This design comes from an exercise in tuning for small area, a short achievable clock period and few clock cycles on the open sky130 flow, not from production work.
RTL that was checked went through simulation tests only; none was proved equivalent to the original.
The series may have gaps, and a smaller design here may also do less where the tests do not look.
Only the layout flow was run in runs 4, 5, 7, 8 and 11; the RTL was not checked for function there.
Power figures rest on the tool's default switching activity, not on a simulated workload.

$ cat flow/config.mk
export PLATFORM = sky130hd
export DESIGN_NAME = axi_stream_insert_header
export DESIGN_NICKNAME = axi_stream_insert_header
export VERILOG_FILES = /design/flow/design.v
export SDC_FILE = /design/flow/constraint.sdc
export NUM_CORES = 4
export LEC_CHECK = 0
export CAP_MARGIN = 20
export CORE_MARGIN = 2
export CORE_UTILIZATION = 30
export SLEW_MARGIN = 20
$ cat flow/run.sh
#!/bin/bash
# synth_recipe.tcl (not shown) runs the flow's synth.tcl, then flattens the netlist and writes it again
# the make line also repeats each setting of config.mk as NAME=value (left out here)
make -C /OpenROAD-flow-scripts/flow DESIGN_CONFIG=/design/flow/config.mk WORK_HOME=/design/flow/orfs CLKGATE_MAP_FILE= SYNTH_SCRIPT=/design/flow/synth_recipe.tcl finish
$ cat flow/constraint.sdc
create_clock -name core_clock -period 5.0 [get_ports {clk}]
set_input_delay 1.0000 -clock core_clock [delete_from_list [all_inputs] [get_ports {clk}]]
set_output_delay 1.0000 -clock core_clock [all_outputs]
set_load 0.01 [all_outputs]
$ cat flow/design.v
module axi_stream_insert_header #(
	parameter DATA_WD 		= 32,
	parameter DATA_BYTE_WD 	= DATA_WD / 8,
	parameter BYTE_CNT_WD 	= $clog2(DATA_BYTE_WD)
) (
	input clk,
	input rst_n,
	input 							valid_in,
	input 	[DATA_WD-1 : 0] 		data_in,
	input 	[DATA_BYTE_WD-1 : 0] 	keep_in,
	input 							last_in,
	output 							ready_in,
	output 							valid_out,
	output reg	[DATA_WD-1 : 0] 	data_out,
	output reg	[DATA_BYTE_WD-1:0] 	keep_out,
	output reg						last_out,
	input 							ready_out,
	input 							valid_insert,
	input 	[DATA_WD-1 : 0] 		header_insert,
	input 	[DATA_BYTE_WD-1 : 0] 	keep_insert,
	input 	[BYTE_CNT_WD : 0] 		byte_insert_cnt,
	output 							ready_insert
);
	reg			e;			 
	reg			pend;		 
	reg			fl;			 
	reg	[1:0]	s_reg;
	reg	[31:0]	rem;
	wire		h4		= keep_insert[3];
	wire [1:0]	s_hdr	= {keep_insert[1] & ~keep_insert[3],
						   ~keep_insert[1] | (keep_insert[2] & ~keep_insert[3])};
	wire		ovf		= (s_reg == 2'd1) ? keep_in[0] : (s_reg == 2'd2) ? keep_in[1] : (s_reg == 2'd3) ? keep_in[2] : 1'b0;
	wire [1:0]	llen	= {keep_in[2] & ~keep_in[0], ~keep_in[2] | (keep_in[1] & ~keep_in[0])};
	wire [1:0]	r		= s_reg + llen;
	wire		strm	= ~e & ~pend & ~fl;
	wire		done	= fl | (strm & valid_in & last_in & ~ovf);	 
	assign valid_out	= ~e & (pend | fl | valid_in);
	assign ready_in		= ready_out & strm;
	assign ready_insert	= e | (ready_out & done);
	reg [31:0]	rot;
	always @(*) begin
		case (s_reg)
			2'd0: rot = data_in;
			2'd1: rot = {data_in[7:0], data_in[31:8]};
			2'd2: rot = {data_in[15:0], data_in[31:16]};
			default: rot = {data_in[23:0], data_in[31:24]};
		endcase
	end
	reg [31:0]	hrot;
	always @(*) begin
		case (s_hdr)
			2'd0: hrot = header_insert;
			2'd1: hrot = {header_insert[7:0], header_insert[31:8]};
			2'd2: hrot = {header_insert[15:0], header_insert[31:16]};
			default: hrot = {header_insert[23:0], header_insert[31:24]};
		endcase
	end
	wire [3:0]	therm	= {s_reg != 2'd0, s_reg[1], s_reg == 2'd3, 1'b0};
	wire [3:0]	mask	= pend ? 4'b1111 : therm;
	integer j;
	always @(*) begin
		for (j = 0; j < 4; j = j + 1)
			data_out[8*j +: 8] = mask[j] ? rem[8*j +: 8] : rot[8*j +: 8];
		if (fl) begin
			keep_out = therm;
			last_out = 1'b1;
		end else if (pend | ~last_in | ovf) begin
			keep_out = 4'b1111;
			last_out = 1'b0;
		end else begin
			keep_out = therm | (keep_in >> s_reg);
			last_out = 1'b1;
		end
	end
	wire		hs		= valid_out & ready_out;
	wire		take_h	= valid_insert & ready_insert;
	wire		take_d	= valid_in & ready_in;
	always @(posedge clk or negedge rst_n) begin
		if (!rst_n) begin
			e		<= 1'b1;
			pend	<= 1'b0;
			fl		<= 1'b0;
			s_reg	<= 2'd0;
		end else if (take_h) begin
			e		<= 1'b0;
			pend	<= h4;
			fl		<= 1'b0;
			s_reg	<= s_hdr;
		end else if (hs) begin
			if (done) begin
				e		<= 1'b1;
				fl		<= 1'b0;
			end else if (pend) begin
				pend	<= 1'b0;
			end else if (last_in & ovf) begin
				fl		<= 1'b1;
				s_reg	<= r;
			end
		end
	end
	always @(posedge clk) begin
		if (take_h)
			rem <= hrot;
		else if (take_d)
			rem[31:8] <= rot[31:8];
	end
endmodule
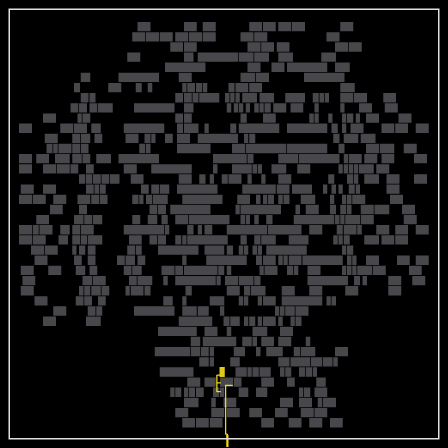
Figure 1: run 1, I/O nets highlighted.
- ready_in: yellow (direction output; end cells 1; buffers 1; wire 23.2 µm)
IO Pins: 121
Port Buf Inserts: 116

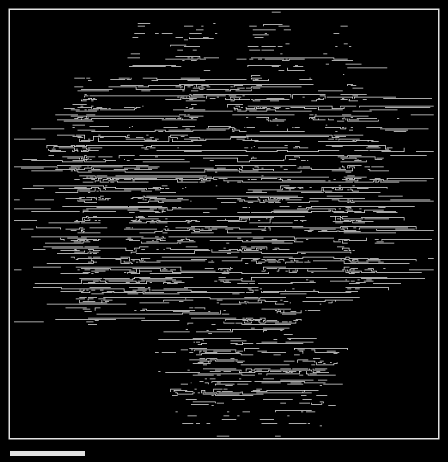
Figure 2: run 1, metal 1.
The bar under the picture is 20 µm long.
- share of all routed wire: 46%
- wire length on this layer: 5940 µm
- nets with wire on the layer: 549
DR vias: 3752
Post-Route WL: 12.78 mm
met1 usage: 0.2752

==> impl_metrics.py, run 1 <==
metrics = {
    "clock_tree": {
        "holdBufCountCts": 0,
        "clk_latency_ns": 0.28,
        "cts_setup_buffers": 0,
        "cts.clk_slew.worst_paths_ns": 0.06,
        "clock_path_buffers": 2,
        "cts-buffers-inserted": 5,
        "cts.repair.resized": 0,
        "cts_sinks": 37,
        "cts_root_buf": "clkbuf_16",
        "h-tree-depth": 2,
        "cts_tree": "yes",
    },
    "die": {
        "dieArea_mm2": 0.01314,
        "die_w_um": 114.6,
        "num_rows": 40,
        "initial_core_util": 0.3069,
        "fp.dieH_um": 114.6,
        "tapCellCount": 147,
        "core_area_mm2": 0.01196,
    },
    "synth": {
        "synth_compound_area_frac": 0.2512,
        "synthCells": 442,
        "synth_common_cells": "nand2_1 (64), o22ai_1 (49), o21ai_0 (44)",
        "synth_xor_xnor_area_share": 0.002386,
        "synth_area_leaders": "edfxtp_1 (26%), mux2i_1 (11%), mux2_2 (11%)",
        "ys_ff_latch": 37,
        "muxShareOfSynthArea": 0.2577,
        "synth_area_mm2": 0.003671,
        "yosysMostFrequentCell": "nand2_1",
        "avgSynthCellArea_um2": 8.305,
        "syn_nets": 524,
        "synthArstFlopShare": 0.1351,
        "yosys.area.top_type_share": 0.2618,
        "ys_seq_area_frac": 0.2962,
        "synth-main-ff-cell": "edfxtp_1",
        "synth_top_family_by_area": "multiplexers",
        "synth.largest_area_cell": "edfxtp_1",
        "yosys.area_share.simple": 0.1271,
        "synth_warnings": 1,
        "synth_cell_types": 42,
        "synth_edf_count": 32,
        "synth_adder_area_share": 0.003408,
    },
    "layout": {
        "largest_register_ffs": 32,
        "layoutNonFillerInstCount": 680,
        "top_area_cell_class": "multi-input gates",
        "stdcell_area_mm2": 0.005029,
        "n_all_inverters": 17,
        "seq_cell_count": 37,
        "multiInputGateArea_mm2": 0.002356,
        "antenna_cells": 0,
        "buffers": 121,
        "seq_share": 0.2170,
        "layout.nonclk_buf_frac": 0.2374,
        "clock_buffers": 6,
        "final-seq-area_mm2": 0.001091,
        "syn_to_final_growth_pct": 36.98,
        "final_nets": 614,
        "multi_input_area_share": 0.4685,
        "final_util": 0.4204,
        "clkCellAreaFrac": 0.02762,
        "final_layout_size_suffix_gt1_frac": 0.1220,
        "nFillCells": 1166,
        "multi_input_cells": 350,
    },
    "critical_path": {
        "r2r_slack_ns": 1.82,
        "rr_startpoint": "s_reg[1]",
        "cp.required_ns": 4.00,
        "cp-end-kind": "output port",
        "cp_max_fo": 5,
        "crit_arrival_ns": 3.10,
        "cp-start-kind": "input port",
        "r2r_end": "s_reg[0]",
        "rr_worst_depth": 5,
        "endpoint": "keep_out[1]",
        "cp-startpoint": "keep_in[2]",
        "critPathKind": "in -> out",
    },
    "place": {
        "dp_slack_ns": 0.9219,
        "placed_cell_area_mm2": 0.004887,
        "hpwl_mm": 9.503,
        "gp_congestion": 0.8836,
        "dp.cells": 672,
    },
    "pwr": {
        "max-vdd-ir-drop_mv": 0.1611,
        "p_per_area_mw_per_mm2": 496.1,
        "leakage_uw": 0.001962,
        "clockPowerShare": 0.122,
        "top_power_group": "combinational logic",
        "p_seq_frac": 0.232,
        "p_sw_frac": 0.4124,
        "power_clock_uw": 305,
        "netSwitchingPower_uw": 1029,
        "cellInternalPower_uw": 1466,
        "combPwrFrac": 0.646,
        "seq-power_uw": 579,
        "comb_power_uw": 1610,
    },
    "global_route": {
        "grt_max_degree": 59,
        "grt_usage": 0.1917,
        "grt-ovfl-total": 0,
        "grt_pass1_vias": 3501,
        "antenna_found_initial": 0,
        "grt_pass1_wl_mm": 19.39,
    },
    "worst_hold_path": {
        "hold_path_class": "reg -> reg",
        "hp-start": "e",
    },
    "drt": {
        "routedWlPerCell_um": 18.79,
        "drt_iter0_drc": 340,
        "dr.pass1.iters": 5,
        "viasPerCell": 5.518,
        "final_antenna_net_count": 0,
        "drc": 0,
    },
    "sta": {
        "rsz0062_at_grt": "false",
        "worst_pin_slew_ns": 0.9220,
        "slew_headroom": 0.3835,
        "max_freq_mhz": 243.9,
        "setup_slack_ns": 0.8999,
        "drv_slew": 0,
        "skew_ns": 0.003760,
        "post-route-period-util": 0.8200,
        "finalSetupViolCount": 0,
        "tns_ns": 0,
        "finalHoldViolCount": 0,
        "period_needed_ns": 4.100,
    },
    "run": {
        "cap_violations": 0,
    },
    "status": {
        "status": "timing/DRC/antenna clean",
    },
}
Testbench counts for the RTL of run 1, summed over its fixed seeds: cycles 1,652.
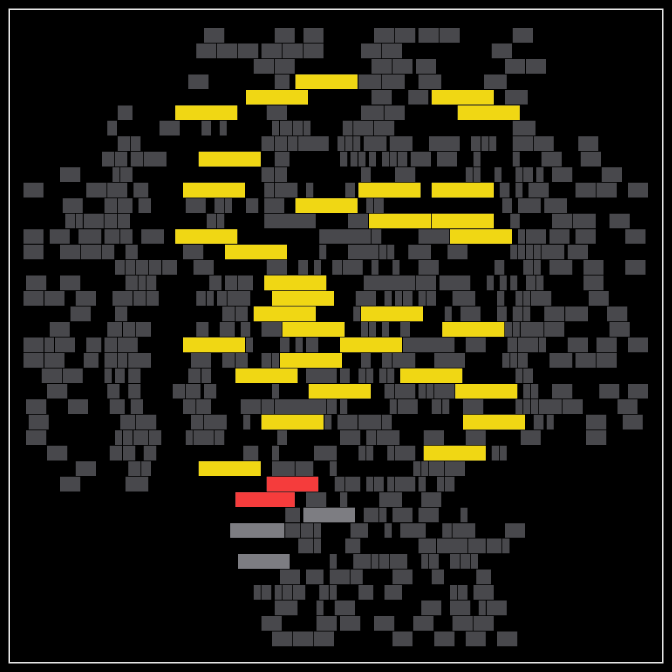
Figure 3: run 1, sequential cells colored by netlist name.
- rem: yellow (sequential cells 32)
- s_reg: red (sequential cells 2)
- not colored: 3

## run 1: metrics by stage
stage	power, µW	hold WS [ns]
finish	2495	0.5246
floorplan	1497	0.4845
detailed placement	2194	0.5252
CTS	2505	0.5328
global route	2650	0.5632
global placement	2175	0.5065
## run 1: critical path, cell delays in order
cell	delay (ns)
clkdlybuf4s50_1	0.47
mux2_4	0.31
a21oi_1	0.39
a31o_2	0.28
o221ai_1	0.12
clkdlybuf4s50_1	0.52
## run 1: worst min path at each step
stage               to  cells past startpoint
floorplan            e                      2
global placement     e                      2
detailed placement   e                      2
CTS                  e                      2
global route         e                      2
finish               e                      2
## run 1: layer usage
metal,wire length (µm),GRT usage,vias to the layer above
met2,5883,0.3041,154
met1,5936,0.2752,1771
met3,735,0.02012,11
li1,-,-,1816
met5,0,0,-
met4,221,0.05528,0
## run 1: cell usage in the layout, fill, tap and decap left out, drive strengths merged, types with 2 or more instances in the layout
cell,n
a21o,17
a21oi,21
a32o,8
buf,6
clkbuf,6
clkdlybuf4s50,115
clkinv,5
dfrtp,4
edfxtp,32
inv,14
mux2,44
mux2i,42
nand2,64
nand3b,2
nor2,37
nor3,2
o21ai,44
o22ai,49
or2,3
Figure 4. Placed cells, one color a class (run 1).
The bar under the picture is 20 µm long. Fill, decap, tap and diode cells in gray.
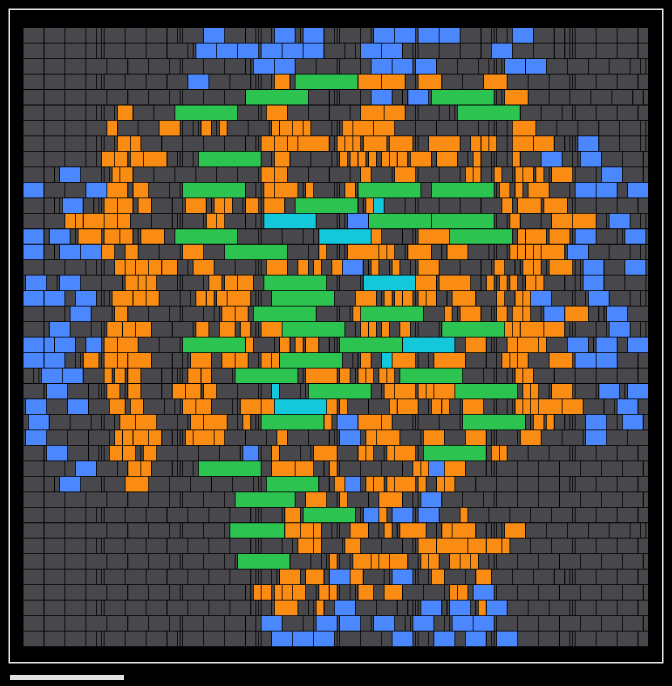

## Run 2: what changed since run 1
==> flow/design.v (replaced) <==
module axi_stream_insert_header #(
	parameter DATA_WD 		= 32,
	parameter DATA_BYTE_WD 	= DATA_WD / 8,
	parameter BYTE_CNT_WD 	= $clog2(DATA_BYTE_WD)
) (
	input clk,
	input rst_n,
	input 							valid_in,
	input 	[DATA_WD-1 : 0] 		data_in,
	input 	[DATA_BYTE_WD-1 : 0] 	keep_in,
	input 							last_in,
	output 							ready_in,
	output 							valid_out,
	output reg	[DATA_WD-1 : 0] 	data_out,
	output reg	[DATA_BYTE_WD-1:0] 	keep_out,
	output reg						last_out,
	input 							ready_out,
	input 							valid_insert,
	input 	[DATA_WD-1 : 0] 		header_insert,
	input 	[DATA_BYTE_WD-1 : 0] 	keep_insert,
	input 	[BYTE_CNT_WD : 0] 		byte_insert_cnt,
	output 							ready_insert
);
	reg			e;			 
	reg			fl;			 
	reg	[2:0]	sh;			 
	reg	[2:1]	fk;			 
	reg	[31:0]	rem;
	wire		pend	= sh[2];
	wire [4:0]	sel		= {sh == 3'd4, sh == 3'd3, sh == 3'd2, sh == 3'd1, sh == 3'd0};
	wire		ovf		= sel[1] & keep_in[0] | sel[2] & keep_in[1] | sel[3] & keep_in[2];
	wire		strm	= ~e & ~fl & ~pend;
	wire		done	= fl | (strm & valid_in & last_in & ~ovf);	 
	assign valid_out	= ~e & (pend | fl | valid_in);
	assign ready_in		= ready_out & strm;
	assign ready_insert	= e | (ready_out & done);
	wire [63:0]	win		= {rem, data_in};
	wire [3:0]	therm	= {~sel[0], sh[1], sel[3], 1'b0};
	integer j, k;
	always @(*) begin
		data_out = 32'd0;
		for (j = 0; j < 4; j = j + 1)
			for (k = 0; k < 5; k = k + 1)
				data_out[8*j +: 8] = data_out[8*j +: 8] | ({8{sel[k]}} & win[8*(j+k) +: 8]);
		if (fl) begin
			keep_out = {1'b1, fk, 1'b0};
			last_out = 1'b1;
		end else if (pend | ~last_in | ovf) begin
			keep_out = 4'b1111;
			last_out = 1'b0;
		end else begin
			keep_out = therm | (keep_in >> sh[1:0]);
			last_out = 1'b1;
		end
	end
	wire		hs		= valid_out & ready_out;
	wire		take_h	= valid_insert & ready_insert;
	wire		take_d	= valid_in & ready_in;
	always @(posedge clk or negedge rst_n) begin
		if (!rst_n) begin
			e		<= 1'b1;
			fl		<= 1'b0;
			sh		<= 3'd0;
		end else if (take_h) begin
			e		<= 1'b0;
			fl		<= 1'b0;
			sh		<= {keep_insert[3], keep_insert[1] & ~keep_insert[3],
						~keep_insert[1] | (keep_insert[2] & ~keep_insert[3])};
		end else if (hs) begin
			if (done) begin
				e		<= 1'b1;
				fl		<= 1'b0;
			end else if (pend) begin
				sh		<= 3'd0;
			end else if (last_in & ovf) begin
				fl		<= 1'b1;
			end
		end
	end
	always @(posedge clk) begin
		if (take_d)
			fk <= {sel[2] & keep_in[0] | sel[3] & keep_in[1], sel[3] & keep_in[0]};
	end
	always @(posedge clk) begin
		if (take_h)
			rem <= header_insert;
		else if (take_d)
			rem[23:0] <= data_in[23:0];
	end
endmodule
==> flow/flow/run.sh (new file) <==
#!/bin/bash
# The standard layout, with the port buffers made of buf_1 cells
# (every input and output port still gets its own buffer).
set -euo pipefail
bash standard.sh "BUFFER_PORTS_ARGS=-buffer_cell sky130_fd_sc_hd__buf_1" finish > standard_flow.log 2>&1
==> flow/standard.sh (new file) <==
#!/bin/bash
# synth_recipe.tcl (not shown) runs the flow's synth.tcl, then flattens the netlist and writes it again
# the make line also repeats each setting of config.mk as NAME=value (left out here)
make -C /OpenROAD-flow-scripts/flow DESIGN_CONFIG=/design/flow/config.mk WORK_HOME=/design/flow/orfs CLKGATE_MAP_FILE= SYNTH_SCRIPT=/design/flow/synth_recipe.tcl "${@:-finish}"
--- a/flow/config.mk
+++ b/flow/config.mk
@@ -8,4 +8,5 @@
 export CAP_MARGIN = 20
 export CORE_MARGIN = 2
 export CORE_UTILIZATION = 30
+export SETUP_SLACK_MARGIN = 2.5
 export SLEW_MARGIN = 20
removed: flow/run.sh
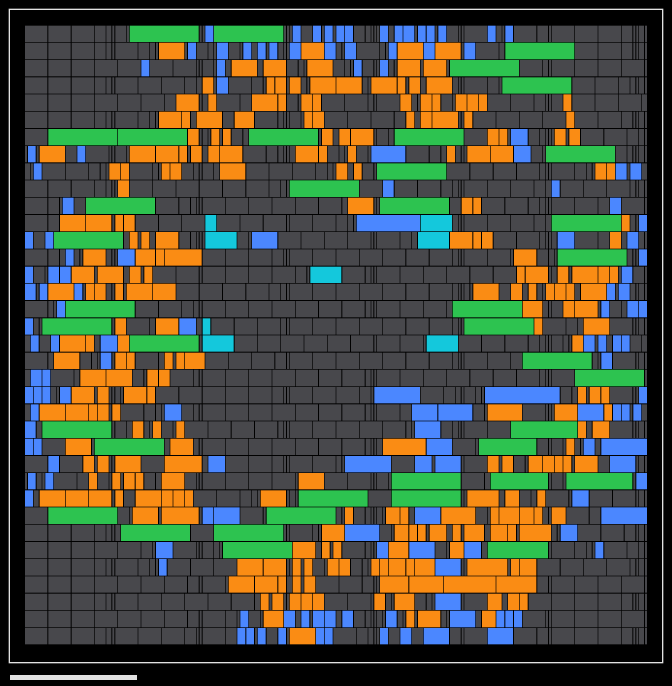
Figure 5: run 2, placed cells, one color a class.
The bar under the picture is 20 µm long. Fill, decap, tap and diode cells in gray.
- clock drivers and dummy loads: cyan (cells 8)
- remaining buffers and delay cells: blue (cells 146)
- combinational and other logic: orange (cells 257)
- sequential cells: green (cells 39)

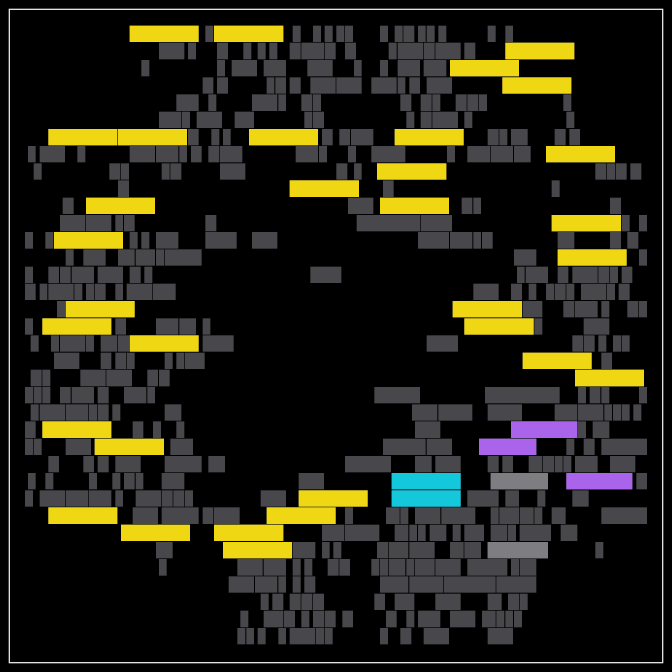
Figure 6: run 2, sequential cells colored by netlist name.
- fk: cyan (sequential cells 2)
- rem: yellow (sequential cells 32; where all over the die)
- sh: purple (sequential cells 3)
Final Util: 0.4289
seq pwr: 504 µW
register area: 0.001155 mm²

==> impl_metrics.py, run 2 <==
metrics = {
    "synth": {
        "synth.largest_area_cell": "edfxtp_1",
        "synth_area_leaders": "edfxtp_1 (35%), mux2_2 (13%), mux2i_1 (12%)",
        "synthCells": 321,
        "synth_edf_count": 34,
        "yosys.area_share.simple": 0.1378,
        "avgSynthCellArea_um2": 9.168,
        "ys_seq_area_frac": 0.3899,
        "synth_adder_area_share": 0,
        "muxShareOfSynthArea": 0.2832,
        "yosysMostFrequentCell": "nand2_1",
        "yosys.area.top_type_share": 0.3469,
    },
    "place": {
        "hpwl_mm": 5.843,
        "portBuffers": 116,
        "gp_congestion": 0.7920,
        "dp.cells": 551,
    },
    "layout": {
        "stdcell_area_mm2": 0.004134,
        "syn_to_final_growth_pct": 40.48,
        "seq_share": 0.2794,
        "antenna_cells": 0,
        "final_layout_size_suffix_gt1_frac": 0.3089,
        "layout_commonest_cell": "buf_1",
        "layout.nonclk_buf_frac": 0.2194,
        "multi_input_area_share": 0.4313,
        "largest_register_ffs": 32,
        "multiInputGateArea_mm2": 0.001783,
    },
    "clock_tree": {
        "cts_setup_buffers": 18,
        "clk_latency_ns": 0.29,
        "h-tree-depth": 2,
        "cts.repair.resized": 89,
        "clock_path_buffers": 2,
    },
    "sta": {
        "finalHoldViolCount": 0,
        "tns_ns": 0,
        "period_needed_ns": 2.836,
        "drv_slew": 0,
        "max_freq_mhz": 352.6,
        "skew_ns": 0.01139,
    },
    "pwr": {
        "p_per_area_mw_per_mm2": 541.3,
        "clockPowerShare": 0.101,
        "comb_power_uw": 1510,
        "cellInternalPower_uw": 1285,
        "combPwrFrac": 0.673,
        "power_clock_uw": 227,
        "netSwitchingPower_uw": 952.8,
        "p_seq_frac": 0.225,
        "max-vdd-ir-drop_mv": 0.2036,
    },
    "drt": {
        "drc": 0,
        "viasPerCell": 4.988,
        "final_antenna_net_count": 0,
        "num_vias": 2908,
        "drt_iter0_drc": 106,
        "wirelength_mm": 8.973,
        "dr.pass1.iters": 4,
    },
    "die": {
        "fp.dieH_um": 103.0,
        "dieArea_mm2": 0.01062,
        "die_w_um": 103.0,
        "core_area_mm2": 0.009639,
        "num_rows": 36,
    },
    "critical_path": {
        "rr_startpoint": "sh[0]",
        "cp.required_ns": 4.00,
        "endpoint": "keep_out[1]",
        "r2r_end": "rem[20]",
    },
    "status": {
        "status": "timing/DRC/antenna clean",
    },
    "global_route": {
        "grt_pass1_wl_mm": 13.52,
        "grt_pass1_vias": 2755,
    },
}
Testbench counts for the RTL of run 2, summed over its fixed seeds: cycles 1,652.
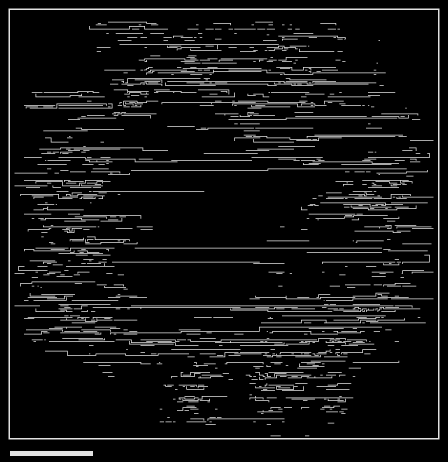
Figure 7: run 2, metal 1.
The bar under the picture is 20 µm long.
- wire length on this layer: 4170 µm
- share of all routed wire: 47%
- main direction: horizontal
- nets with wire on the layer: 442
- longest straight run: 63.0 µm

[run 2: cell count changes after synthesis, sizes merged, moves of 4 or more]
cell / previous run / this run
a32o: 8 / 0
mux2i: 42 / 36
o21ai: 44 / 51
o22ai: 49 / 0
clkbuf: 27 / 12
a21o: 17 / 1
nand2: 64 / 59
a21oi: 21 / 17
inv: 14 / 5
nor2: 37 / 21
[run 2: metrics by stage]
stage,power (µW),worst slack (ns)
2_1_floorplan,1296,2.396
3_3_place_gp,1602,1.748
3_5_place_dp,1618,1.723
4_1_cts,2182,2.168
5_1_grt,2410,2.112
6_report,2238,2.164
[run 2: how the worst min path moves through the flow]
stage	cells after the start	to	slack [ns]	from
6_report	1	sh[0]	0.56	rst_n
5_1_grt	1	sh[0]	0.57	rst_n
4_1_cts	1	sh[0]	0.56	rst_n
3_5_place_dp	2	fl	0.70	e
3_3_place_gp	2	fl	0.68	e
2_1_floorplan	1	fk[1]	0.58	fl
[run 2: critical path: stages]
cell and delay (ns):
buf_1 0.11, o211ai_1 0.20, nand4_1 0.11, mux2_4 0.29
buf_6 0.12
[run 2: layer usage]
layer,GRT usage,routed length (µm)
met3,0.02780,475
met1,0.2308,4172
met4,0.04352,97
met2,0.2662,4227
met5,0,0
Figure 8. I/O nets highlighted (run 2).
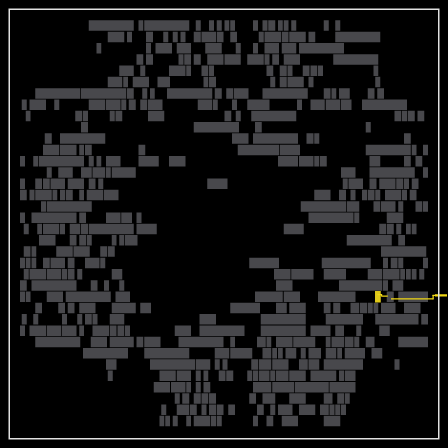

## Run 3: what changed since run 2
--- a/flow/config.mk
+++ b/flow/config.mk
@@ -8,5 +8,4 @@
 export CAP_MARGIN = 20
 export CORE_MARGIN = 2
 export CORE_UTILIZATION = 30
-export SETUP_SLACK_MARGIN = 2.5
 export SLEW_MARGIN = 20
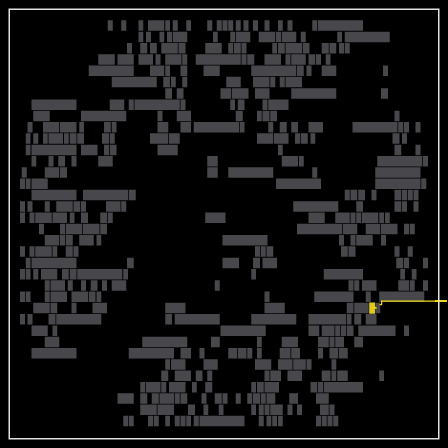
Figure 9: run 3, I/O nets highlighted.
- ready_in: yellow (direction output; end cells 1; buffers 1; wire 15.7 µm)

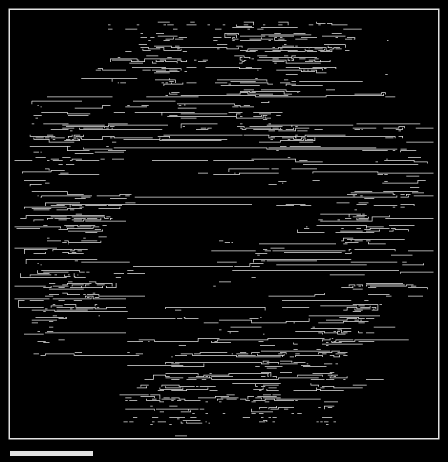
Figure 10: run 3, metal 1.
The bar under the picture is 20 µm long.
- share of all routed wire: 47%
- wire length on this layer: 3880 µm
Post-Route WL: 8.193 mm
DR vias: 2748
met1 usage: 0.2071

==> impl_metrics.py, run 3 <==
metrics = {
    "drt": {
        "routedWlPerCell_um": 14.60,
        "drt_iter0_drc": 52,
        "dr.pass1.iters": 4,
        "drc": 0,
        "dr_wl_met3_um": 392,
        "dr_wl_met2_mm": 3.832,
        "wl_met1_mm": 3.875,
        "viasPerCell": 4.898,
        "final_antenna_net_count": 0,
        "top_layer": "met4",
    },
    "critical_path": {
        "cp.required_ns": 4.00,
        "cp_max_fo": 38,
        "r2r_end": "rem[4]",
        "rr_startpoint": "sh[0]",
        "endpoint": "data_out[27]",
        "rr_worst_depth": 5,
        "crit_arrival_ns": 2.68,
        "cp-startpoint": "sh[0]",
        "cp-start-kind": "register",
        "r2r_slack_ns": 1.89,
        "cp-end-kind": "output port",
        "critPathKind": "reg -> out",
    },
    "synth": {
        "synth_area_leaders": "edfxtp_1 (35%), mux2_2 (13%), mux2i_1 (12%)",
        "synth_edf_count": 34,
        "synth-main-ff-cell": "edfxtp_1",
        "synth_area_mm2": 0.002943,
        "ys_ff_latch": 39,
        "syn_nets": 402,
        "synth_common_cells": "nand2_1 (59), o21ai_0 (50), mux2i_1 (36)",
        "synth_cell_types": 35,
        "synth.largest_area_cell": "edfxtp_1",
        "avgSynthCellArea_um2": 9.168,
        "synth_warnings": 1,
        "yosys.area.top_type_share": 0.3469,
        "ys_seq_area_frac": 0.3899,
        "yosysMostFrequentCell": "nand2_1",
        "synthArstFlopShare": 0.1282,
        "synthCells": 321,
    },
    "pwr": {
        "seq-power_uw": 576,
        "leakage_uw": 0.001224,
        "clockPowerShare": 0.125,
        "combPwrFrac": 0.552,
        "comb_power_uw": 984,
        "cellInternalPower_uw": 948.3,
        "top_power_group": "combinational logic",
        "max-vdd-ir-drop_mv": 0.1868,
        "p_seq_frac": 0.323,
        "power_clock_uw": 222,
        "p_per_area_mw_per_mm2": 498.7,
        "netSwitchingPower_uw": 833.8,
        "p_sw_frac": 0.4679,
    },
    "global_route": {
        "busiest_layer": "met2",
        "grt-ovfl-total": 0,
        "grt_pass1_vias": 2426,
        "grtUsageMet2": 0.2478,
        "grt_pass1_wl_mm": 12.45,
        "grtUsageMet3": 0.02983,
        "grt_max_degree": 43,
        "antenna_found_initial": 0,
        "grt_usage": 0.1531,
    },
    "die": {
        "io_pins": 121,
        "num_rows": 36,
        "initial_core_util": 0.3053,
        "core_area_mm2": 0.009639,
        "fp.dieH_um": 103.0,
        "dieArea_mm2": 0.01062,
        "die_w_um": 103.0,
    },
    "sta": {
        "period_needed_ns": 3.677,
        "drv_slew": 0,
        "finalHoldViolCount": 0,
        "tns_ns": 0,
        "skew_ns": 0.003457,
        "max_freq_mhz": 272.0,
        "finalSetupViolCount": 0,
        "post-route-period-util": 0.7353,
        "worst_pin_slew_ns": 1.038,
        "rsz0062_at_grt": "false",
        "slew_headroom": 0.3081,
    },
    "run": {
        "cap_violations": 0,
    },
    "layout": {
        "layoutNonFillerInstCount": 561,
        "syn_to_final_growth_pct": 21.43,
        "regMostFlops": "rem",
        "antenna_cells": 0,
        "largest_register_ffs": 32,
        "final_cell_mix": "buf_1 (116), nand2_1 (59), o21ai_0 (50)",
        "final_layout_size_suffix_gt1_frac": 0.1332,
        "final_util": 0.3707,
        "final_nets": 508,
        "layout_commonest_cell": "buf_1",
    },
    "clock_tree": {
        "cts_tree": "yes",
        "holdBufCountCts": 0,
        "cts_setup_buffers": 0,
        "cts_root_buf": "clkbuf_8",
        "cts_sinks": 39,
        "cts.clk_slew.worst_paths_ns": 0.08,
        "cts-buffers-inserted": 5,
        "clk_latency_ns": 0.30,
        "cts.repair.resized": 0,
        "clock_path_buffers": 2,
        "h-tree-depth": 2,
    },
    "place": {
        "gp_congestion": 0.7574,
        "hpwl_mm": 5.882,
        "dp.cells": 553,
        "portBuffers": 116,
    },
    "status": {
        "status": "timing/DRC/antenna clean",
    },
    "worst_hold_path": {
        "hold_path_class": "in -> async",
    },
}
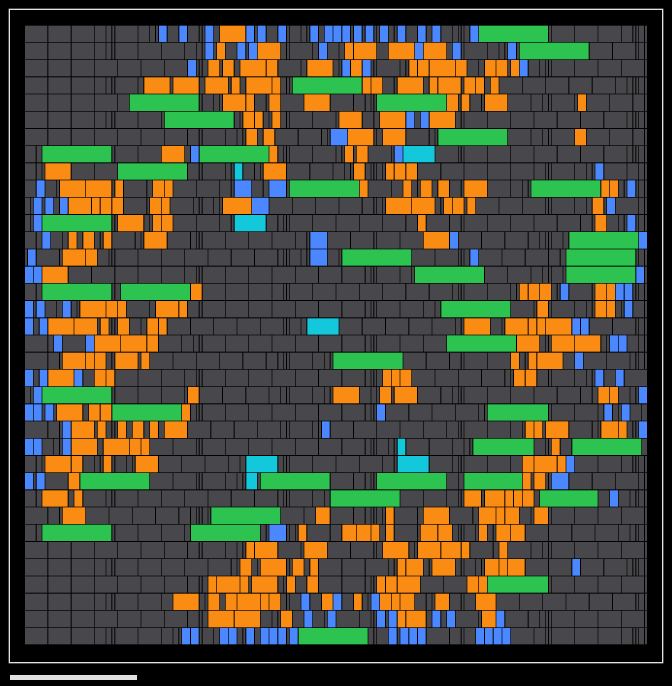
Figure 11: run 3, placed cells, one color a class.
The bar under the picture is 20 µm long. Fill, decap, tap and diode cells in gray.
- sequential cells: green (cells 39)
- remaining buffers and delay cells: blue (cells 124)
- clock drivers and dummy loads: cyan (cells 8)
- combinational and other logic: orange (cells 257)

## run 3: cell counts after synthesis
No cell type changed its count.
## run 3: critical path, stage by stage, from the launching register on
cell and delay (ns):
dfrtp_2 1.04, buf_4 0.36, mux2_2 0.37, o21ai_0 0.30, o21ai_0 0.13, buf_1 0.15
## run 3: logic make-up after synthesis
kind of cell	after synthesis	synth area share
mux	78	0.2832
buf+inv	30	0.04719
compound gates	77	0.1420
simple gates	97	0.1378
flops	39	0.3899
## run 3: layout make-up
cell class	instances	area, µm²
multi-input cells	252	1662
fillers	1067	6066
clock buffers	7	76.32
well taps	133	166.4
flip-flops and latches	39	1150
repair buffers	124	495.5
clock inverters	1	5.005
inverters	5	18.77
## run 3: per-stage QoR
step           power (µW)  hold WS (ns)  instance area (µm²)  setup WS [ns]
2_1_floorplan        1249        0.5809                 2943          2.253
5_1_grt              1941        0.5643                 3573          1.117
6_report             1782        0.5385                 3573          1.323
3_5_place_dp         1581        0.6841                 3492          1.651
3_3_place_gp         1565        0.6861                 3492          1.663
4_1_cts              1807        0.5354                 3573          1.300
Figure 12. Sequential cells colored by netlist name (run 3).
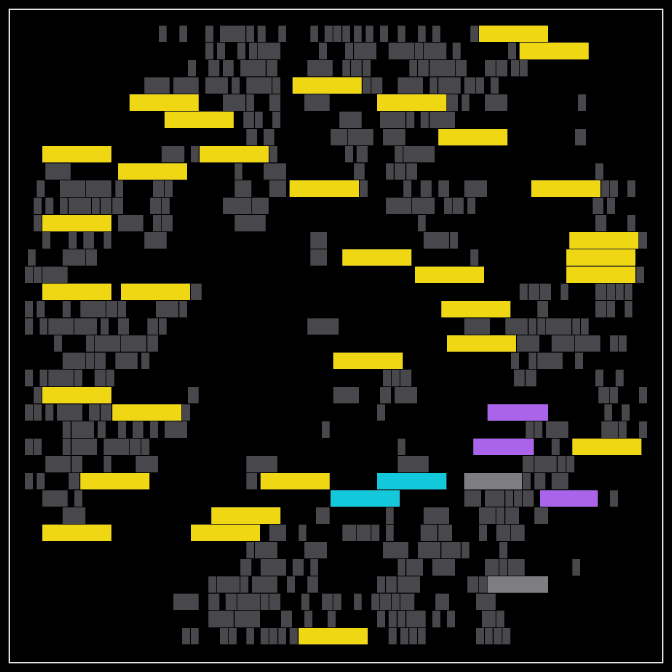

## Run 4: what changed since run 3
--- a/flow/design.v
+++ b/flow/design.v
@@ -49,7 +49,7 @@
 			keep_out = 4'b1111;
 			last_out = 1'b0;
 		end else begin
-			keep_out = therm | (keep_in >> sh[1:0]);
+			keep_out = therm | ({1'b1, keep_in[2:0]} >> sh[1:0]);	 
 			last_out = 1'b1;
 		end
 	end
--- a/flow/config.mk
+++ b/flow/config.mk
@@ -8,4 +8,6 @@
 export CAP_MARGIN = 20
 export CORE_MARGIN = 2
 export CORE_UTILIZATION = 30
+export SETUP_SLACK_MARGIN = 2.5
 export SLEW_MARGIN = 20
+export TNS_END_PERCENT = 0
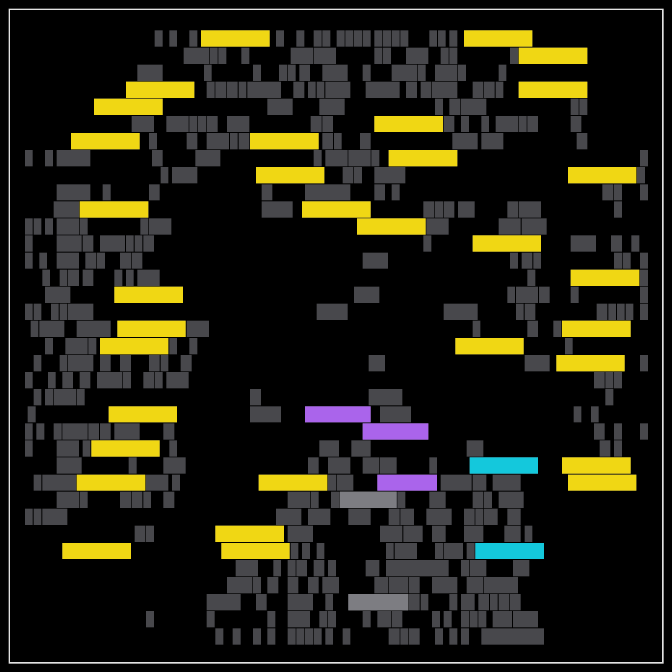
Figure 13: run 4, sequential cells colored by netlist name.
- rem: yellow (sequential cells 32; where all over the die)
- fk: cyan (sequential cells 2)
- sh: purple (sequential cells 3)

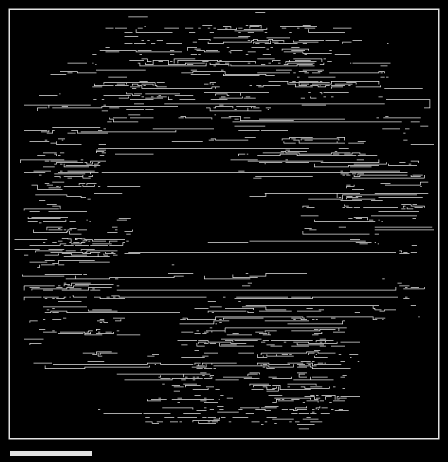
Figure 14: run 4, metal 1.
The bar under the picture is 20 µm long.
- share of all routed wire: 45%
- nets with wire on the layer: 446
- wire length on this layer: 3940 µm
- main direction: horizontal
- longest straight run: 74.1 µm

==> impl_metrics.py, run 4 <==
metrics = {
    "layout": {
        "syn_to_final_growth_pct": 24.77,
        "stdcell_area_mm2": 0.003731,
        "largest_register_ffs": 32,
        "multiInputGateArea_mm2": 0.001719,
        "nFillCells": 1024,
        "antenna_cells": 0,
        "final_cell_mix": "buf_1 (109), nand2_1 (54), o21ai_0 (43)",
        "final_nets": 508,
        "final_layout_size_suffix_gt1_frac": 0.1729,
    },
    "drt": {
        "wl_met1_mm": 3.935,
        "drc": 0,
        "viasPerCell": 4.848,
        "num_vias": 2720,
        "dr_wl_met2_mm": 4.250,
        "drt_iter0_drc": 103,
        "dr_wl_met3_um": 394,
        "dr.pass1.iters": 4,
    },
    "pwr": {
        "leakage_uw": 0.001330,
        "max-vdd-ir-drop_mv": 0.1691,
        "power_uw": 1865,
        "p_per_area_mw_per_mm2": 500.0,
    },
    "clock_tree": {
        "h-tree-depth": 2,
        "cts_root_buf": "clkbuf_8",
        "cts-buffers-inserted": 5,
        "clock_path_buffers": 2,
        "cts_tree": "yes",
        "cts.clk_slew.worst_paths_ns": 0.09,
    },
    "synth": {
        "synth.largest_area_cell": "edfxtp_1",
        "synth_cell_types": 36,
        "yosysMostFrequentCell": "nand2_1",
        "synth_common_cells": "nand2_1 (54), o21ai_0 (49), mux2i_1 (35)",
        "synth_area_mm2": 0.002990,
        "synth_area_leaders": "edfxtp_1 (34%), mux2i_1 (12%), mux2_2 (9.4%)",
        "ys_ff_latch": 39,
        "yosys.area.top_type_share": 0.3414,
        "synthArstFlopShare": 0.1282,
        "syn_nets": 399,
        "avgSynthCellArea_um2": 9.404,
        "synth_edf_count": 34,
        "synth_warnings": 1,
    },
    "place": {
        "dp_slack_ns": 1.369,
    },
    "die": {
        "dieArea_mm2": 0.01078,
        "num_rows": 36,
        "initial_core_util": 0.3074,
        "die_w_um": 103.8,
        "fp.dieH_um": 103.8,
        "core_area_mm2": 0.009729,
    },
    "sta": {
        "drv_slew": 0,
        "rsz0062_at_grt": "true",
        "tns_ns": 0,
        "setup_slack_ns": 2.011,
        "hold_ws_ns": 0.5458,
        "finalHoldViolCount": 0,
    },
    "critical_path": {
        "r2r_slack_ns": 2.43,
        "cpPeakStageDelay_ns": 0.34,
        "rr_startpoint": "sh[0]",
        "crit_chain": "buf_6 > mux2_4 > a2111oi_4 > or2_4 > buf_6",
        "endpoint": "last_out",
        "r2r_end": "rem[13]",
        "crit_top_cell": "buf_6",
        "cp-start-kind": "input port",
        "rr_worst_depth": 7,
        "crit_arrival_ns": 1.99,
        "critPathKind": "in -> out",
        "cp.required_ns": 4.00,
    },
    "global_route": {
        "grt_pass1_vias": 2757,
        "grt_pass1_wl_mm": 14.02,
        "busiest_layer": "met2",
        "grt_max_degree": 67,
        "grtUsageMet3": 0.02958,
        "antenna_found_initial": 0,
        "met1_usage": 0.2091,
        "grt-ovfl-total": 0,
    },
    "worst_hold_path": {
        "hold_path_class": "in -> async",
    },
    "run": {
        "cap_violations": 0,
    },
    "status": {
        "status": "timing/DRC/antenna clean",
    },
}
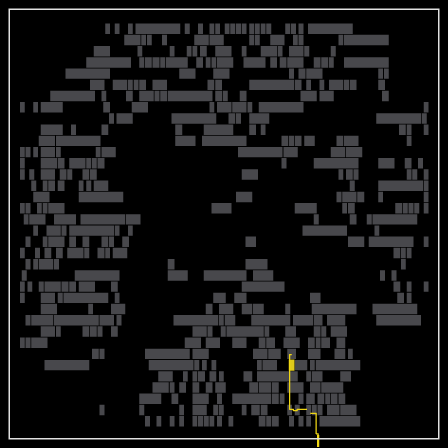
Figure 15: run 4, I/O nets highlighted.
- ready_in: yellow (direction output; end cells 1; buffers 1; wire 26.0 µm)
Port Buf Inserts: 114

## run 4: layout make-up
type                            count  area share
Clock buffer                        5     0.01844
Inverter                            4    0.005366
Tap cell                          133     0.04460
Sequential cell                    39      0.3099
Timing Repair Buffer              128      0.1569
Clock inverter                      3    0.004024
Multi-Input combinational cell    249      0.4608
## run 4: worst register-to-register path, delay by kind of cell, from the launching register on
| kind | cells | cell delay [ns] |
|---|---|---|
| muxes | 2 | 0.70 |
| buffers and inverters | 3 | 0.58 |
| DFF | 1 | 0.53 |
| AOI/OAI and AO/OA | 2 | 0.51 |
## run 4: power breakdown
part / internal (µW) / switching, µW / total (µW)
sequential: 435 / 60.8 / 496
combinational: 475 / 677 / 1150
clock: 95.8 / 122 / 218
## run 4: cells by family (layout without fill, tap and decap cells)
logic type / count (synthesis) / count (layout) / synth area share
buffers and inverters: 30 / 140 / 0.04686
and+or+nand+nor: 95 / 95 / 0.1351
other: 1 / 1 / 0.001254
muxes: 76 / 76 / 0.2828
DFF: 39 / 39 / 0.3837
AOI/OAI and AO/OA: 77 / 77 / 0.1502
## run 4: timing repair
action,CTS,global route
gates resized for setup,18,12
buffers inserted,6,4
endpoints found under the setup margin,98,98
hold buffers,0,0
pin swaps,2,4
Figure 16. Placed cells, one color a class (run 4).
The bar under the picture is 20 µm long. Fill, decap, tap and diode cells in gray.
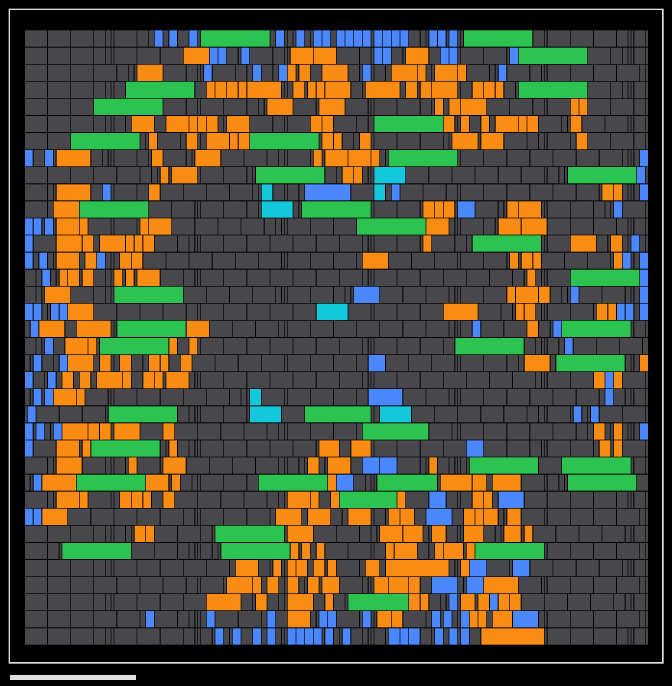

## Run 5: what changed since run 4
--- a/flow/config.mk
+++ b/flow/config.mk
@@ -7,7 +7,7 @@
 export LEC_CHECK = 0
 export CAP_MARGIN = 20
 export CORE_MARGIN = 2
-export CORE_UTILIZATION = 30
+export CORE_UTILIZATION = 55
 export SETUP_SLACK_MARGIN = 2.5
 export SLEW_MARGIN = 20
 export TNS_END_PERCENT = 0
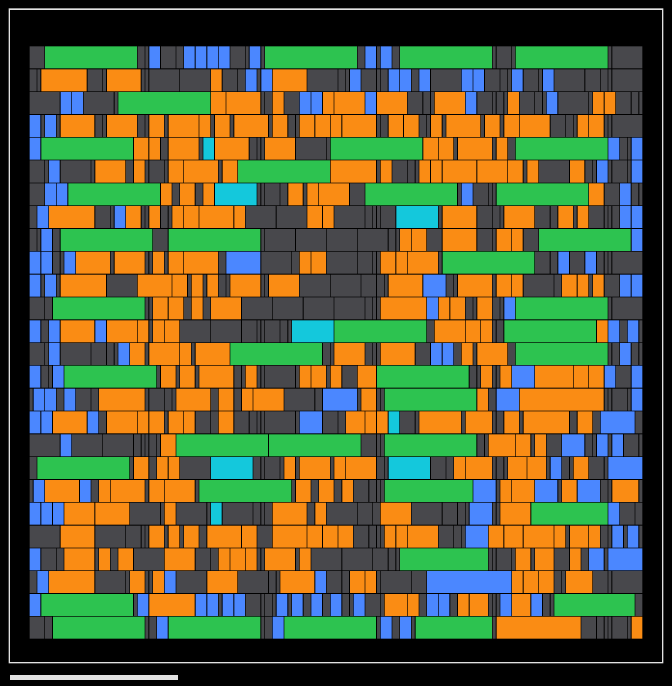
Figure 17: run 5, placed cells, one color a class.
The bar under the picture is 20 µm long. Fill, decap, tap and diode cells in gray.
- sequential cells: green (cells 39)
- clock drivers and dummy loads: cyan (cells 8)
- combinational and other logic: orange (cells 253)
- remaining buffers and delay cells: blue (cells 127)
sequential share of cell area: 0.3175
core area: 0.005172 mm²
Site Rows: 26
Final Instance Area: 0.003637 mm²

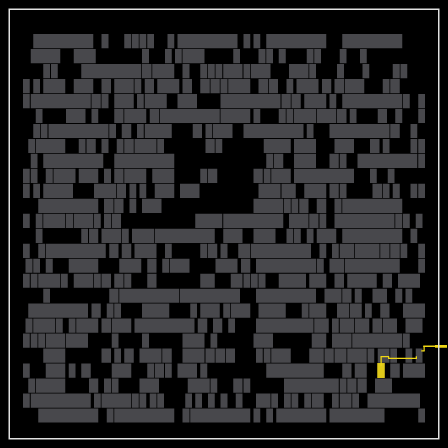
Figure 18: run 5, I/O nets highlighted.
- ready_in: yellow (direction output; end cells 1; buffers 1; wire 12.3 µm)

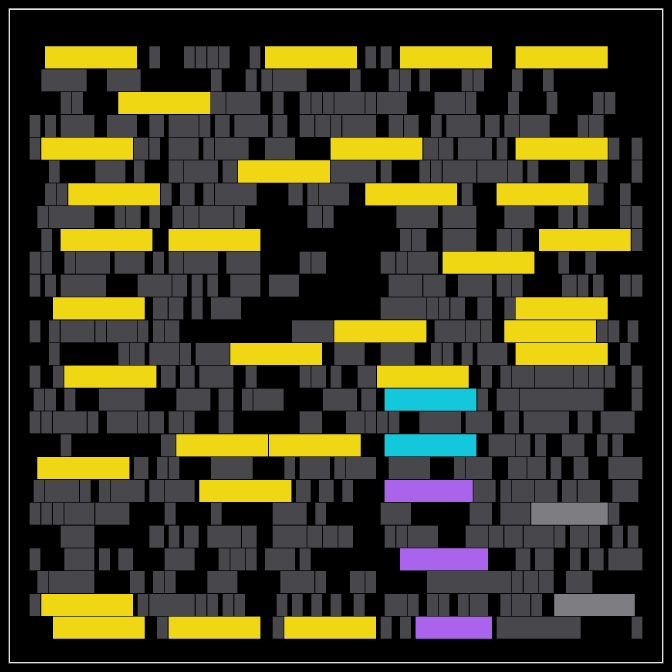
Figure 19: run 5, sequential cells colored by netlist name.
- sh: purple (sequential cells 3)
- rem: yellow (sequential cells 32; where all over the die)
- fk: cyan (sequential cells 2)
- not colored: 2

==> impl_metrics.py, run 5 <==
metrics = {
    "critical_path": {
        "cp.required_ns": 4.00,
        "rr_worst_depth": 7,
        "endpoint": "last_out",
        "cp-start-kind": "input port",
        "slowest_stage": "a2111oi_4",
        "crit_chain": "buf_1 > and3b_4 > a2111oi_4 > or2_4 > buf_6",
        "crit_arrival_ns": 2.02,
        "r2r_slack_ns": 2.53,
        "rr_startpoint": "sh[0]",
        "r2r_end": "rem[23]",
        "cp-startpoint": "keep_in[0]",
        "critPathKind": "in -> out",
        "cpPeakStageDelay_ns": 0.38,
        "cp_max_fo": 4,
        "cp-end-kind": "output port",
    },
    "drt": {
        "drc": 0,
        "routedWlPerCell_um": 15.42,
        "wirelength_mm": 7.663,
        "viasPerCell": 5.551,
        "num_vias": 2759,
        "final_antenna_net_count": 0,
        "drt_iter0_drc": 194,
        "dr.pass1.iters": 4,
    },
    "synth": {
        "synthArstFlopShare": 0.1282,
        "yosysMostFrequentCell": "nand2_1",
        "ys_seq_area_frac": 0.3837,
        "synth_warnings": 1,
        "synth_edf_count": 34,
        "synth-main-ff-cell": "edfxtp_1",
        "synth_area_mm2": 0.002990,
        "synth_area_leaders": "edfxtp_1 (34%), mux2i_1 (12%), mux2_2 (9.4%)",
        "synth_common_cells": "nand2_1 (54), o21ai_0 (49), mux2i_1 (35)",
        "avgSynthCellArea_um2": 9.404,
        "ys_ff_latch": 39,
        "yosys.area.top_type_share": 0.3414,
        "synth.largest_area_cell": "edfxtp_1",
        "synthCells": 318,
        "synth_cell_types": 36,
        "syn_nets": 399,
    },
    "clock_tree": {
        "h-tree-depth": 2,
        "clk_latency_ns": 0.29,
        "clock_path_buffers": 2,
        "holdBufCountCts": 0,
        "cts.clk_slew.worst_paths_ns": 0.07,
        "cts-buffers-inserted": 5,
        "cts_tree": "yes",
        "cts_sinks": 39,
        "cts_root_buf": "clkbuf_8",
    },
    "sta": {
        "setup_slack_ns": 1.976,
        "skew_ns": 0.006034,
        "period_needed_ns": 3.024,
        "drv_slew": 0,
        "max_freq_mhz": 330.7,
        "post-route-period-util": 0.6048,
        "finalSetupViolCount": 0,
        "finalHoldViolCount": 0,
        "tns_ns": 0,
        "rsz0062_at_grt": "true",
        "hold_ws_ns": 0.5542,
    },
    "die": {
        "die_w_um": 77.74,
        "dieArea_mm2": 0.006043,
        "initial_core_util": 0.5781,
        "io_pins": 121,
        "fp.dieH_um": 77.74,
    },
    "place": {
        "hpwl_mm": 5.063,
        "dp.cells": 479,
        "gp_congestion": 0.8068,
        "placed_cell_area_mm2": 0.003410,
        "dp_slack_ns": 1.451,
        "portBuffers": 114,
    },
    "pwr": {
        "top_power_group": "combinational logic",
        "netSwitchingPower_uw": 832.2,
        "leakage_uw": 0.001316,
        "power_clock_uw": 211,
        "seq-power_uw": 507,
        "max-vdd-ir-drop_mv": 0.2721,
        "combPwrFrac": 0.609,
        "power_uw": 1836,
        "p_sw_frac": 0.4534,
        "p_per_area_mw_per_mm2": 504.7,
        "comb_power_uw": 1120,
        "cellInternalPower_uw": 1003,
        "clockPowerShare": 0.115,
        "p_seq_frac": 0.276,
    },
    "layout": {
        "final_nets": 507,
        "final_util": 0.7032,
        "layout_commonest_cell": "buf_1",
        "largest_register_ffs": 32,
        "regMostFlops": "rem",
        "antenna_cells": 0,
        "final_cell_mix": "buf_1 (110), nand2_1 (54), o21ai_0 (49)",
        "syn_to_final_growth_pct": 21.63,
        "layoutNonFillerInstCount": 497,
        "final_layout_size_suffix_gt1_frac": 0.1569,
    },
    "global_route": {
        "grt_max_degree": 52,
        "grt_usage": 0.2548,
        "met1_usage": 0.3725,
        "grt_pass1_wl_mm": 12.19,
        "grt_pass1_vias": 2526,
        "antenna_found_initial": 0,
        "grtUsageMet2": 0.3853,
        "grt-ovfl-total": 0,
        "busiest_layer": "met2",
        "grtUsageMet3": 0.04651,
    },
    "worst_hold_path": {
        "hold_path_class": "in -> async",
    },
    "run": {
        "cap_violations": 0,
    },
    "status": {
        "status": "timing/DRC/antenna clean",
    },
}
-- run 5: cell counts after synthesis --
Identical to the previous run, type by type.
-- run 5: timing repair --
item                                   4_1_cts  5_1_grt
gates resized for setup                     14        3
endpoints found under the hold margin        0        0
setup endpoints to repair                   98       88
buffers inserted                             9        1
pin swaps                                    3        2
-- run 5: layout make-up --
class / count / area [µm²]
Multi-Input combinational cell: 249 / 1715
Clock inverter: 2 / 7.507
Timing Repair Buffer: 127 / 576.8
Inverter: 4 / 22.52
Sequential cell: 39 / 1155
Clock buffer: 6 / 72.57
Fill cell: 443 / 1535
Tap cell: 70 / 87.58
-- run 5: per-layer routing --
layer  part of all wire  wire length (µm)
met1               0.46              3527
met2               0.44              3390
met3              0.091               695
met4             0.0064                49
met5                  0                 0
-- run 5: kinds of logic after synthesis --
group                  share of synthesized area
other                                   0.001254
buffers and inverters                    0.04686
flip-flops                                0.3837
multiplexers                              0.2828
AND/OR/NAND/NOR                           0.1351
AO/OA/AOI/OAI                             0.1502
-- run 5: critical path: cells and delay by family --
family / cells / cell delay [ns]
AND/OR/NAND/NOR: 2 / 0.42
buffers and inverters: 2 / 0.23
AO/OA/AOI/OAI: 1 / 0.38
Figure 20. Metal 1 (run 5).
The bar under the picture is 20 µm long.
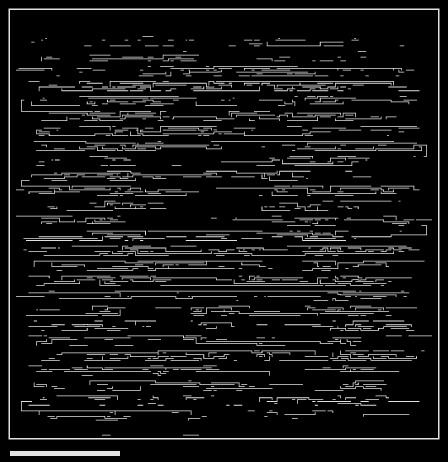

## Run 6: what changed since run 5
--- a/flow/design.v
+++ b/flow/design.v
@@ -49,7 +49,7 @@
 			keep_out = 4'b1111;
 			last_out = 1'b0;
 		end else begin
-			keep_out = therm | ({1'b1, keep_in[2:0]} >> sh[1:0]);	 
+			keep_out = therm | (keep_in >> sh[1:0]);
 			last_out = 1'b1;
 		end
 	end
==> flow/run.sh (new file) <==
#!/bin/bash
# synth_recipe.tcl (not shown) runs the flow's synth.tcl, then flattens the netlist and writes it again
# the make line also repeats each setting of config.mk as NAME=value (left out here)
make -C /OpenROAD-flow-scripts/flow DESIGN_CONFIG=/design/flow/config.mk WORK_HOME=/design/flow/orfs CLKGATE_MAP_FILE= SYNTH_SCRIPT=/design/flow/synth_recipe.tcl finish
--- a/flow/config.mk
+++ b/flow/config.mk
@@ -7,7 +7,5 @@
 export LEC_CHECK = 0
 export CAP_MARGIN = 20
 export CORE_MARGIN = 2
-export CORE_UTILIZATION = 55
-export SETUP_SLACK_MARGIN = 2.5
+export CORE_UTILIZATION = 30
 export SLEW_MARGIN = 20
-export TNS_END_PERCENT = 0
removed: flow/flow/run.sh
removed: flow/standard.sh
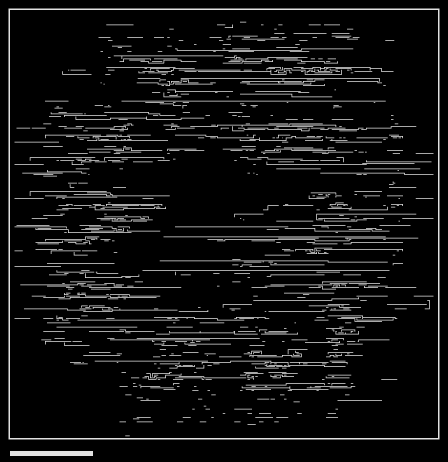
Figure 21: run 6, metal 1.
The bar under the picture is 20 µm long.
- share of all routed wire: 48%
- main direction: horizontal
- longest straight run: 63.5 µm
- wire length on this layer: 3970 µm
- nets with wire on the layer: 440

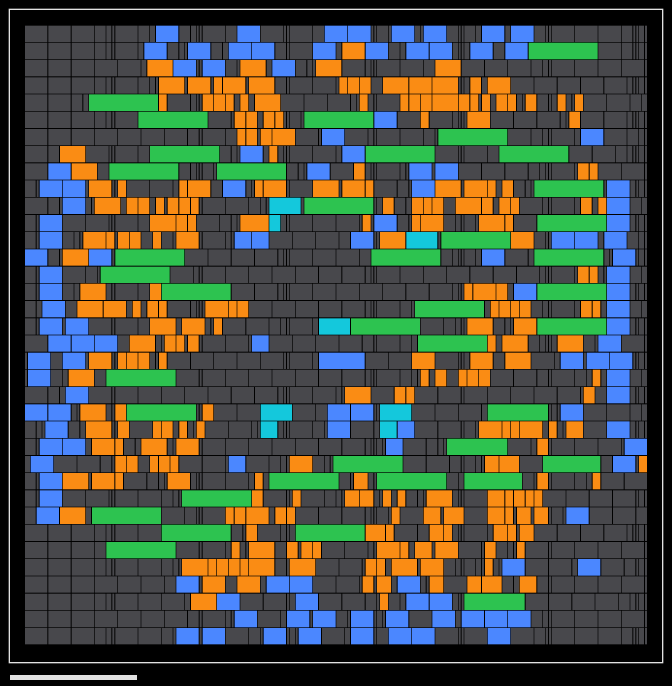
Figure 22: run 6, placed cells, one color a class.
The bar under the picture is 20 µm long. Fill, decap, tap and diode cells in gray.
- remaining buffers and delay cells: blue (cells 123)
- sequential cells: green (cells 39)
- combinational and other logic: orange (cells 257)
- clock drivers and dummy loads: cyan (cells 8)
Final Instance Area: 0.004312 mm²
core area: 0.009639 mm²
Final Util: 0.4473
Site Rows: 36

==> impl_metrics.py, run 6 <==
metrics = {
    "critical_path": {
        "rr_worst_depth": 7,
        "crit_cells": 5,
        "crit_chain": "buf_12 > mux2_2 > o21ai_0 > o21ai_0 > clkdlybuf4s50_1",
        "cp-start-kind": "register",
        "cp.required_ns": 4.00,
        "cp_num_buf_inv": 2,
    },
    "synth": {
        "yosysMostFrequentCell": "nand2_1",
        "synthCells": 321,
        "synthArstFlopShare": 0.1282,
        "synth_cell_types": 35,
        "synth_area_leaders": "edfxtp_1 (35%), mux2_2 (13%), mux2i_1 (12%)",
        "ys_ff_latch": 39,
        "synth_xor_xnor_area_share": 0,
        "synth_adder_area_share": 0,
        "synth_top_family_by_area": "multiplexers",
        "yosys.area_share.simple": 0.1378,
        "synth_warnings": 1,
        "synth-main-ff-cell": "edfxtp_1",
        "synth_edf_count": 34,
        "syn_nets": 402,
    },
    "layout": {
        "seq_cell_count": 39,
        "clock_buffers": 5,
        "seq_share": 0.2667,
        "buffers": 123,
        "top_area_cell_class": "multi-input gates",
        "multi_input_area_share": 0.3854,
        "largest_register_ffs": 32,
        "final_nets": 507,
        "clkCellAreaFrac": 0.02060,
        "final_cell_mix": "clkdlybuf4s50_1 (116), nand2_1 (59), o21ai_0 (50)",
        "nFillCells": 973,
        "layoutNonFillerInstCount": 560,
        "n_all_inverters": 5,
        "multiInputGateArea_mm2": 0.001662,
        "regMostFlops": "rem",
        "multi_input_cells": 252,
    },
    "die": {
        "dieArea_mm2": 0.01062,
        "io_pins": 121,
        "fp.dieH_um": 103.0,
        "initial_core_util": 0.3053,
    },
    "global_route": {
        "grtUsageMet3": 0.02508,
        "grt_max_degree": 45,
        "grt_usage": 0.1527,
        "busiest_layer": "met2",
        "grtUsageMet2": 0.2468,
    },
    "drt": {
        "routedWlPerCell_um": 14.86,
        "wirelength_mm": 8.322,
        "dr.pass1.iters": 4,
        "wl_met1_mm": 3.968,
        "drc": 0,
        "num_vias": 2638,
    },
    "place": {
        "gp_congestion": 0.7558,
        "dp_slack_ns": 1.270,
        "dp.cells": 552,
        "portBuffers": 116,
    },
    "clock_tree": {
        "cts.clk_slew.worst_paths_ns": 0.08,
        "cts_root_buf": "clkbuf_8",
        "cts_sinks": 39,
        "holdBufCountCts": 0,
        "cts.repair.resized": 0,
        "clk_latency_ns": 0.30,
        "cts_setup_buffers": 0,
        "h-tree-depth": 2,
    },
    "sta": {
        "post-route-period-util": 0.7776,
        "finalHoldViolCount": 0,
        "rsz0062_at_grt": "false",
        "tns_ns": 0,
        "max_freq_mhz": 257.2,
        "setup_slack_ns": 1.112,
        "drv_slew": 0,
    },
    "run": {
        "cap_violations": 0,
    },
    "status": {
        "status": "timing/DRC/antenna clean",
    },
    "pwr": {
        "leakage_uw": 0.001537,
        "max-vdd-ir-drop_mv": 0.1883,
    },
}
Testbench counts for the RTL of run 6, summed over its fixed seeds: cycles 1,652.
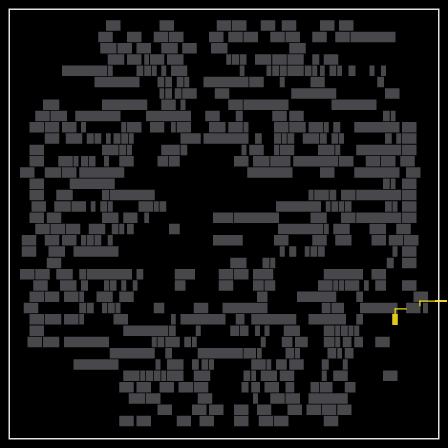
Figure 23: run 6, I/O nets highlighted.
- ready_in: yellow (direction output; end cells 1; buffers 1; wire 9.60 µm)

run 6: cell types whose count changed in the layout (fill, tap and decap cells not counted), sizes merged, moves of 3 or more:
cell and delta:
a21oi -3, nor4 +3, buf -119, nand2 +5
clkdlybuf4s50 +116
run 6: worst paths after layout:
| check | start | to | slack [ns] |
|---|---|---|---|
| max in group asynchronous | rst_n | e | 3.79 |
| min in group asynchronous | rst_n | sh[2] | 0.94 |
| worst max register to register | sh[0] | rem[23] | 1.83 |
| worst min register to register | e | fl | 0.71 |
| worst max-delay path | sh[0] | data_out[24] | 1.11 |
| worst min-delay path | e | fl | 0.71 |
run 6: per-stage QoR:
step                      total power [µW]  area [µm²]  hold slack, ns
final                                 2076        4312          0.7117
after global routing                  2229        4312          0.7570
after CTS                             2101        4312          0.7173
after detailed placement              1873        4223          0.7048
after global placement                1862        4223          0.6862
after floorplan                       1249        2943          0.5809
run 6: worst register-to-register path, stage by stage (launching register included):
cell and delay, ns:
dfrtp_2 0.85, buf_12 0.31, mux2i_1 0.35, o21ai_2 0.11, o21a_1 0.24, buf_4 0.23
inv_2 0.43, mux2_2 0.40
run 6: power breakdown:
group	switching [µW]	internal, µW
registers	132	430
logic	585	710
clock network	120	97.2
total	838	1240
Figure 24. Sequential cells colored by netlist name (run 6).
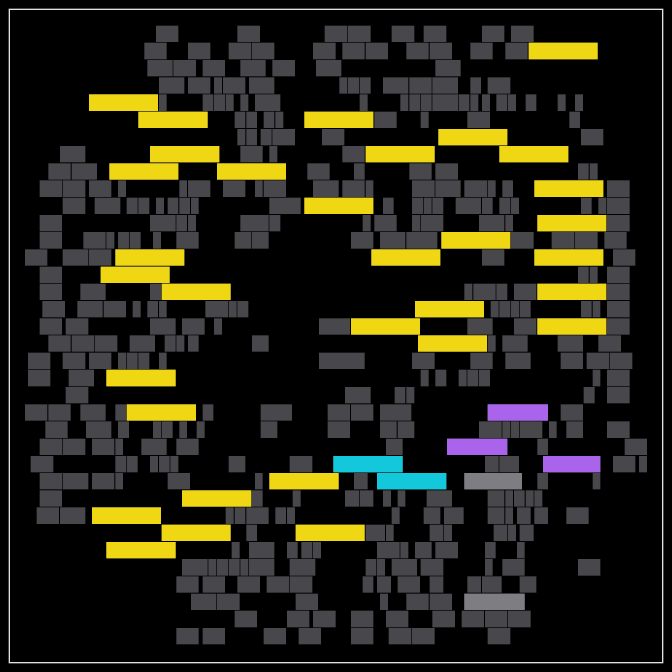

## Run 7: what changed since run 6
==> flow/design.v (replaced) <==
module axi_stream_insert_header #(
	parameter DATA_WD 		= 32,
	parameter DATA_BYTE_WD 	= DATA_WD / 8,
	parameter BYTE_CNT_WD 	= $clog2(DATA_BYTE_WD)
) (
	input clk,
	input rst_n,
	input 							valid_in,
	input 	[DATA_WD-1 : 0] 		data_in,
	input 	[DATA_BYTE_WD-1 : 0] 	keep_in,
	input 							last_in,
	output 							ready_in,
	output 							valid_out,
	output reg	[DATA_WD-1 : 0] 	data_out,
	output reg	[DATA_BYTE_WD-1:0] 	keep_out,
	output reg						last_out,
	input 							ready_out,
	input 							valid_insert,
	input 	[DATA_WD-1 : 0] 		header_insert,
	input 	[DATA_BYTE_WD-1 : 0] 	keep_insert,
	input 	[BYTE_CNT_WD : 0] 		byte_insert_cnt,
	output 							ready_insert
);
	reg			e;			 
	reg			fl;			 
	reg			pend;		 
	reg	[3:0]	m;			 
	reg	[2:1]	fk;			 
	reg	[31:0]	rem;
	wire		strm	= ~e & ~fl & ~pend;
	wire		fit		= m[0] | m[1] & ~keep_in[0] | m[2] & ~keep_in[1] | m[3] & ~keep_in[2];
	wire		ovf		= m[1] & keep_in[0] | m[2] & keep_in[1] | m[3] & keep_in[2];
	assign valid_out	= pend | fl | ~e & valid_in;
	assign ready_in		= ready_out & strm;
	assign ready_insert	= e | ready_out & (fl | valid_in & last_in & fit);
	wire [63:0]	win		= {rem, data_in};
	wire [4:0]	sel		= {pend, m};
	integer j, k;
	always @(*) begin
		data_out = 32'd0;
		for (j = 0; j < 4; j = j + 1)
			for (k = 0; k < 5; k = k + 1)
				data_out[8*j +: 8] = data_out[8*j +: 8] | ({8{sel[k]}} & win[8*(j+k) +: 8]);
		keep_out[3] = 1'b1;
		keep_out[2] = fl ? fk[2] : ~(last_in & m[0] & ~keep_in[2]);
		keep_out[1] = fl ? fk[1] : ~(last_in & (m[0] & ~keep_in[1] | m[1] & ~keep_in[2]));
		keep_out[0] = ~fl & ~(last_in & (m[0] & ~keep_in[0] | m[1] & ~keep_in[1] | m[2] & ~keep_in[2]));
		last_out	= fl | last_in & fit;
	end
	wire		take_h	= valid_insert & ready_insert;
	wire		take_d	= valid_in & ready_in;
	wire		hs		= valid_out & ready_out;
	always @(posedge clk or negedge rst_n) begin
		if (!rst_n) begin
			e		<= 1'b1;
			fl		<= 1'b0;
			pend	<= 1'b0;
			m		<= 4'd0;
		end else if (take_h) begin
			e		<= 1'b0;
			fl		<= 1'b0;
			pend	<= keep_insert[3];
			m		<= {keep_insert[2] & ~keep_insert[3], keep_insert[1] & ~keep_insert[2],
						~keep_insert[1], 1'b0};
		end else if (hs) begin
			if (fl | strm & last_in & fit) begin
				e		<= 1'b1;
				fl		<= 1'b0;
			end else if (pend) begin
				pend	<= 1'b0;
				m		<= 4'b0001;
			end else if (last_in) begin
				fl		<= 1'b1;
			end
		end
	end
	always @(posedge clk) begin
		if (take_d)
			fk <= {m[2] & keep_in[0] | m[3] & keep_in[1], m[3] & keep_in[0]};
	end
	wire		hsel	= e | fl | last_in & fit;
	always @(posedge clk) begin
		if (take_h | take_d)
			rem[23:0] <= hsel ? header_insert[23:0] : data_in[23:0];
		if (take_h)
			rem[31:24] <= header_insert[31:24];
	end
endmodule
==> flow/flow/run.sh (new file) <==
#!/bin/bash
# The standard layout, with the port buffers made of buf_1 cells
# (every input and output port still gets its own buffer).
set -euo pipefail
bash standard.sh "BUFFER_PORTS_ARGS=-buffer_cell sky130_fd_sc_hd__buf_1" finish > standard_flow.log 2>&1
==> flow/standard.sh (new file) <==
#!/bin/bash
# synth_recipe.tcl (not shown) runs the flow's synth.tcl, then flattens the netlist and writes it again
# the make line also repeats each setting of config.mk as NAME=value (left out here)
make -C /OpenROAD-flow-scripts/flow DESIGN_CONFIG=/design/flow/config.mk WORK_HOME=/design/flow/orfs CLKGATE_MAP_FILE= SYNTH_SCRIPT=/design/flow/synth_recipe.tcl "${@:-finish}"
--- a/flow/config.mk
+++ b/flow/config.mk
@@ -8,4 +8,6 @@
 export CAP_MARGIN = 20
 export CORE_MARGIN = 2
 export CORE_UTILIZATION = 30
+export SETUP_SLACK_MARGIN = 2.5
 export SLEW_MARGIN = 20
+export TNS_END_PERCENT = 0
removed: flow/run.sh
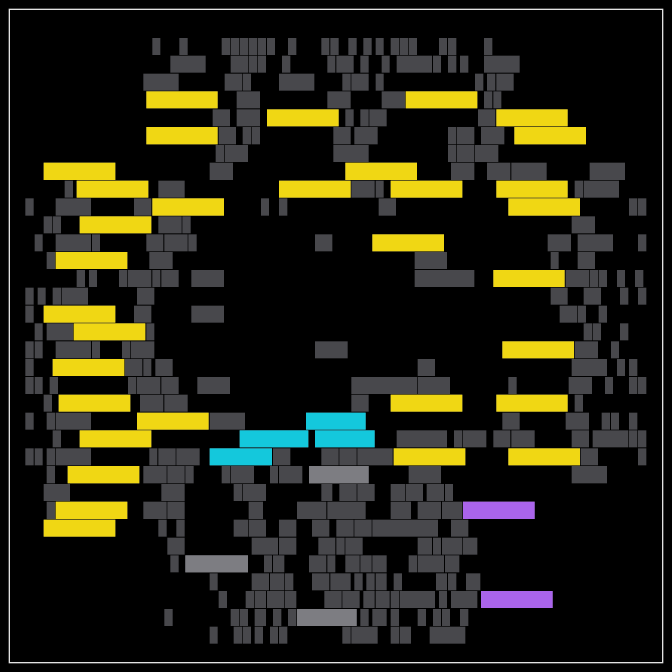
Figure 25: run 7, sequential cells colored by netlist name.
- rem: yellow (sequential cells 32)
- fk: purple (sequential cells 2)
- m: cyan (sequential cells 4)

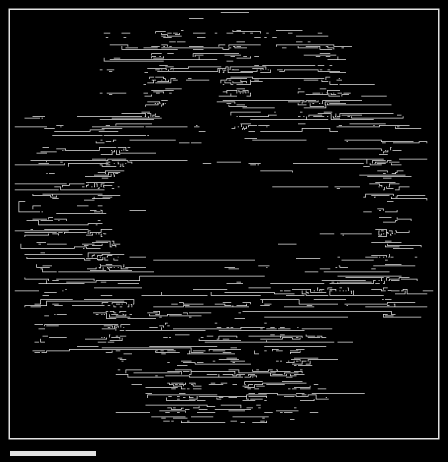
Figure 26: run 7, metal 1.
The bar under the picture is 20 µm long.
- nets with wire on the layer: 364
- longest straight run: 34.5 µm
- wire length on this layer: 3360 µm

==> impl_metrics.py, run 7 <==
metrics = {
    "status": {
        "status": "timing/DRC/antenna clean",
    },
    "clock_tree": {
        "clk_latency_ns": 0.29,
        "cts_sinks": 41,
        "clock_path_buffers": 2,
        "cts_root_buf": "clkbuf_8",
        "cts_tree": "yes",
        "cts.clk_slew.worst_paths_ns": 0.09,
    },
    "synth": {
        "avgSynthCellArea_um2": 11.28,
        "synth-main-ff-cell": "edfxtp_1",
        "synthArstFlopShare": 0.1707,
        "synth.largest_area_cell": "edfxtp_1",
        "synth_adder_area_share": 0,
        "synth_edf_count": 34,
        "muxShareOfSynthArea": 0.1416,
        "synth_xor_xnor_area_share": 0,
        "yosys.area_share.simple": 0.1109,
        "synth_cell_types": 41,
        "synthCells": 242,
        "synth_common_cells": "nand2_1 (38), edfxtp_1 (34), a222oi_1 (32), a22oi_1 (32), mux2_4 (20)",
        "syn_nets": 323,
        "yosys.area.top_type_share": 0.3740,
    },
    "global_route": {
        "antenna_found_initial": 0,
        "met1_usage": 0.1938,
        "grt_max_degree": 38,
        "grt_usage": 0.1563,
        "grt_pass1_wl_mm": 12.36,
        "grt-ovfl-total": 0,
    },
    "sta": {
        "hold_ws_ns": 0.5938,
        "worst_pin_slew_ns": 0.6480,
        "slew_headroom": 0.5680,
        "finalSetupViolCount": 0,
        "skew_ns": 0.009396,
        "post-route-period-util": 0.6147,
        "drv_slew": 0,
        "finalHoldViolCount": 0,
        "tns_ns": 0,
        "rsz0062_at_grt": "true",
        "period_needed_ns": 3.073,
    },
    "critical_path": {
        "cp.required_ns": 4.00,
        "crit_chain": "buf_8 > and2b_2 > nor4_4 > nor2_1 > or2_4 > buf_6",
        "cp_max_fo": 4,
        "cp-start-kind": "input port",
        "crit_cells": 6,
        "cpPeakStageDelay_ns": 0.31,
        "cpLargestDelayFamily": "simple AND/OR/NAND/NOR gates",
        "crit_arrival_ns": 2.07,
        "slowest_stage": "nor4_4",
    },
    "drt": {
        "dr_wl_met3_um": 528,
        "drt_iter0_drc": 216,
        "dr.pass1.iters": 9,
        "dr_wl_met2_mm": 4.017,
        "routedWlPerCell_um": 17.01,
        "num_vias": 2617,
        "wl_met1_mm": 3.358,
        "wirelength_mm": 7.993,
        "drc": 0,
    },
    "layout": {
        "final_layout_size_suffix_gt1_frac": 0.1989,
        "final_cell_mix": "buf_1 (110), nand2_1 (38), edfxtp_1 (34)",
        "nFillCells": 899,
        "syn_to_final_growth_pct": 29.42,
        "regMostFlops": "rem",
        "layoutNonFillerInstCount": 470,
        "layout_commonest_cell": "buf_1",
        "final_util": 0.4032,
        "largest_register_ffs": 32,
    },
    "place": {
        "dp.cells": 445,
        "hpwl_mm": 5.498,
        "portBuffers": 114,
        "gp_congestion": 0.7801,
    },
    "die": {
        "io_pins": 121,
        "fp.dieH_um": 99.40,
        "initial_core_util": 0.3115,
    },
    "worst_hold_path": {
        "hold_path_class": "in -> async",
    },
    "pwr": {
        "power_uw": 1960,
        "leakage_uw": 0.001322,
    },
}
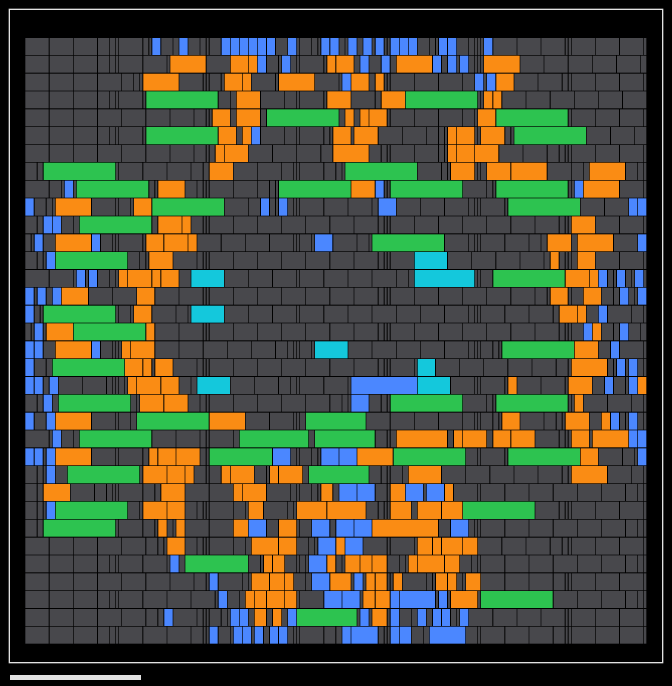
Figure 27: run 7, placed cells, one color a class.
The bar under the picture is 20 µm long. Fill, decap, tap and diode cells in gray.
- combinational and other logic: orange (cells 177)
- sequential cells: green (cells 41)
- remaining buffers and delay cells: blue (cells 136)
- clock drivers and dummy loads: cyan (cells 8)
core area: 0.008763 mm²
Site Rows: 34

## run 7: changes by cell type in the layout (fill, tap and decap cells not counted), sizes merged, moves of 13 or more
cell           delta
nand2            -21
a222oi           +32
clkdlybuf4s50   -116
a21oi            -13
mux2             -17
o21ai            -47
nor2             -17
a22oi            +32
buf             +129
mux2i            -33
## run 7: worst paths after layout
path | from | endpoint
min in group core_clock | e | pend
hold / removal | rst_n | pend
setup / recovery | keep_in[0] | last_out
setup reg to reg | m[1] | fl
hold reg to reg | e | pend
max in group asynchronous | rst_n | e
## run 7: per-stage QoR
stage                     instance area, µm²  setup WS, ns
after floorplan                         2734         2.217
after global placement                  3229         1.810
after detailed placement                3229         1.760
after CTS                               3487         1.941
after global routing                    3533         1.907
final                                   3533         1.927
## run 7: area by class of cell
cell class,instances,area (µm²),area share
repair buffers,136,644.4,0.1824
multi-input cells,172,1418,0.4012
well taps,108,135.1,0.03824
flip-flops and latches,41,1202,0.3403
clock buffers,7,107.6,0.03045
clock inverters,1,7.507,0.002125
inverters,5,18.77,0.005312
## run 7: where the power goes
group	leakage [µW]	internal (µW)	switching (µW)
Clock	0.0000556	142	122
Sequential	0.000404	483	111
Combinational	0.000863	511	592
Total	0.00132	1140	824
## Run 8: what changed since run 7
--- a/flow/config.mk
+++ b/flow/config.mk
@@ -8,6 +8,6 @@
 export CAP_MARGIN = 20
 export CORE_MARGIN = 2
 export CORE_UTILIZATION = 30
-export SETUP_SLACK_MARGIN = 2.5
+export SETUP_SLACK_MARGIN = 2.8
 export SLEW_MARGIN = 20
 export TNS_END_PERCENT = 0
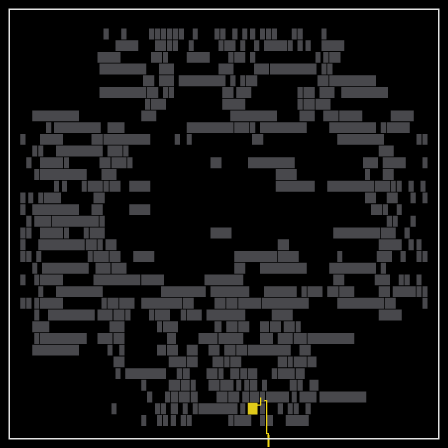
Figure 28: run 8, I/O nets highlighted.
- ready_in: yellow (direction output; end cells 1; buffers 1; wire 11.9 µm)

==> impl_metrics.py, run 8 <==
metrics = {
    "synth": {
        "synth_compound_area_frac": 0.2594,
        "synth_cell_types": 41,
        "synth_warnings": 1,
        "yosysMostFrequentCell": "nand2_1",
        "synth-main-ff-cell": "edfxtp_1",
        "ys_ff_latch": 41,
        "yosys.area.top_type_share": 0.3740,
        "ys_seq_area_frac": 0.4386,
        "avgSynthCellArea_um2": 11.28,
        "synthArstFlopShare": 0.1707,
        "synth_area_mm2": 0.002730,
        "yosys.area_share.simple": 0.1109,
        "synth_top_family_by_area": "compound AO/OA/AOI/OAI gates",
        "synthCells": 242,
        "synth_adder_area_share": 0,
        "muxShareOfSynthArea": 0.1416,
    },
    "sta": {
        "drv_slew": 0,
        "period_needed_ns": 3.073,
        "post-route-period-util": 0.6147,
        "finalHoldViolCount": 0,
        "rsz0062_at_grt": "true",
        "worst_pin_slew_ns": 0.6480,
        "tns_ns": 0,
        "slew_headroom": 0.5680,
        "setup_slack_ns": 1.927,
        "finalSetupViolCount": 0,
        "skew_ns": 0.009396,
    },
    "place": {
        "portBuffers": 114,
        "gp_congestion": 0.7801,
        "placed_cell_area_mm2": 0.003229,
    },
    "clock_tree": {
        "cts.clk_slew.worst_paths_ns": 0.09,
        "h-tree-depth": 2,
        "cts_tree": "yes",
        "cts_root_buf": "clkbuf_8",
        "cts-buffers-inserted": 5,
        "holdBufCountCts": 0,
        "clk_latency_ns": 0.29,
    },
    "die": {
        "core_area_mm2": 0.008763,
        "die_w_um": 99.40,
        "fp.dieH_um": 99.40,
        "initial_core_util": 0.3115,
        "num_rows": 34,
        "io_pins": 121,
    },
    "layout": {
        "antenna_cells": 0,
        "nFillCells": 899,
        "regMostFlops": "rem",
        "final_nets": 442,
        "stdcell_area_mm2": 0.003533,
        "final_layout_size_suffix_gt1_frac": 0.1989,
    },
    "pwr": {
        "comb_power_uw": 1100,
        "p_per_area_mw_per_mm2": 554.7,
        "clockPowerShare": 0.135,
        "power_clock_uw": 264,
        "power_uw": 1960,
        "p_seq_frac": 0.303,
        "netSwitchingPower_uw": 824.2,
        "max-vdd-ir-drop_mv": 0.2213,
        "combPwrFrac": 0.562,
        "leakage_uw": 0.001322,
    },
    "critical_path": {
        "cp.required_ns": 4.00,
        "cp-end-kind": "output port",
        "rr_worst_depth": 15,
        "critPathKind": "in -> out",
        "cp-startpoint": "keep_in[0]",
        "cp_max_fo": 4,
        "crit_arrival_ns": 2.07,
        "endpoint": "last_out",
        "r2r_end": "fl",
    },
    "drt": {
        "num_vias": 2617,
        "drc": 0,
        "dr_wl_met3_um": 528,
        "wl_met1_mm": 3.358,
        "dr_wl_met2_mm": 4.017,
        "drt_iter0_drc": 216,
        "routedWlPerCell_um": 17.01,
        "viasPerCell": 5.568,
        "top_layer": "met4",
        "wirelength_mm": 7.993,
    },
    "global_route": {
        "grt_max_degree": 38,
        "grt_pass1_wl_mm": 12.36,
        "grt-ovfl-total": 0,
    },
    "status": {
        "status": "timing/DRC/antenna clean",
    },
    "worst_hold_path": {
        "hold_path_class": "in -> async",
    },
}
## run 8: cell counts after synthesis
No cell type changed its count.
## run 8: metal layers
metal | vias up | GRT usage
met5 | - | 0
met4 | 0 | 0.04531
met3 | 7 | 0.02319
met2 | 124 | 0.2812
met1 | 1258 | 0.1938
li1 | 1228 | -
## run 8: final cells by class
cell class                 count  area, µm²  area share
clock buffer                   7      107.6     0.03045
multi-input combinational    172       1418      0.4012
clock inverter                 1      7.507    0.002125
sequential                    41       1202      0.3403
inverter                       5      18.77    0.005312
tap                          108      135.1     0.03824
timing repair buffer         136      644.4      0.1824
## run 8: cell families (layout without fill, tap and decap cells)
family / Yosys count / count (layout)
other cells: 1 / 1
flops: 41 / 41
simple gates: 61 / 61
buf+inv: 29 / 149
compound gates: 82 / 82
mux: 28 / 28
## run 8: what timing repair did
action | in CTS | in global routing
pin swaps | 3 | 3
setup endpoints to repair | 100 | 88
resized for setup | 11 | 3
buffers inserted | 15 | 1
## run 8: critical path, stage by stage
cell and delay [ns]:
buf_8 0.08, and2b_2 0.23, nor4_4 0.31, nor2_1 0.10, or2_4 0.24, buf_6 0.12
## Run 9: what changed since run 8
--- a/flow/design.v
+++ b/flow/design.v
@@ -28,8 +28,8 @@
 	reg	[2:1]	fk;			 
 	reg	[31:0]	rem;
 	wire		strm	= ~e & ~fl & ~pend;
-	wire		fit		= m[0] | m[1] & ~keep_in[0] | m[2] & ~keep_in[1] | m[3] & ~keep_in[2];
 	wire		ovf		= m[1] & keep_in[0] | m[2] & keep_in[1] | m[3] & keep_in[2];
+	wire		fit		= ~pend & ~ovf;
 	assign valid_out	= pend | fl | ~e & valid_in;
 	assign ready_in		= ready_out & strm;
 	assign ready_insert	= e | ready_out & (fl | valid_in & last_in & fit);
@@ -78,11 +78,12 @@
 		if (take_d)
 			fk <= {m[2] & keep_in[0] | m[3] & keep_in[1], m[3] & keep_in[0]};
 	end
+	wire		en		= e | ready_out & (fl | pend | valid_in);
 	wire		hsel	= e | fl | last_in & fit;
 	always @(posedge clk) begin
-		if (take_h | take_d)
-			rem[23:0] <= hsel ? header_insert[23:0] : data_in[23:0];
-		if (take_h)
-			rem[31:24] <= header_insert[31:24];
+		if (en) begin
+			rem[23:0]	<= hsel ? header_insert[23:0] : data_in[23:0];
+			rem[31:24]	<= header_insert[31:24];
+		end
 	end
 endmodule
--- a/flow/config.mk
+++ b/flow/config.mk
@@ -7,7 +7,7 @@
 export LEC_CHECK = 0
 export CAP_MARGIN = 20
 export CORE_MARGIN = 2
-export CORE_UTILIZATION = 30
-export SETUP_SLACK_MARGIN = 2.8
+export CORE_UTILIZATION = 50
+export SETUP_SLACK_MARGIN = 2.7
 export SLEW_MARGIN = 20
 export TNS_END_PERCENT = 0
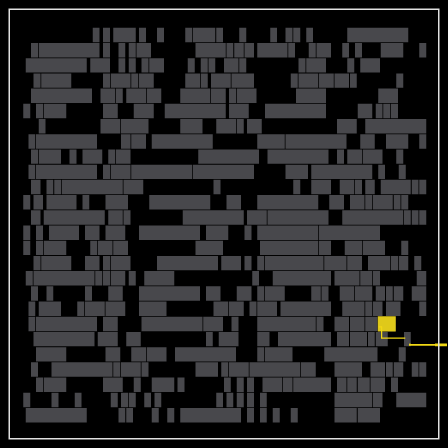
Figure 29: run 9, I/O nets highlighted.
- ready_in: yellow (direction output; end cells 1; buffers 1; wire 11.2 µm)

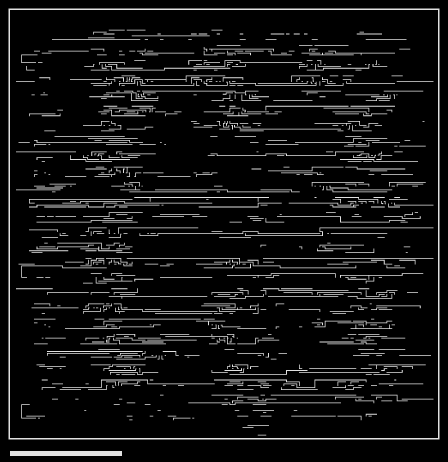
Figure 30: run 9, metal 1.
The bar under the picture is 20 µm long.
- wire length on this layer: 2980 µm
- main direction: horizontal
- nets with wire on the layer: 335
- longest straight run: 30.4 µm
met1 usage: 0.2929
Post-Route WL: 7.266 mm
DR vias: 2549

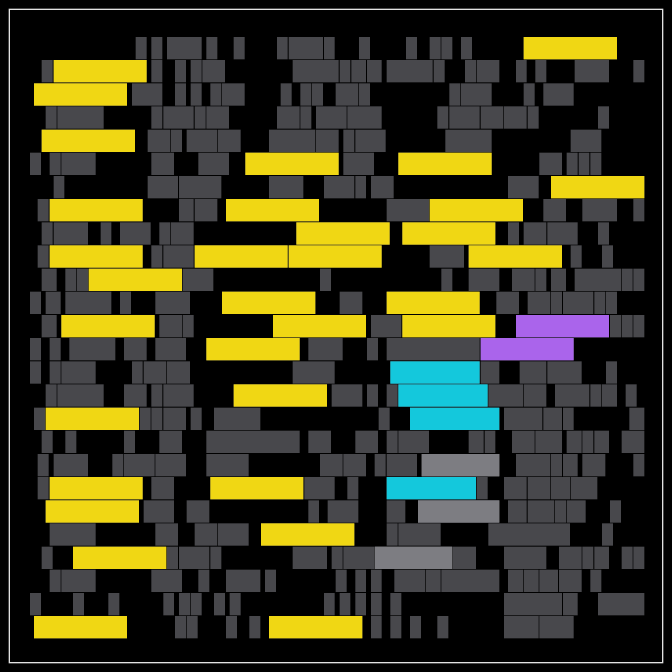
Figure 31: run 9, sequential cells colored by netlist name.
- fk: purple (sequential cells 2)
- m: cyan (sequential cells 4)
- rem: yellow (sequential cells 32)
- not colored: 3
seq pwr: 646 µW
Final Util: 0.6597
register area: 0.001212 mm²

==> impl_metrics.py, run 9 <==
metrics = {
    "status": {
        "status": "timing/DRC/antenna clean",
    },
    "sta": {
        "setup_slack_ns": 2.264,
        "rsz0062_at_grt": "true",
        "finalSetupViolCount": 0,
        "hold_ws_ns": 0.5718,
        "max_freq_mhz": 365.5,
        "period_needed_ns": 2.736,
        "slew_headroom": 0.3631,
        "skew_ns": 0.01063,
        "post-route-period-util": 0.5472,
        "drv_slew": 0,
        "tns_ns": 0,
    },
    "critical_path": {
        "cp_num_buf_inv": 2,
        "cp_max_fo": 2,
        "cp.required_ns": 4.00,
        "critPathKind": "in -> out",
        "cp-start-kind": "input port",
        "crit_chain": "buf_8 > nor2b_4 > a311oi_4 > nor2_4 > buf_6",
        "cp-end-kind": "output port",
    },
    "global_route": {
        "antenna_found_initial": 0,
        "grt_pass1_wl_mm": 10.88,
        "grt_usage": 0.2335,
        "grt_pass1_vias": 2347,
    },
    "synth": {
        "syn_nets": 315,
        "synth_warnings": 1,
        "synth.largest_area_cell": "edfxtp_1",
        "synth_common_cells": "nand2_1 (38), edfxtp_1 (34), a222oi_1 (32), a22oi_1 (32), clkbuf_1 (14)",
        "yosysMostFrequentCell": "nand2_1",
        "ys_ff_latch": 41,
        "synthCells": 234,
        "yosys.area.top_type_share": 0.3880,
        "synth_area_leaders": "edfxtp_1 (39%), a222oi_1 (12%), a22oi_1 (9.1%)",
        "synth_cell_types": 37,
        "synthArstFlopShare": 0.1707,
        "synth_edf_count": 34,
    },
    "place": {
        "placed_cell_area_mm2": 0.003080,
        "gp_congestion": 0.7978,
        "portBuffers": 114,
        "dp.cells": 397,
        "dp_slack_ns": 2.119,
    },
    "pwr": {
        "netSwitchingPower_uw": 797.4,
        "clockPowerShare": 0.166,
        "top_power_group": "combinational logic",
        "comb_power_uw": 954,
        "leakage_uw": 0.001259,
        "power_uw": 1918,
        "power_clock_uw": 319,
        "p_sw_frac": 0.4157,
        "combPwrFrac": 0.497,
        "max-vdd-ir-drop_mv": 0.2585,
        "p_per_area_mw_per_mm2": 569.3,
    },
    "layout": {
        "final_layout_size_suffix_gt1_frac": 0.1890,
        "final_cell_mix": "buf_1 (99), nand2_1 (38), edfxtp_1 (34)",
        "stdcell_area_mm2": 0.003369,
        "antenna_cells": 0,
        "layout_commonest_cell": "buf_1",
        "nFillCells": 461,
        "syn_to_final_growth_pct": 28.06,
        "largest_register_ffs": 32,
        "final_nets": 424,
        "layoutNonFillerInstCount": 414,
    },
    "drt": {
        "drt_iter0_drc": 316,
        "routedWlPerCell_um": 17.55,
        "viasPerCell": 6.157,
        "final_antenna_net_count": 0,
    },
    "clock_tree": {
        "clk_latency_ns": 0.30,
        "h-tree-depth": 2,
        "holdBufCountCts": 0,
        "cts_tree": "yes",
        "cts_setup_buffers": 1,
        "cts-buffers-inserted": 5,
        "cts.repair.resized": 21,
        "cts_sinks": 41,
        "cts.clk_slew.worst_paths_ns": 0.07,
    },
    "run": {
        "cap_violations": 0,
    },
    "die": {
        "die_w_um": 76.55,
        "dieArea_mm2": 0.005859,
        "fp.dieH_um": 76.55,
    },
    "worst_hold_path": {
        "hold_path_class": "in -> async",
    },
}
Testbench counts for the RTL of run 9, summed over its fixed seeds: cycles 1,652.
run 9: cells by family after synthesis:
family                 count (synthesis)  share of synthesized area
muxes                                 29                     0.1365
DFF                                   41                     0.4551
buffers and inverters                 30                    0.05230
and+or+nand+nor                       56                    0.09938
other                                  1                   0.001425
AOI/OAI and AO/OA                     77                     0.2554
run 9: routing by layer:
layer  global-route usage  up-vias  wire length [µm]
li1                     -     1182                 -
met1               0.2929     1214              2976
met2               0.4018      147              3579
met3              0.05332        6               645
met4              0.07091        0                64
met5                    0        -                 0
run 9: cell type report:
class	instances	area (µm²)	share of cell area
multi-input combinational	163	1325	0.3932
sequential	41	1212	0.3598
timing repair buffer	126	588.1	0.1745
tap	70	87.58	0.02599
clock buffer	5	68.82	0.02042
clock inverter	3	65.06	0.01931
inverter	6	22.52	0.006684
run 9: worst paths after layout:
kind	endpoint	depth (start not counted)	slack [ns]	startpoint
hold reg to reg	e	2	0.75	e
hold / removal	m[2]	1	0.57	rst_n
max in group asynchronous	e	1	4.13	rst_n
min in group core_clock	e	2	0.75	e
setup / recovery	ready_insert	5	2.26	last_in
setup reg to reg	rem[23]	4	2.74	m[2]
Figure 32. Placed cells, one color a class (run 9).
The bar under the picture is 20 µm long. Fill, decap, tap and diode cells in gray.
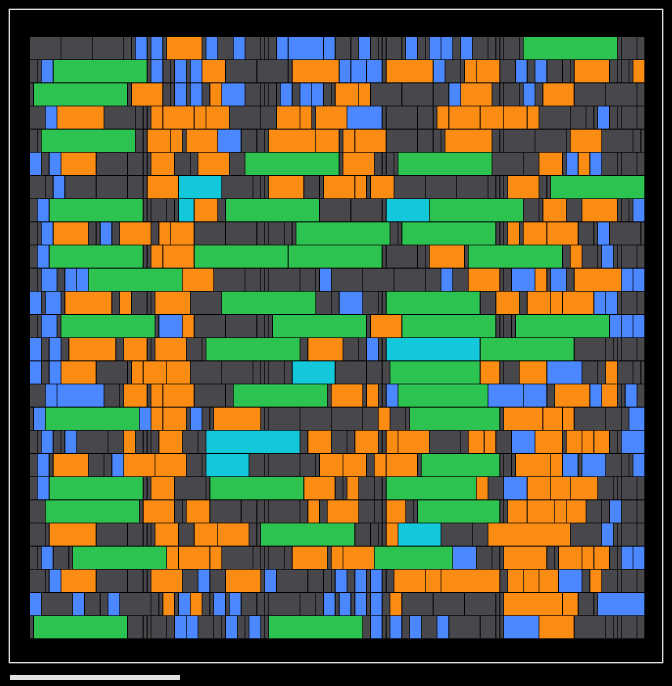

## Run 10: what changed since run 9
--- a/flow/config.mk
+++ b/flow/config.mk
@@ -7,7 +7,7 @@
 export LEC_CHECK = 0
 export CAP_MARGIN = 20
 export CORE_MARGIN = 2
-export CORE_UTILIZATION = 50
-export SETUP_SLACK_MARGIN = 2.7
+export CORE_UTILIZATION = 30
+export SETUP_SLACK_MARGIN = 2.5
 export SLEW_MARGIN = 20
 export TNS_END_PERCENT = 0
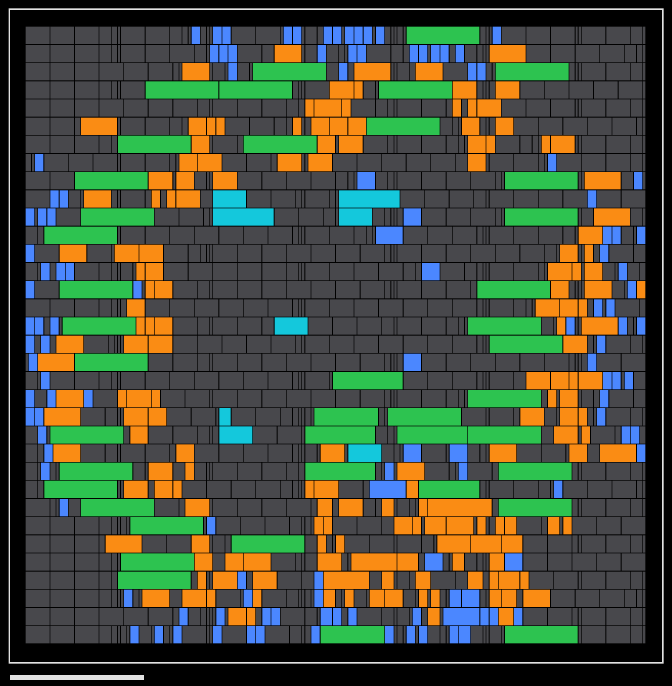
Figure 33: run 10, placed cells, one color a class.
The bar under the picture is 20 µm long. Fill, decap, tap and diode cells in gray.
- remaining buffers and delay cells: blue (cells 124)
- sequential cells: green (cells 41)
- clock drivers and dummy loads: cyan (cells 8)
- combinational and other logic: orange (cells 169)
core area: 0.008593 mm²
Final Instance Area: 0.003346 mm²
sequential share of cell area: 0.3628
Final Util: 0.3893

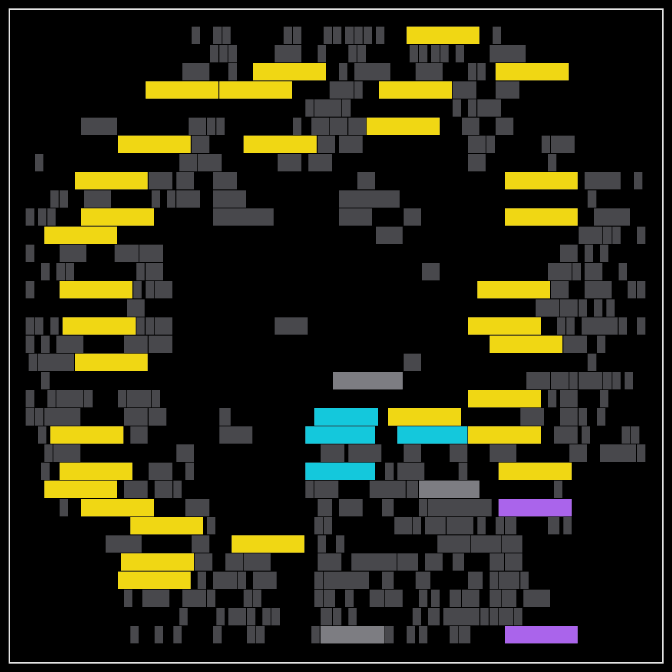
Figure 34: run 10, sequential cells colored by netlist name.
- rem: yellow (sequential cells 32; where all over the die)
- m: cyan (sequential cells 4)
- fk: purple (sequential cells 2)

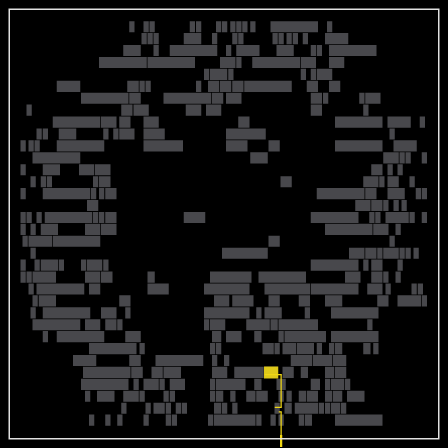
Figure 35: run 10, I/O nets highlighted.
- ready_in: yellow (direction output; end cells 1; buffers 1; wire 18.6 µm)

==> impl_metrics.py, run 10 <==
metrics = {
    "global_route": {
        "grtUsageMet3": 0.03165,
        "grt_pass1_wl_mm": 12.08,
        "busiest_layer": "met2",
        "grt_max_degree": 37,
        "grt-ovfl-total": 0,
        "grtUsageMet2": 0.2679,
        "grt_pass1_vias": 2474,
        "met1_usage": 0.1974,
        "grt_usage": 0.1567,
        "antenna_found_initial": 0,
    },
    "drt": {
        "wl_met1_mm": 3.284,
        "viasPerCell": 5.622,
        "num_vias": 2530,
        "dr_wl_met3_um": 543,
        "final_antenna_net_count": 0,
        "wirelength_mm": 7.733,
        "dr_wl_met2_mm": 3.788,
        "top_layer": "met4",
        "drt_iter0_drc": 259,
        "routedWlPerCell_um": 17.18,
        "dr.pass1.iters": 6,
        "drc": 0,
    },
    "pwr": {
        "max-vdd-ir-drop_mv": 0.1960,
        "leakage_uw": 0.001206,
        "power_uw": 1870,
        "p_per_area_mw_per_mm2": 559.0,
    },
    "synth": {
        "synth_area_mm2": 0.002631,
        "yosysMostFrequentCell": "nand2_1",
        "synth_edf_count": 34,
        "synth.largest_area_cell": "edfxtp_1",
        "synthArstFlopShare": 0.1707,
        "synthCells": 234,
        "synth_xor_xnor_area_share": 0,
        "synth_warnings": 1,
        "synth_top_family_by_area": "compound AO/OA/AOI/OAI gates",
        "synth_adder_area_share": 0,
        "synth_common_cells": "nand2_1 (38), edfxtp_1 (34), a222oi_1 (32), a22oi_1 (32), clkbuf_1 (14)",
        "yosys.area.top_type_share": 0.3880,
        "synth_compound_area_frac": 0.2553,
        "synth-main-ff-cell": "edfxtp_1",
        "avgSynthCellArea_um2": 11.24,
        "syn_nets": 315,
        "ys_seq_area_frac": 0.4551,
        "ys_ff_latch": 41,
        "synth_area_leaders": "edfxtp_1 (39%), a222oi_1 (12%), a22oi_1 (9.1%)",
        "synth_cell_types": 37,
        "muxShareOfSynthArea": 0.1365,
        "yosys.area_share.simple": 0.09938,
    },
    "sta": {
        "finalHoldViolCount": 0,
        "hold_ws_ns": 0.5777,
        "period_needed_ns": 2.735,
        "tns_ns": 0,
        "slew_headroom": 0.3546,
        "worst_pin_slew_ns": 0.9655,
        "post-route-period-util": 0.5470,
        "drv_slew": 0,
        "skew_ns": 0.01055,
        "max_freq_mhz": 365.6,
        "setup_slack_ns": 2.265,
        "finalSetupViolCount": 0,
        "rsz0062_at_grt": "true",
    },
    "critical_path": {
        "cp-start-kind": "input port",
        "cp-end-kind": "output port",
        "cp.required_ns": 4.00,
        "rr_worst_depth": 4,
        "critPathKind": "in -> out",
        "cp_max_fo": 4,
        "crit_arrival_ns": 1.73,
    },
    "die": {
        "io_pins": 121,
        "dieArea_mm2": 0.009537,
        "fp.dieH_um": 97.66,
        "initial_core_util": 0.3062,
        "die_w_um": 97.66,
        "num_rows": 34,
    },
    "layout": {
        "regMostFlops": "rem",
        "final_layout_size_suffix_gt1_frac": 0.1550,
        "layout_commonest_cell": "buf_1",
        "antenna_cells": 0,
        "largest_register_ffs": 32,
        "syn_to_final_growth_pct": 27.15,
        "layoutNonFillerInstCount": 450,
        "final_nets": 422,
        "final_cell_mix": "buf_1 (109), nand2_1 (38), edfxtp_1 (34)",
    },
    "place": {
        "dp_slack_ns": 2.104,
        "portBuffers": 114,
        "placed_cell_area_mm2": 0.003122,
        "dp.cells": 436,
        "hpwl_mm": 5.253,
        "gp_congestion": 0.7942,
    },
    "run": {
        "cap_violations": 0,
    },
    "clock_tree": {
        "cts.clk_slew.worst_paths_ns": 0.09,
        "cts_tree": "yes",
        "clock_path_buffers": 2,
        "cts-buffers-inserted": 5,
        "cts_sinks": 41,
        "h-tree-depth": 2,
        "clk_latency_ns": 0.30,
        "cts_root_buf": "clkbuf_8",
    },
    "worst_hold_path": {
        "hold_path_class": "in -> async",
    },
    "status": {
        "status": "timing/DRC/antenna clean",
    },
}
## run 10: cell counts after synthesis
No cell type changed its count.
## run 10: worst max-delay path: stages
cell,delay (ns)
buf_2,0.12
a22oi_2,0.22
a311oi_4,0.14
nor2_1,0.11
buf_2,0.14
## run 10: final cells by class
| type | count | area (µm²) |
|---|---|---|
| fill | 874 | 5248 |
| multi-input combinational | 163 | 1318 |
| sequential | 41 | 1214 |
| timing repair buffer | 124 | 533.0 |
| tap | 108 | 135.1 |
| clock buffer | 7 | 118.9 |
| inverter | 6 | 22.52 |
| clock inverter | 1 | 5.005 |
## run 10: final timing paths
path,from,to,slack [ns]
worst max-delay path,keep_in[1],ready_insert,2.27
worst min-delay path,rst_n,m[1],0.58
worst max register to register,m[3],rem[20],2.79
worst min register to register,e,e,0.68
max in group asynchronous,rst_n,m[3],4.11
min in group core_clock,e,e,0.68
## run 10: report_power, final
part / switching (µW) / internal [µW]
clock network: 124 / 158
registers: 140 / 478
logic: 546 / 425
total: 810 / 1060
## run 10: repair_timing
| item | in CTS | in global routing |
|---|---|---|
| hold buffers | 0 | 0 |
| buffers inserted | 1 | 5 |
| resized for setup | 18 | 3 |
| pin swaps | 2 | 3 |
| endpoints found under the setup margin | 69 | 39 |
Figure 36. Metal 1 (run 10).
The bar under the picture is 20 µm long.
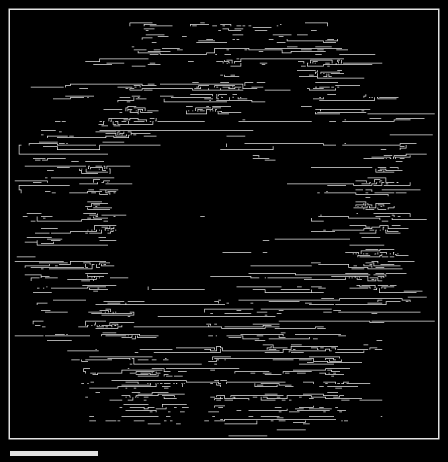

## Run 11: what changed since run 10
--- a/flow/design.v
+++ b/flow/design.v
@@ -80,10 +80,11 @@
 	end
 	wire		en		= e | ready_out & (fl | pend | valid_in);
 	wire		hsel	= e | fl | last_in & fit;
+	wire		ld_h	= en & hsel;
+	wire		ld_d	= en & ~hsel;
 	always @(posedge clk) begin
-		if (en) begin
-			rem[23:0]	<= hsel ? header_insert[23:0] : data_in[23:0];
+		rem[23:0]	<= {24{ld_h}} & header_insert[23:0] | {24{ld_d}} & data_in[23:0] | {24{~en}} & rem[23:0];
+		if (en)
 			rem[31:24]	<= header_insert[31:24];
-		end
 	end
 endmodule
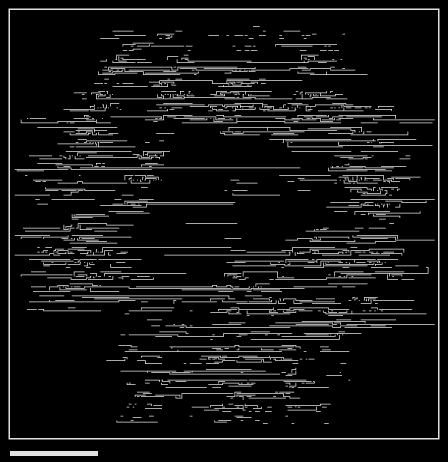
Figure 37: run 11, metal 1.
The bar under the picture is 20 µm long.
- nets with wire on the layer: 379
- wire length on this layer: 4080 µm
- share of all routed wire: 46%
- longest straight run: 49.7 µm

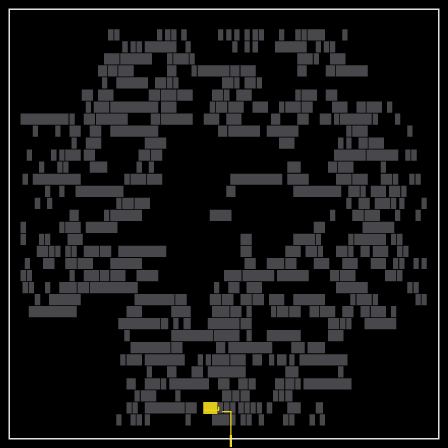
Figure 38: run 11, I/O nets highlighted.
- ready_in: yellow (direction output; end cells 1; buffers 1; wire 11.3 µm)

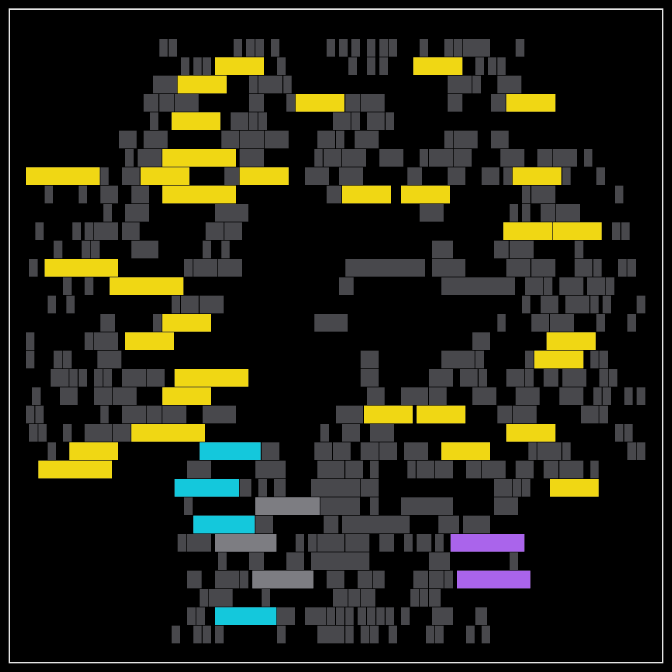
Figure 39: run 11, sequential cells colored by netlist name.
- rem: yellow (sequential cells 32)
- fk: purple (sequential cells 2)
- m: cyan (sequential cells 4)

==> impl_metrics.py, run 11 <==
metrics = {
    "status": {
        "status": "timing/DRC/antenna clean",
    },
    "layout": {
        "nFillCells": 853,
        "regMostFlops": "rem",
        "final_layout_size_suffix_gt1_frac": 0.1250,
        "final_util": 0.3967,
        "final_nets": 456,
        "layout_commonest_cell": "buf_1",
        "layoutNonFillerInstCount": 481,
        "final-seq-area_um2": 958.4,
        "multiInputGateArea_mm2": 0.001459,
        "syn_to_final_growth_pct": 26.96,
        "final_cell_mix": "buf_1 (112), nand2_1 (41), a222oi_1 (32), a22oi_1 (32), dfxtp_1 (24)",
        "largest_register_ffs": 32,
        "antenna_cells": 0,
        "stdcell_area_mm2": 0.003276,
    },
    "clock_tree": {
        "cts_tree": "yes",
        "h-tree-depth": 2,
        "cts_sinks": 41,
        "cts_root_buf": "clkbuf_8",
        "cts.clk_slew.worst_paths_ns": 0.08,
        "holdBufCountCts": 0,
        "cts-buffers-inserted": 5,
        "clock_path_buffers": 2,
        "clk_latency_ns": 0.29,
    },
    "place": {
        "portBuffers": 114,
        "dp.cells": 464,
        "gp_congestion": 0.7914,
        "dp_slack_ns": 1.612,
        "hpwl_mm": 5.749,
        "placed_cell_area_mm2": 0.003044,
    },
    "critical_path": {
        "r2r_slack_ns": 2.75,
        "cp-end-kind": "output port",
        "cp.required_ns": 4.00,
        "cpLargestDelayFamily": "simple AND/OR/NAND/NOR gates",
        "cp_max_fo": 3,
        "crit_top_cell": "buf_6",
        "crit_chain": "buf_6 > or3_4 > a21oi_4 > buf_12 > nor2_4 > buf_6",
        "cp_num_buf_inv": 3,
        "crit_cells": 6,
        "slowest_stage": "or3_4",
        "crit_arrival_ns": 1.93,
        "cpPeakStageDelay_ns": 0.38,
        "rr_worst_depth": 7,
        "cp-start-kind": "input port",
        "critPathKind": "in -> out",
    },
    "die": {
        "initial_core_util": 0.3124,
        "core_area_mm2": 0.008258,
        "num_rows": 33,
        "die_w_um": 96.74,
        "dieArea_mm2": 0.009358,
        "io_pins": 121,
        "fp.dieH_um": 96.74,
    },
    "synth": {
        "synthArstFlopShare": 0.1707,
        "synth_xor_xnor_area_share": 0,
        "synth_area_leaders": "dfxtp_1 (19%), a222oi_1 (12%), edfxtp_1 (12%)",
        "synth_compound_area_frac": 0.3584,
        "synth_adder_area_share": 0,
        "synth_edf_count": 10,
        "synth_top_family_by_area": "compound AO/OA/AOI/OAI gates",
        "ys_seq_area_frac": 0.3710,
        "yosysMostFrequentCell": "nand2_1",
        "synth.largest_area_cell": "dfxtp_1",
        "synth_warnings": 1,
        "syn_nets": 347,
        "synth_area_mm2": 0.002580,
        "synth-main-ff-cell": "dfxtp_1",
        "synthCells": 266,
        "muxShareOfSynthArea": 0.01988,
        "synth_cell_types": 41,
        "ys_ff_latch": 41,
        "avgSynthCellArea_um2": 9.699,
        "synth_common_cells": "nand2_1 (41), a222oi_1 (32), a22oi_1 (32)",
        "yosys.area_share.simple": 0.1833,
        "yosys.area.top_type_share": 0.1862,
    },
    "run": {
        "cap_violations": 0,
    },
    "drt": {
        "routedWlPerCell_um": 18.55,
        "wirelength_mm": 8.922,
        "dr.pass1.iters": 7,
        "drc": 0,
        "viasPerCell": 5.784,
        "drt_iter0_drc": 460,
        "final_antenna_net_count": 0,
        "num_vias": 2782,
    },
    "worst_hold_path": {
        "hold_path_class": "in -> async",
    },
    "sta": {
        "worst_pin_slew_ns": 0.7425,
        "tns_ns": 0,
        "finalHoldViolCount": 0,
        "setup_slack_ns": 2.068,
        "drv_slew": 0,
        "finalSetupViolCount": 0,
        "slew_headroom": 0.5045,
        "period_needed_ns": 2.932,
        "skew_ns": 0.005908,
        "post-route-period-util": 0.5864,
        "rsz0062_at_grt": "true",
        "hold_ws_ns": 0.5821,
        "max_freq_mhz": 341.1,
    },
    "global_route": {
        "grt_max_degree": 41,
        "grt_pass1_vias": 2760,
        "grt-ovfl-total": 0,
        "grt_pass1_wl_mm": 14.59,
        "grt_usage": 0.1907,
        "antenna_found_initial": 0,
    },
    "pwr": {
        "max-vdd-ir-drop_mv": 0.1766,
        "leakage_uw": 0.001257,
        "p_per_area_mw_per_mm2": 591.8,
        "power_uw": 1939,
    },
}
run 11: worst paths after layout:
kind | start | to
worst max-delay path | valid_in | ready_insert
worst min-delay path | rst_n | m[3]
worst max register to register | pend | rem[19]
worst min register to register | rem[16] | rem[16]
max in group asynchronous | rst_n | e
min in group core_clock | rem[16] | rem[16]
run 11: layout make-up:
type | count | area share
well taps | 105 | 0.04011
multi-input cells | 192 | 0.4454
inverters | 6 | 0.006875
clock buffers | 6 | 0.02215
flip-flops and latches | 41 | 0.2926
clock inverters | 2 | 0.01184
repair buffers | 129 | 0.1811
run 11: layer usage:
metal / vias up / track usage / part of all wire
met4: 0 / 0.04984 / 0.010
met2: 152 / 0.2986 / 0.44
met1: 1319 / 0.2709 / 0.46
li1: 1301 / - / -
met5: - / 0 / 0
met3: 10 / 0.03468 / 0.088
run 11: timing repair:
| action | CTS | global route |
|---|---|---|
| cloned | 2 | 0 |
| pin swaps | 2 | 4 |
| resized for setup | 5 | 3 |
| endpoints found under the setup margin | 39 | 39 |
| hold endpoints to repair | 0 | 0 |
| buffers inserted | 3 | 4 |
run 11: report_power, final:
part           switching, µW  leakage, µW  internal, µW
logic                    595     0.000817           455
clock network            124    0.0000554           150
registers                140     0.000384           475
Figure 40. Placed cells, one color a class (run 11).
The bar under the picture is 20 µm long. Fill, decap, tap and diode cells in gray.
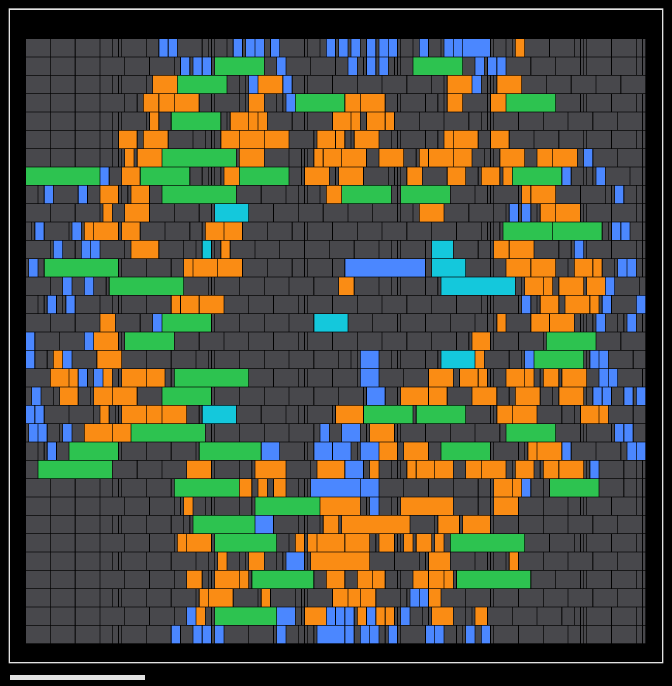

## Run 12: what changed since run 11
--- a/flow/design.v
+++ b/flow/design.v
@@ -80,11 +80,10 @@
 	end
 	wire		en		= e | ready_out & (fl | pend | valid_in);
 	wire		hsel	= e | fl | last_in & fit;
-	wire		ld_h	= en & hsel;
-	wire		ld_d	= en & ~hsel;
 	always @(posedge clk) begin
-		rem[23:0]	<= {24{ld_h}} & header_insert[23:0] | {24{ld_d}} & data_in[23:0] | {24{~en}} & rem[23:0];
-		if (en)
+		if (en) begin
+			rem[23:0]	<= hsel ? header_insert[23:0] : data_in[23:0];
 			rem[31:24]	<= header_insert[31:24];
+		end
 	end
 endmodule
==> flow/flow/run.sh (replaced) <==
#!/bin/bash
# The standard layout, with the port buffers made of buf_1 cells
# (every input and output port still gets its own buffer) and a clock tree
# without dummy balancing loads.
set -euo pipefail
bash standard.sh "BUFFER_PORTS_ARGS=-buffer_cell sky130_fd_sc_hd__buf_1" \
  "CTS_ARGS=-sink_clustering_enable -repair_clock_nets -dont_use_dummy_load" \
  finish > standard_flow.log 2>&1
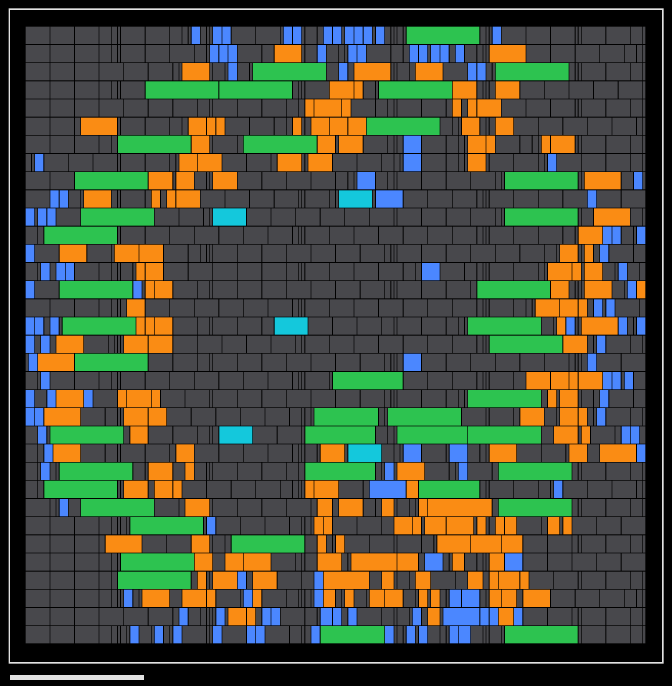
Figure 41: run 12, placed cells, one color a class.
The bar under the picture is 20 µm long. Fill, decap, tap and diode cells in gray.
- combinational and other logic: orange (cells 169)
- clock drivers: cyan (cells 5)
- remaining buffers and delay cells: blue (cells 125)
- sequential cells: green (cells 41)
Final Util: 0.3838
sequential share of cell area: 0.3680
Final Instance Area: 0.003298 mm²

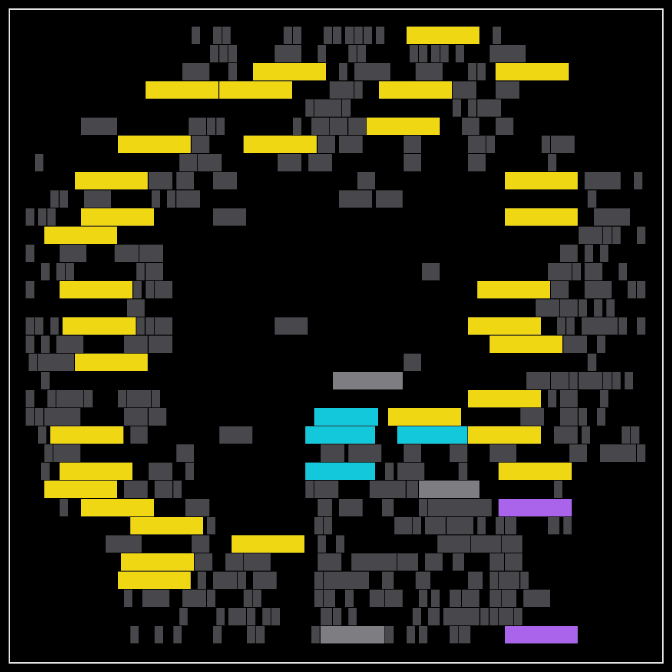
Figure 42: run 12, sequential cells colored by netlist name.
- rem: yellow (sequential cells 32; where all over the die)
- m: cyan (sequential cells 4)
- fk: purple (sequential cells 2)
- not colored: 3
seq pwr: 619 µW
register area: 0.001214 mm²

==> impl_metrics.py, run 12 <==
metrics = {
    "synth": {
        "synth_area_mm2": 0.002631,
        "synth_adder_area_share": 0,
        "synth_xor_xnor_area_share": 0,
        "yosys.area_share.simple": 0.09938,
        "ys_seq_area_frac": 0.4551,
        "synth_edf_count": 34,
        "syn_nets": 315,
        "synth_cell_types": 37,
        "synthArstFlopShare": 0.1707,
        "synth_top_family_by_area": "compound AO/OA/AOI/OAI gates",
        "synth_common_cells": "nand2_1 (38), edfxtp_1 (34), a222oi_1 (32), a22oi_1 (32), clkbuf_1 (14)",
        "synth_warnings": 1,
        "synth-main-ff-cell": "edfxtp_1",
        "muxShareOfSynthArea": 0.1365,
        "synth_compound_area_frac": 0.2553,
        "avgSynthCellArea_um2": 11.24,
        "synth_area_leaders": "edfxtp_1 (39%), a222oi_1 (12%), a22oi_1 (9.1%)",
        "yosys.area.top_type_share": 0.3880,
        "yosysMostFrequentCell": "nand2_1",
        "ys_ff_latch": 41,
        "synthCells": 234,
        "synth.largest_area_cell": "edfxtp_1",
    },
    "layout": {
        "antenna_cells": 0,
        "layoutNonFillerInstCount": 448,
        "final_cell_mix": "buf_1 (109), nand2_1 (38), edfxtp_1 (34)",
        "final_layout_size_suffix_gt1_frac": 0.1500,
        "final_nets": 423,
        "syn_to_final_growth_pct": 25.34,
        "nFillCells": 876,
        "regMostFlops": "rem",
        "multiInputGateArea_mm2": 0.001318,
        "largest_register_ffs": 32,
        "layout_commonest_cell": "buf_1",
    },
    "place": {
        "gp_congestion": 0.7942,
        "dp_slack_ns": 2.104,
        "hpwl_mm": 5.253,
        "placed_cell_area_mm2": 0.003122,
        "dp.cells": 436,
        "portBuffers": 114,
    },
    "critical_path": {
        "crit_top_cell": "buf_2",
        "cp_num_buf_inv": 2,
        "cpPeakStageDelay_ns": 0.22,
        "crit_chain": "buf_2 > a22oi_2 > a311oi_4 > nor2_1 > buf_2",
        "cp-start-kind": "input port",
        "cp_max_fo": 4,
        "crit_arrival_ns": 1.73,
        "critPathKind": "in -> out",
        "cpLargestDelayFamily": "compound AO/OA/AOI/OAI gates",
        "cp-end-kind": "output port",
        "slowest_stage": "a22oi_2",
        "cp.required_ns": 4.00,
    },
    "run": {
        "cap_violations": 0,
    },
    "pwr": {
        "cellInternalPower_uw": 994.2,
        "power_uw": 1789,
        "max-vdd-ir-drop_mv": 0.1835,
        "top_power_group": "combinational logic",
        "power_clock_uw": 201,
        "p_seq_frac": 0.346,
        "comb_power_uw": 969,
        "netSwitchingPower_uw": 794.5,
        "p_per_area_mw_per_mm2": 542.3,
        "clockPowerShare": 0.112,
        "leakage_uw": 0.001182,
        "combPwrFrac": 0.542,
        "p_sw_frac": 0.4442,
    },
    "die": {
        "fp.dieH_um": 97.66,
        "io_pins": 121,
        "die_w_um": 97.66,
        "num_rows": 34,
        "initial_core_util": 0.3062,
        "core_area_mm2": 0.008593,
        "dieArea_mm2": 0.009537,
    },
    "drt": {
        "top_layer": "met4",
        "dr_wl_met2_mm": 3.758,
        "dr.pass1.iters": 5,
        "viasPerCell": 5.667,
        "drc": 0,
        "dr_wl_met3_um": 600,
        "routedWlPerCell_um": 17.26,
        "drt_iter0_drc": 264,
        "num_vias": 2539,
        "final_antenna_net_count": 0,
        "wirelength_mm": 7.734,
        "wl_met1_mm": 3.274,
    },
    "global_route": {
        "antenna_found_initial": 0,
        "grt_pass1_wl_mm": 12.08,
        "grt_max_degree": 37,
        "grtUsageMet3": 0.03165,
        "busiest_layer": "met2",
        "grt-ovfl-total": 0,
        "grt_usage": 0.1568,
        "grtUsageMet2": 0.2658,
        "grt_pass1_vias": 2471,
        "met1_usage": 0.1996,
    },
    "sta": {
        "finalHoldViolCount": 0,
        "rsz0062_at_grt": "true",
        "drv_slew": 0,
        "max_freq_mhz": 366.1,
        "tns_ns": 0,
        "skew_ns": 0.01898,
        "period_needed_ns": 2.732,
        "worst_pin_slew_ns": 0.9706,
        "slew_headroom": 0.3512,
        "hold_ws_ns": 0.5757,
        "post-route-period-util": 0.5464,
        "setup_slack_ns": 2.268,
        "finalSetupViolCount": 0,
    },
    "clock_tree": {
        "clk_latency_ns": 0.30,
        "clock_path_buffers": 2,
        "cts_sinks": 41,
        "cts-buffers-inserted": 5,
        "h-tree-depth": 2,
        "cts_tree": "yes",
        "cts_root_buf": "clkbuf_8",
        "cts.clk_slew.worst_paths_ns": 0.09,
    },
    "worst_hold_path": {
        "hold_path_class": "in -> async",
    },
    "status": {
        "status": "timing/DRC/antenna clean",
    },
}
Testbench counts for the RTL of run 12, summed over its fixed seeds: cycles 1,652.
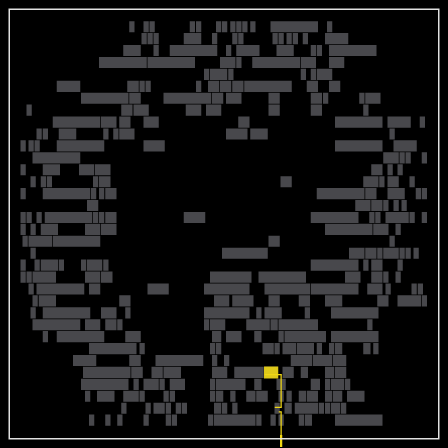
Figure 43: run 12, I/O nets highlighted.
- ready_in: yellow (direction output; end cells 1; buffers 1; wire 18.6 µm)

## run 12: changes by cell type after synthesis, moves of 2 or more
cell / delta
mux2_4: +10
a221o_2: -4
a221o_1: -20
clkbuf_1: -2
mux2_1: +8
and2_1: -17
buf_6: -2
o21ai_0: +2
or2_2: -2
mux2_2: +6
and2_2: -6
edfxtp_1: +24
dfxtp_1: -24
nand2_1: -3
## run 12: cell type report
type	instances	area share
Clock buffer	5	0.02086
Sequential cell	41	0.3680
Timing Repair Buffer	125	0.1639
Tap cell	108	0.04097
Multi-Input combinational cell	163	0.3995
Inverter	6	0.006829
## run 12: timing repair
action | in CTS | in global routing
pin swaps | 2 | 3
setup endpoints to repair | 68 | 39
cloned | 0 | 0
resized for setup | 18 | 3
hold buffers | 0 | 0
buffers inserted | 1 | 6
## run 12: worst paths after layout
kind                            start           end  slack [ns]  cells after the start
setup / recovery           keep_in[1]  ready_insert        2.27                      5
setup reg to reg                 m[3]       rem[20]        2.79                      4
hold reg to reg                     e             e        0.68                      2
max in group asynchronous       rst_n          m[3]        4.10                      1
hold / removal                  rst_n          m[1]        0.58                      1
min in group core_clock             e             e        0.68                      2

==> separate check: timing with driven ports <==
No port has a modelled driver above. Below, the same layouts with a new extraction and two added sets of constraints.
Step 1 (the two cells are an assumption about what drives the block):
set clk [get_ports {clk}]
set_driving_cell -lib_cell sky130_fd_sc_hd__clkbuf_16 $clk
set_driving_cell -lib_cell sky130_fd_sc_hd__buf_2 [delete_from_list [all_inputs] $clk]
Step 2 times the ports against the registers' clock, not the clock port: input delays grow and output delays shrink by t, the midpoint of the rising clock arrivals with the driver on.
Slacks: ideal ports / drivers / drivers and shift; pairs: ideal ports / drivers.
run	shift t [ns]	slack for setup (ns)	pins driven straight from the clock port
run 1	0.316	0.900 / 0.874 / 0.874	1
run 2	0.315	2.164 / 2.144 / 2.144	1
run 3	0.328	1.323 / 1.293 / 1.620	1
run 4	0.324	2.011 / 1.971 / 1.971	1
run 5	0.318	1.976 / 1.947 / 1.947	1
run 6	0.324	1.112 / 1.080 / 1.219	1
run 7	0.319	1.927 / 1.869 / 1.665	1
run 8	0.319	1.927 / 1.869 / 1.665	1
run 9	0.327	2.264 / 2.220 / 2.220	1
run 10	0.322	2.265 / 2.230 / 2.230	1
run 11	0.323	2.068 / 2.036 / 2.036	1
run 12	0.318	2.268 / 2.236 / 2.236	1
After both steps every run listed still meets setup and hold.
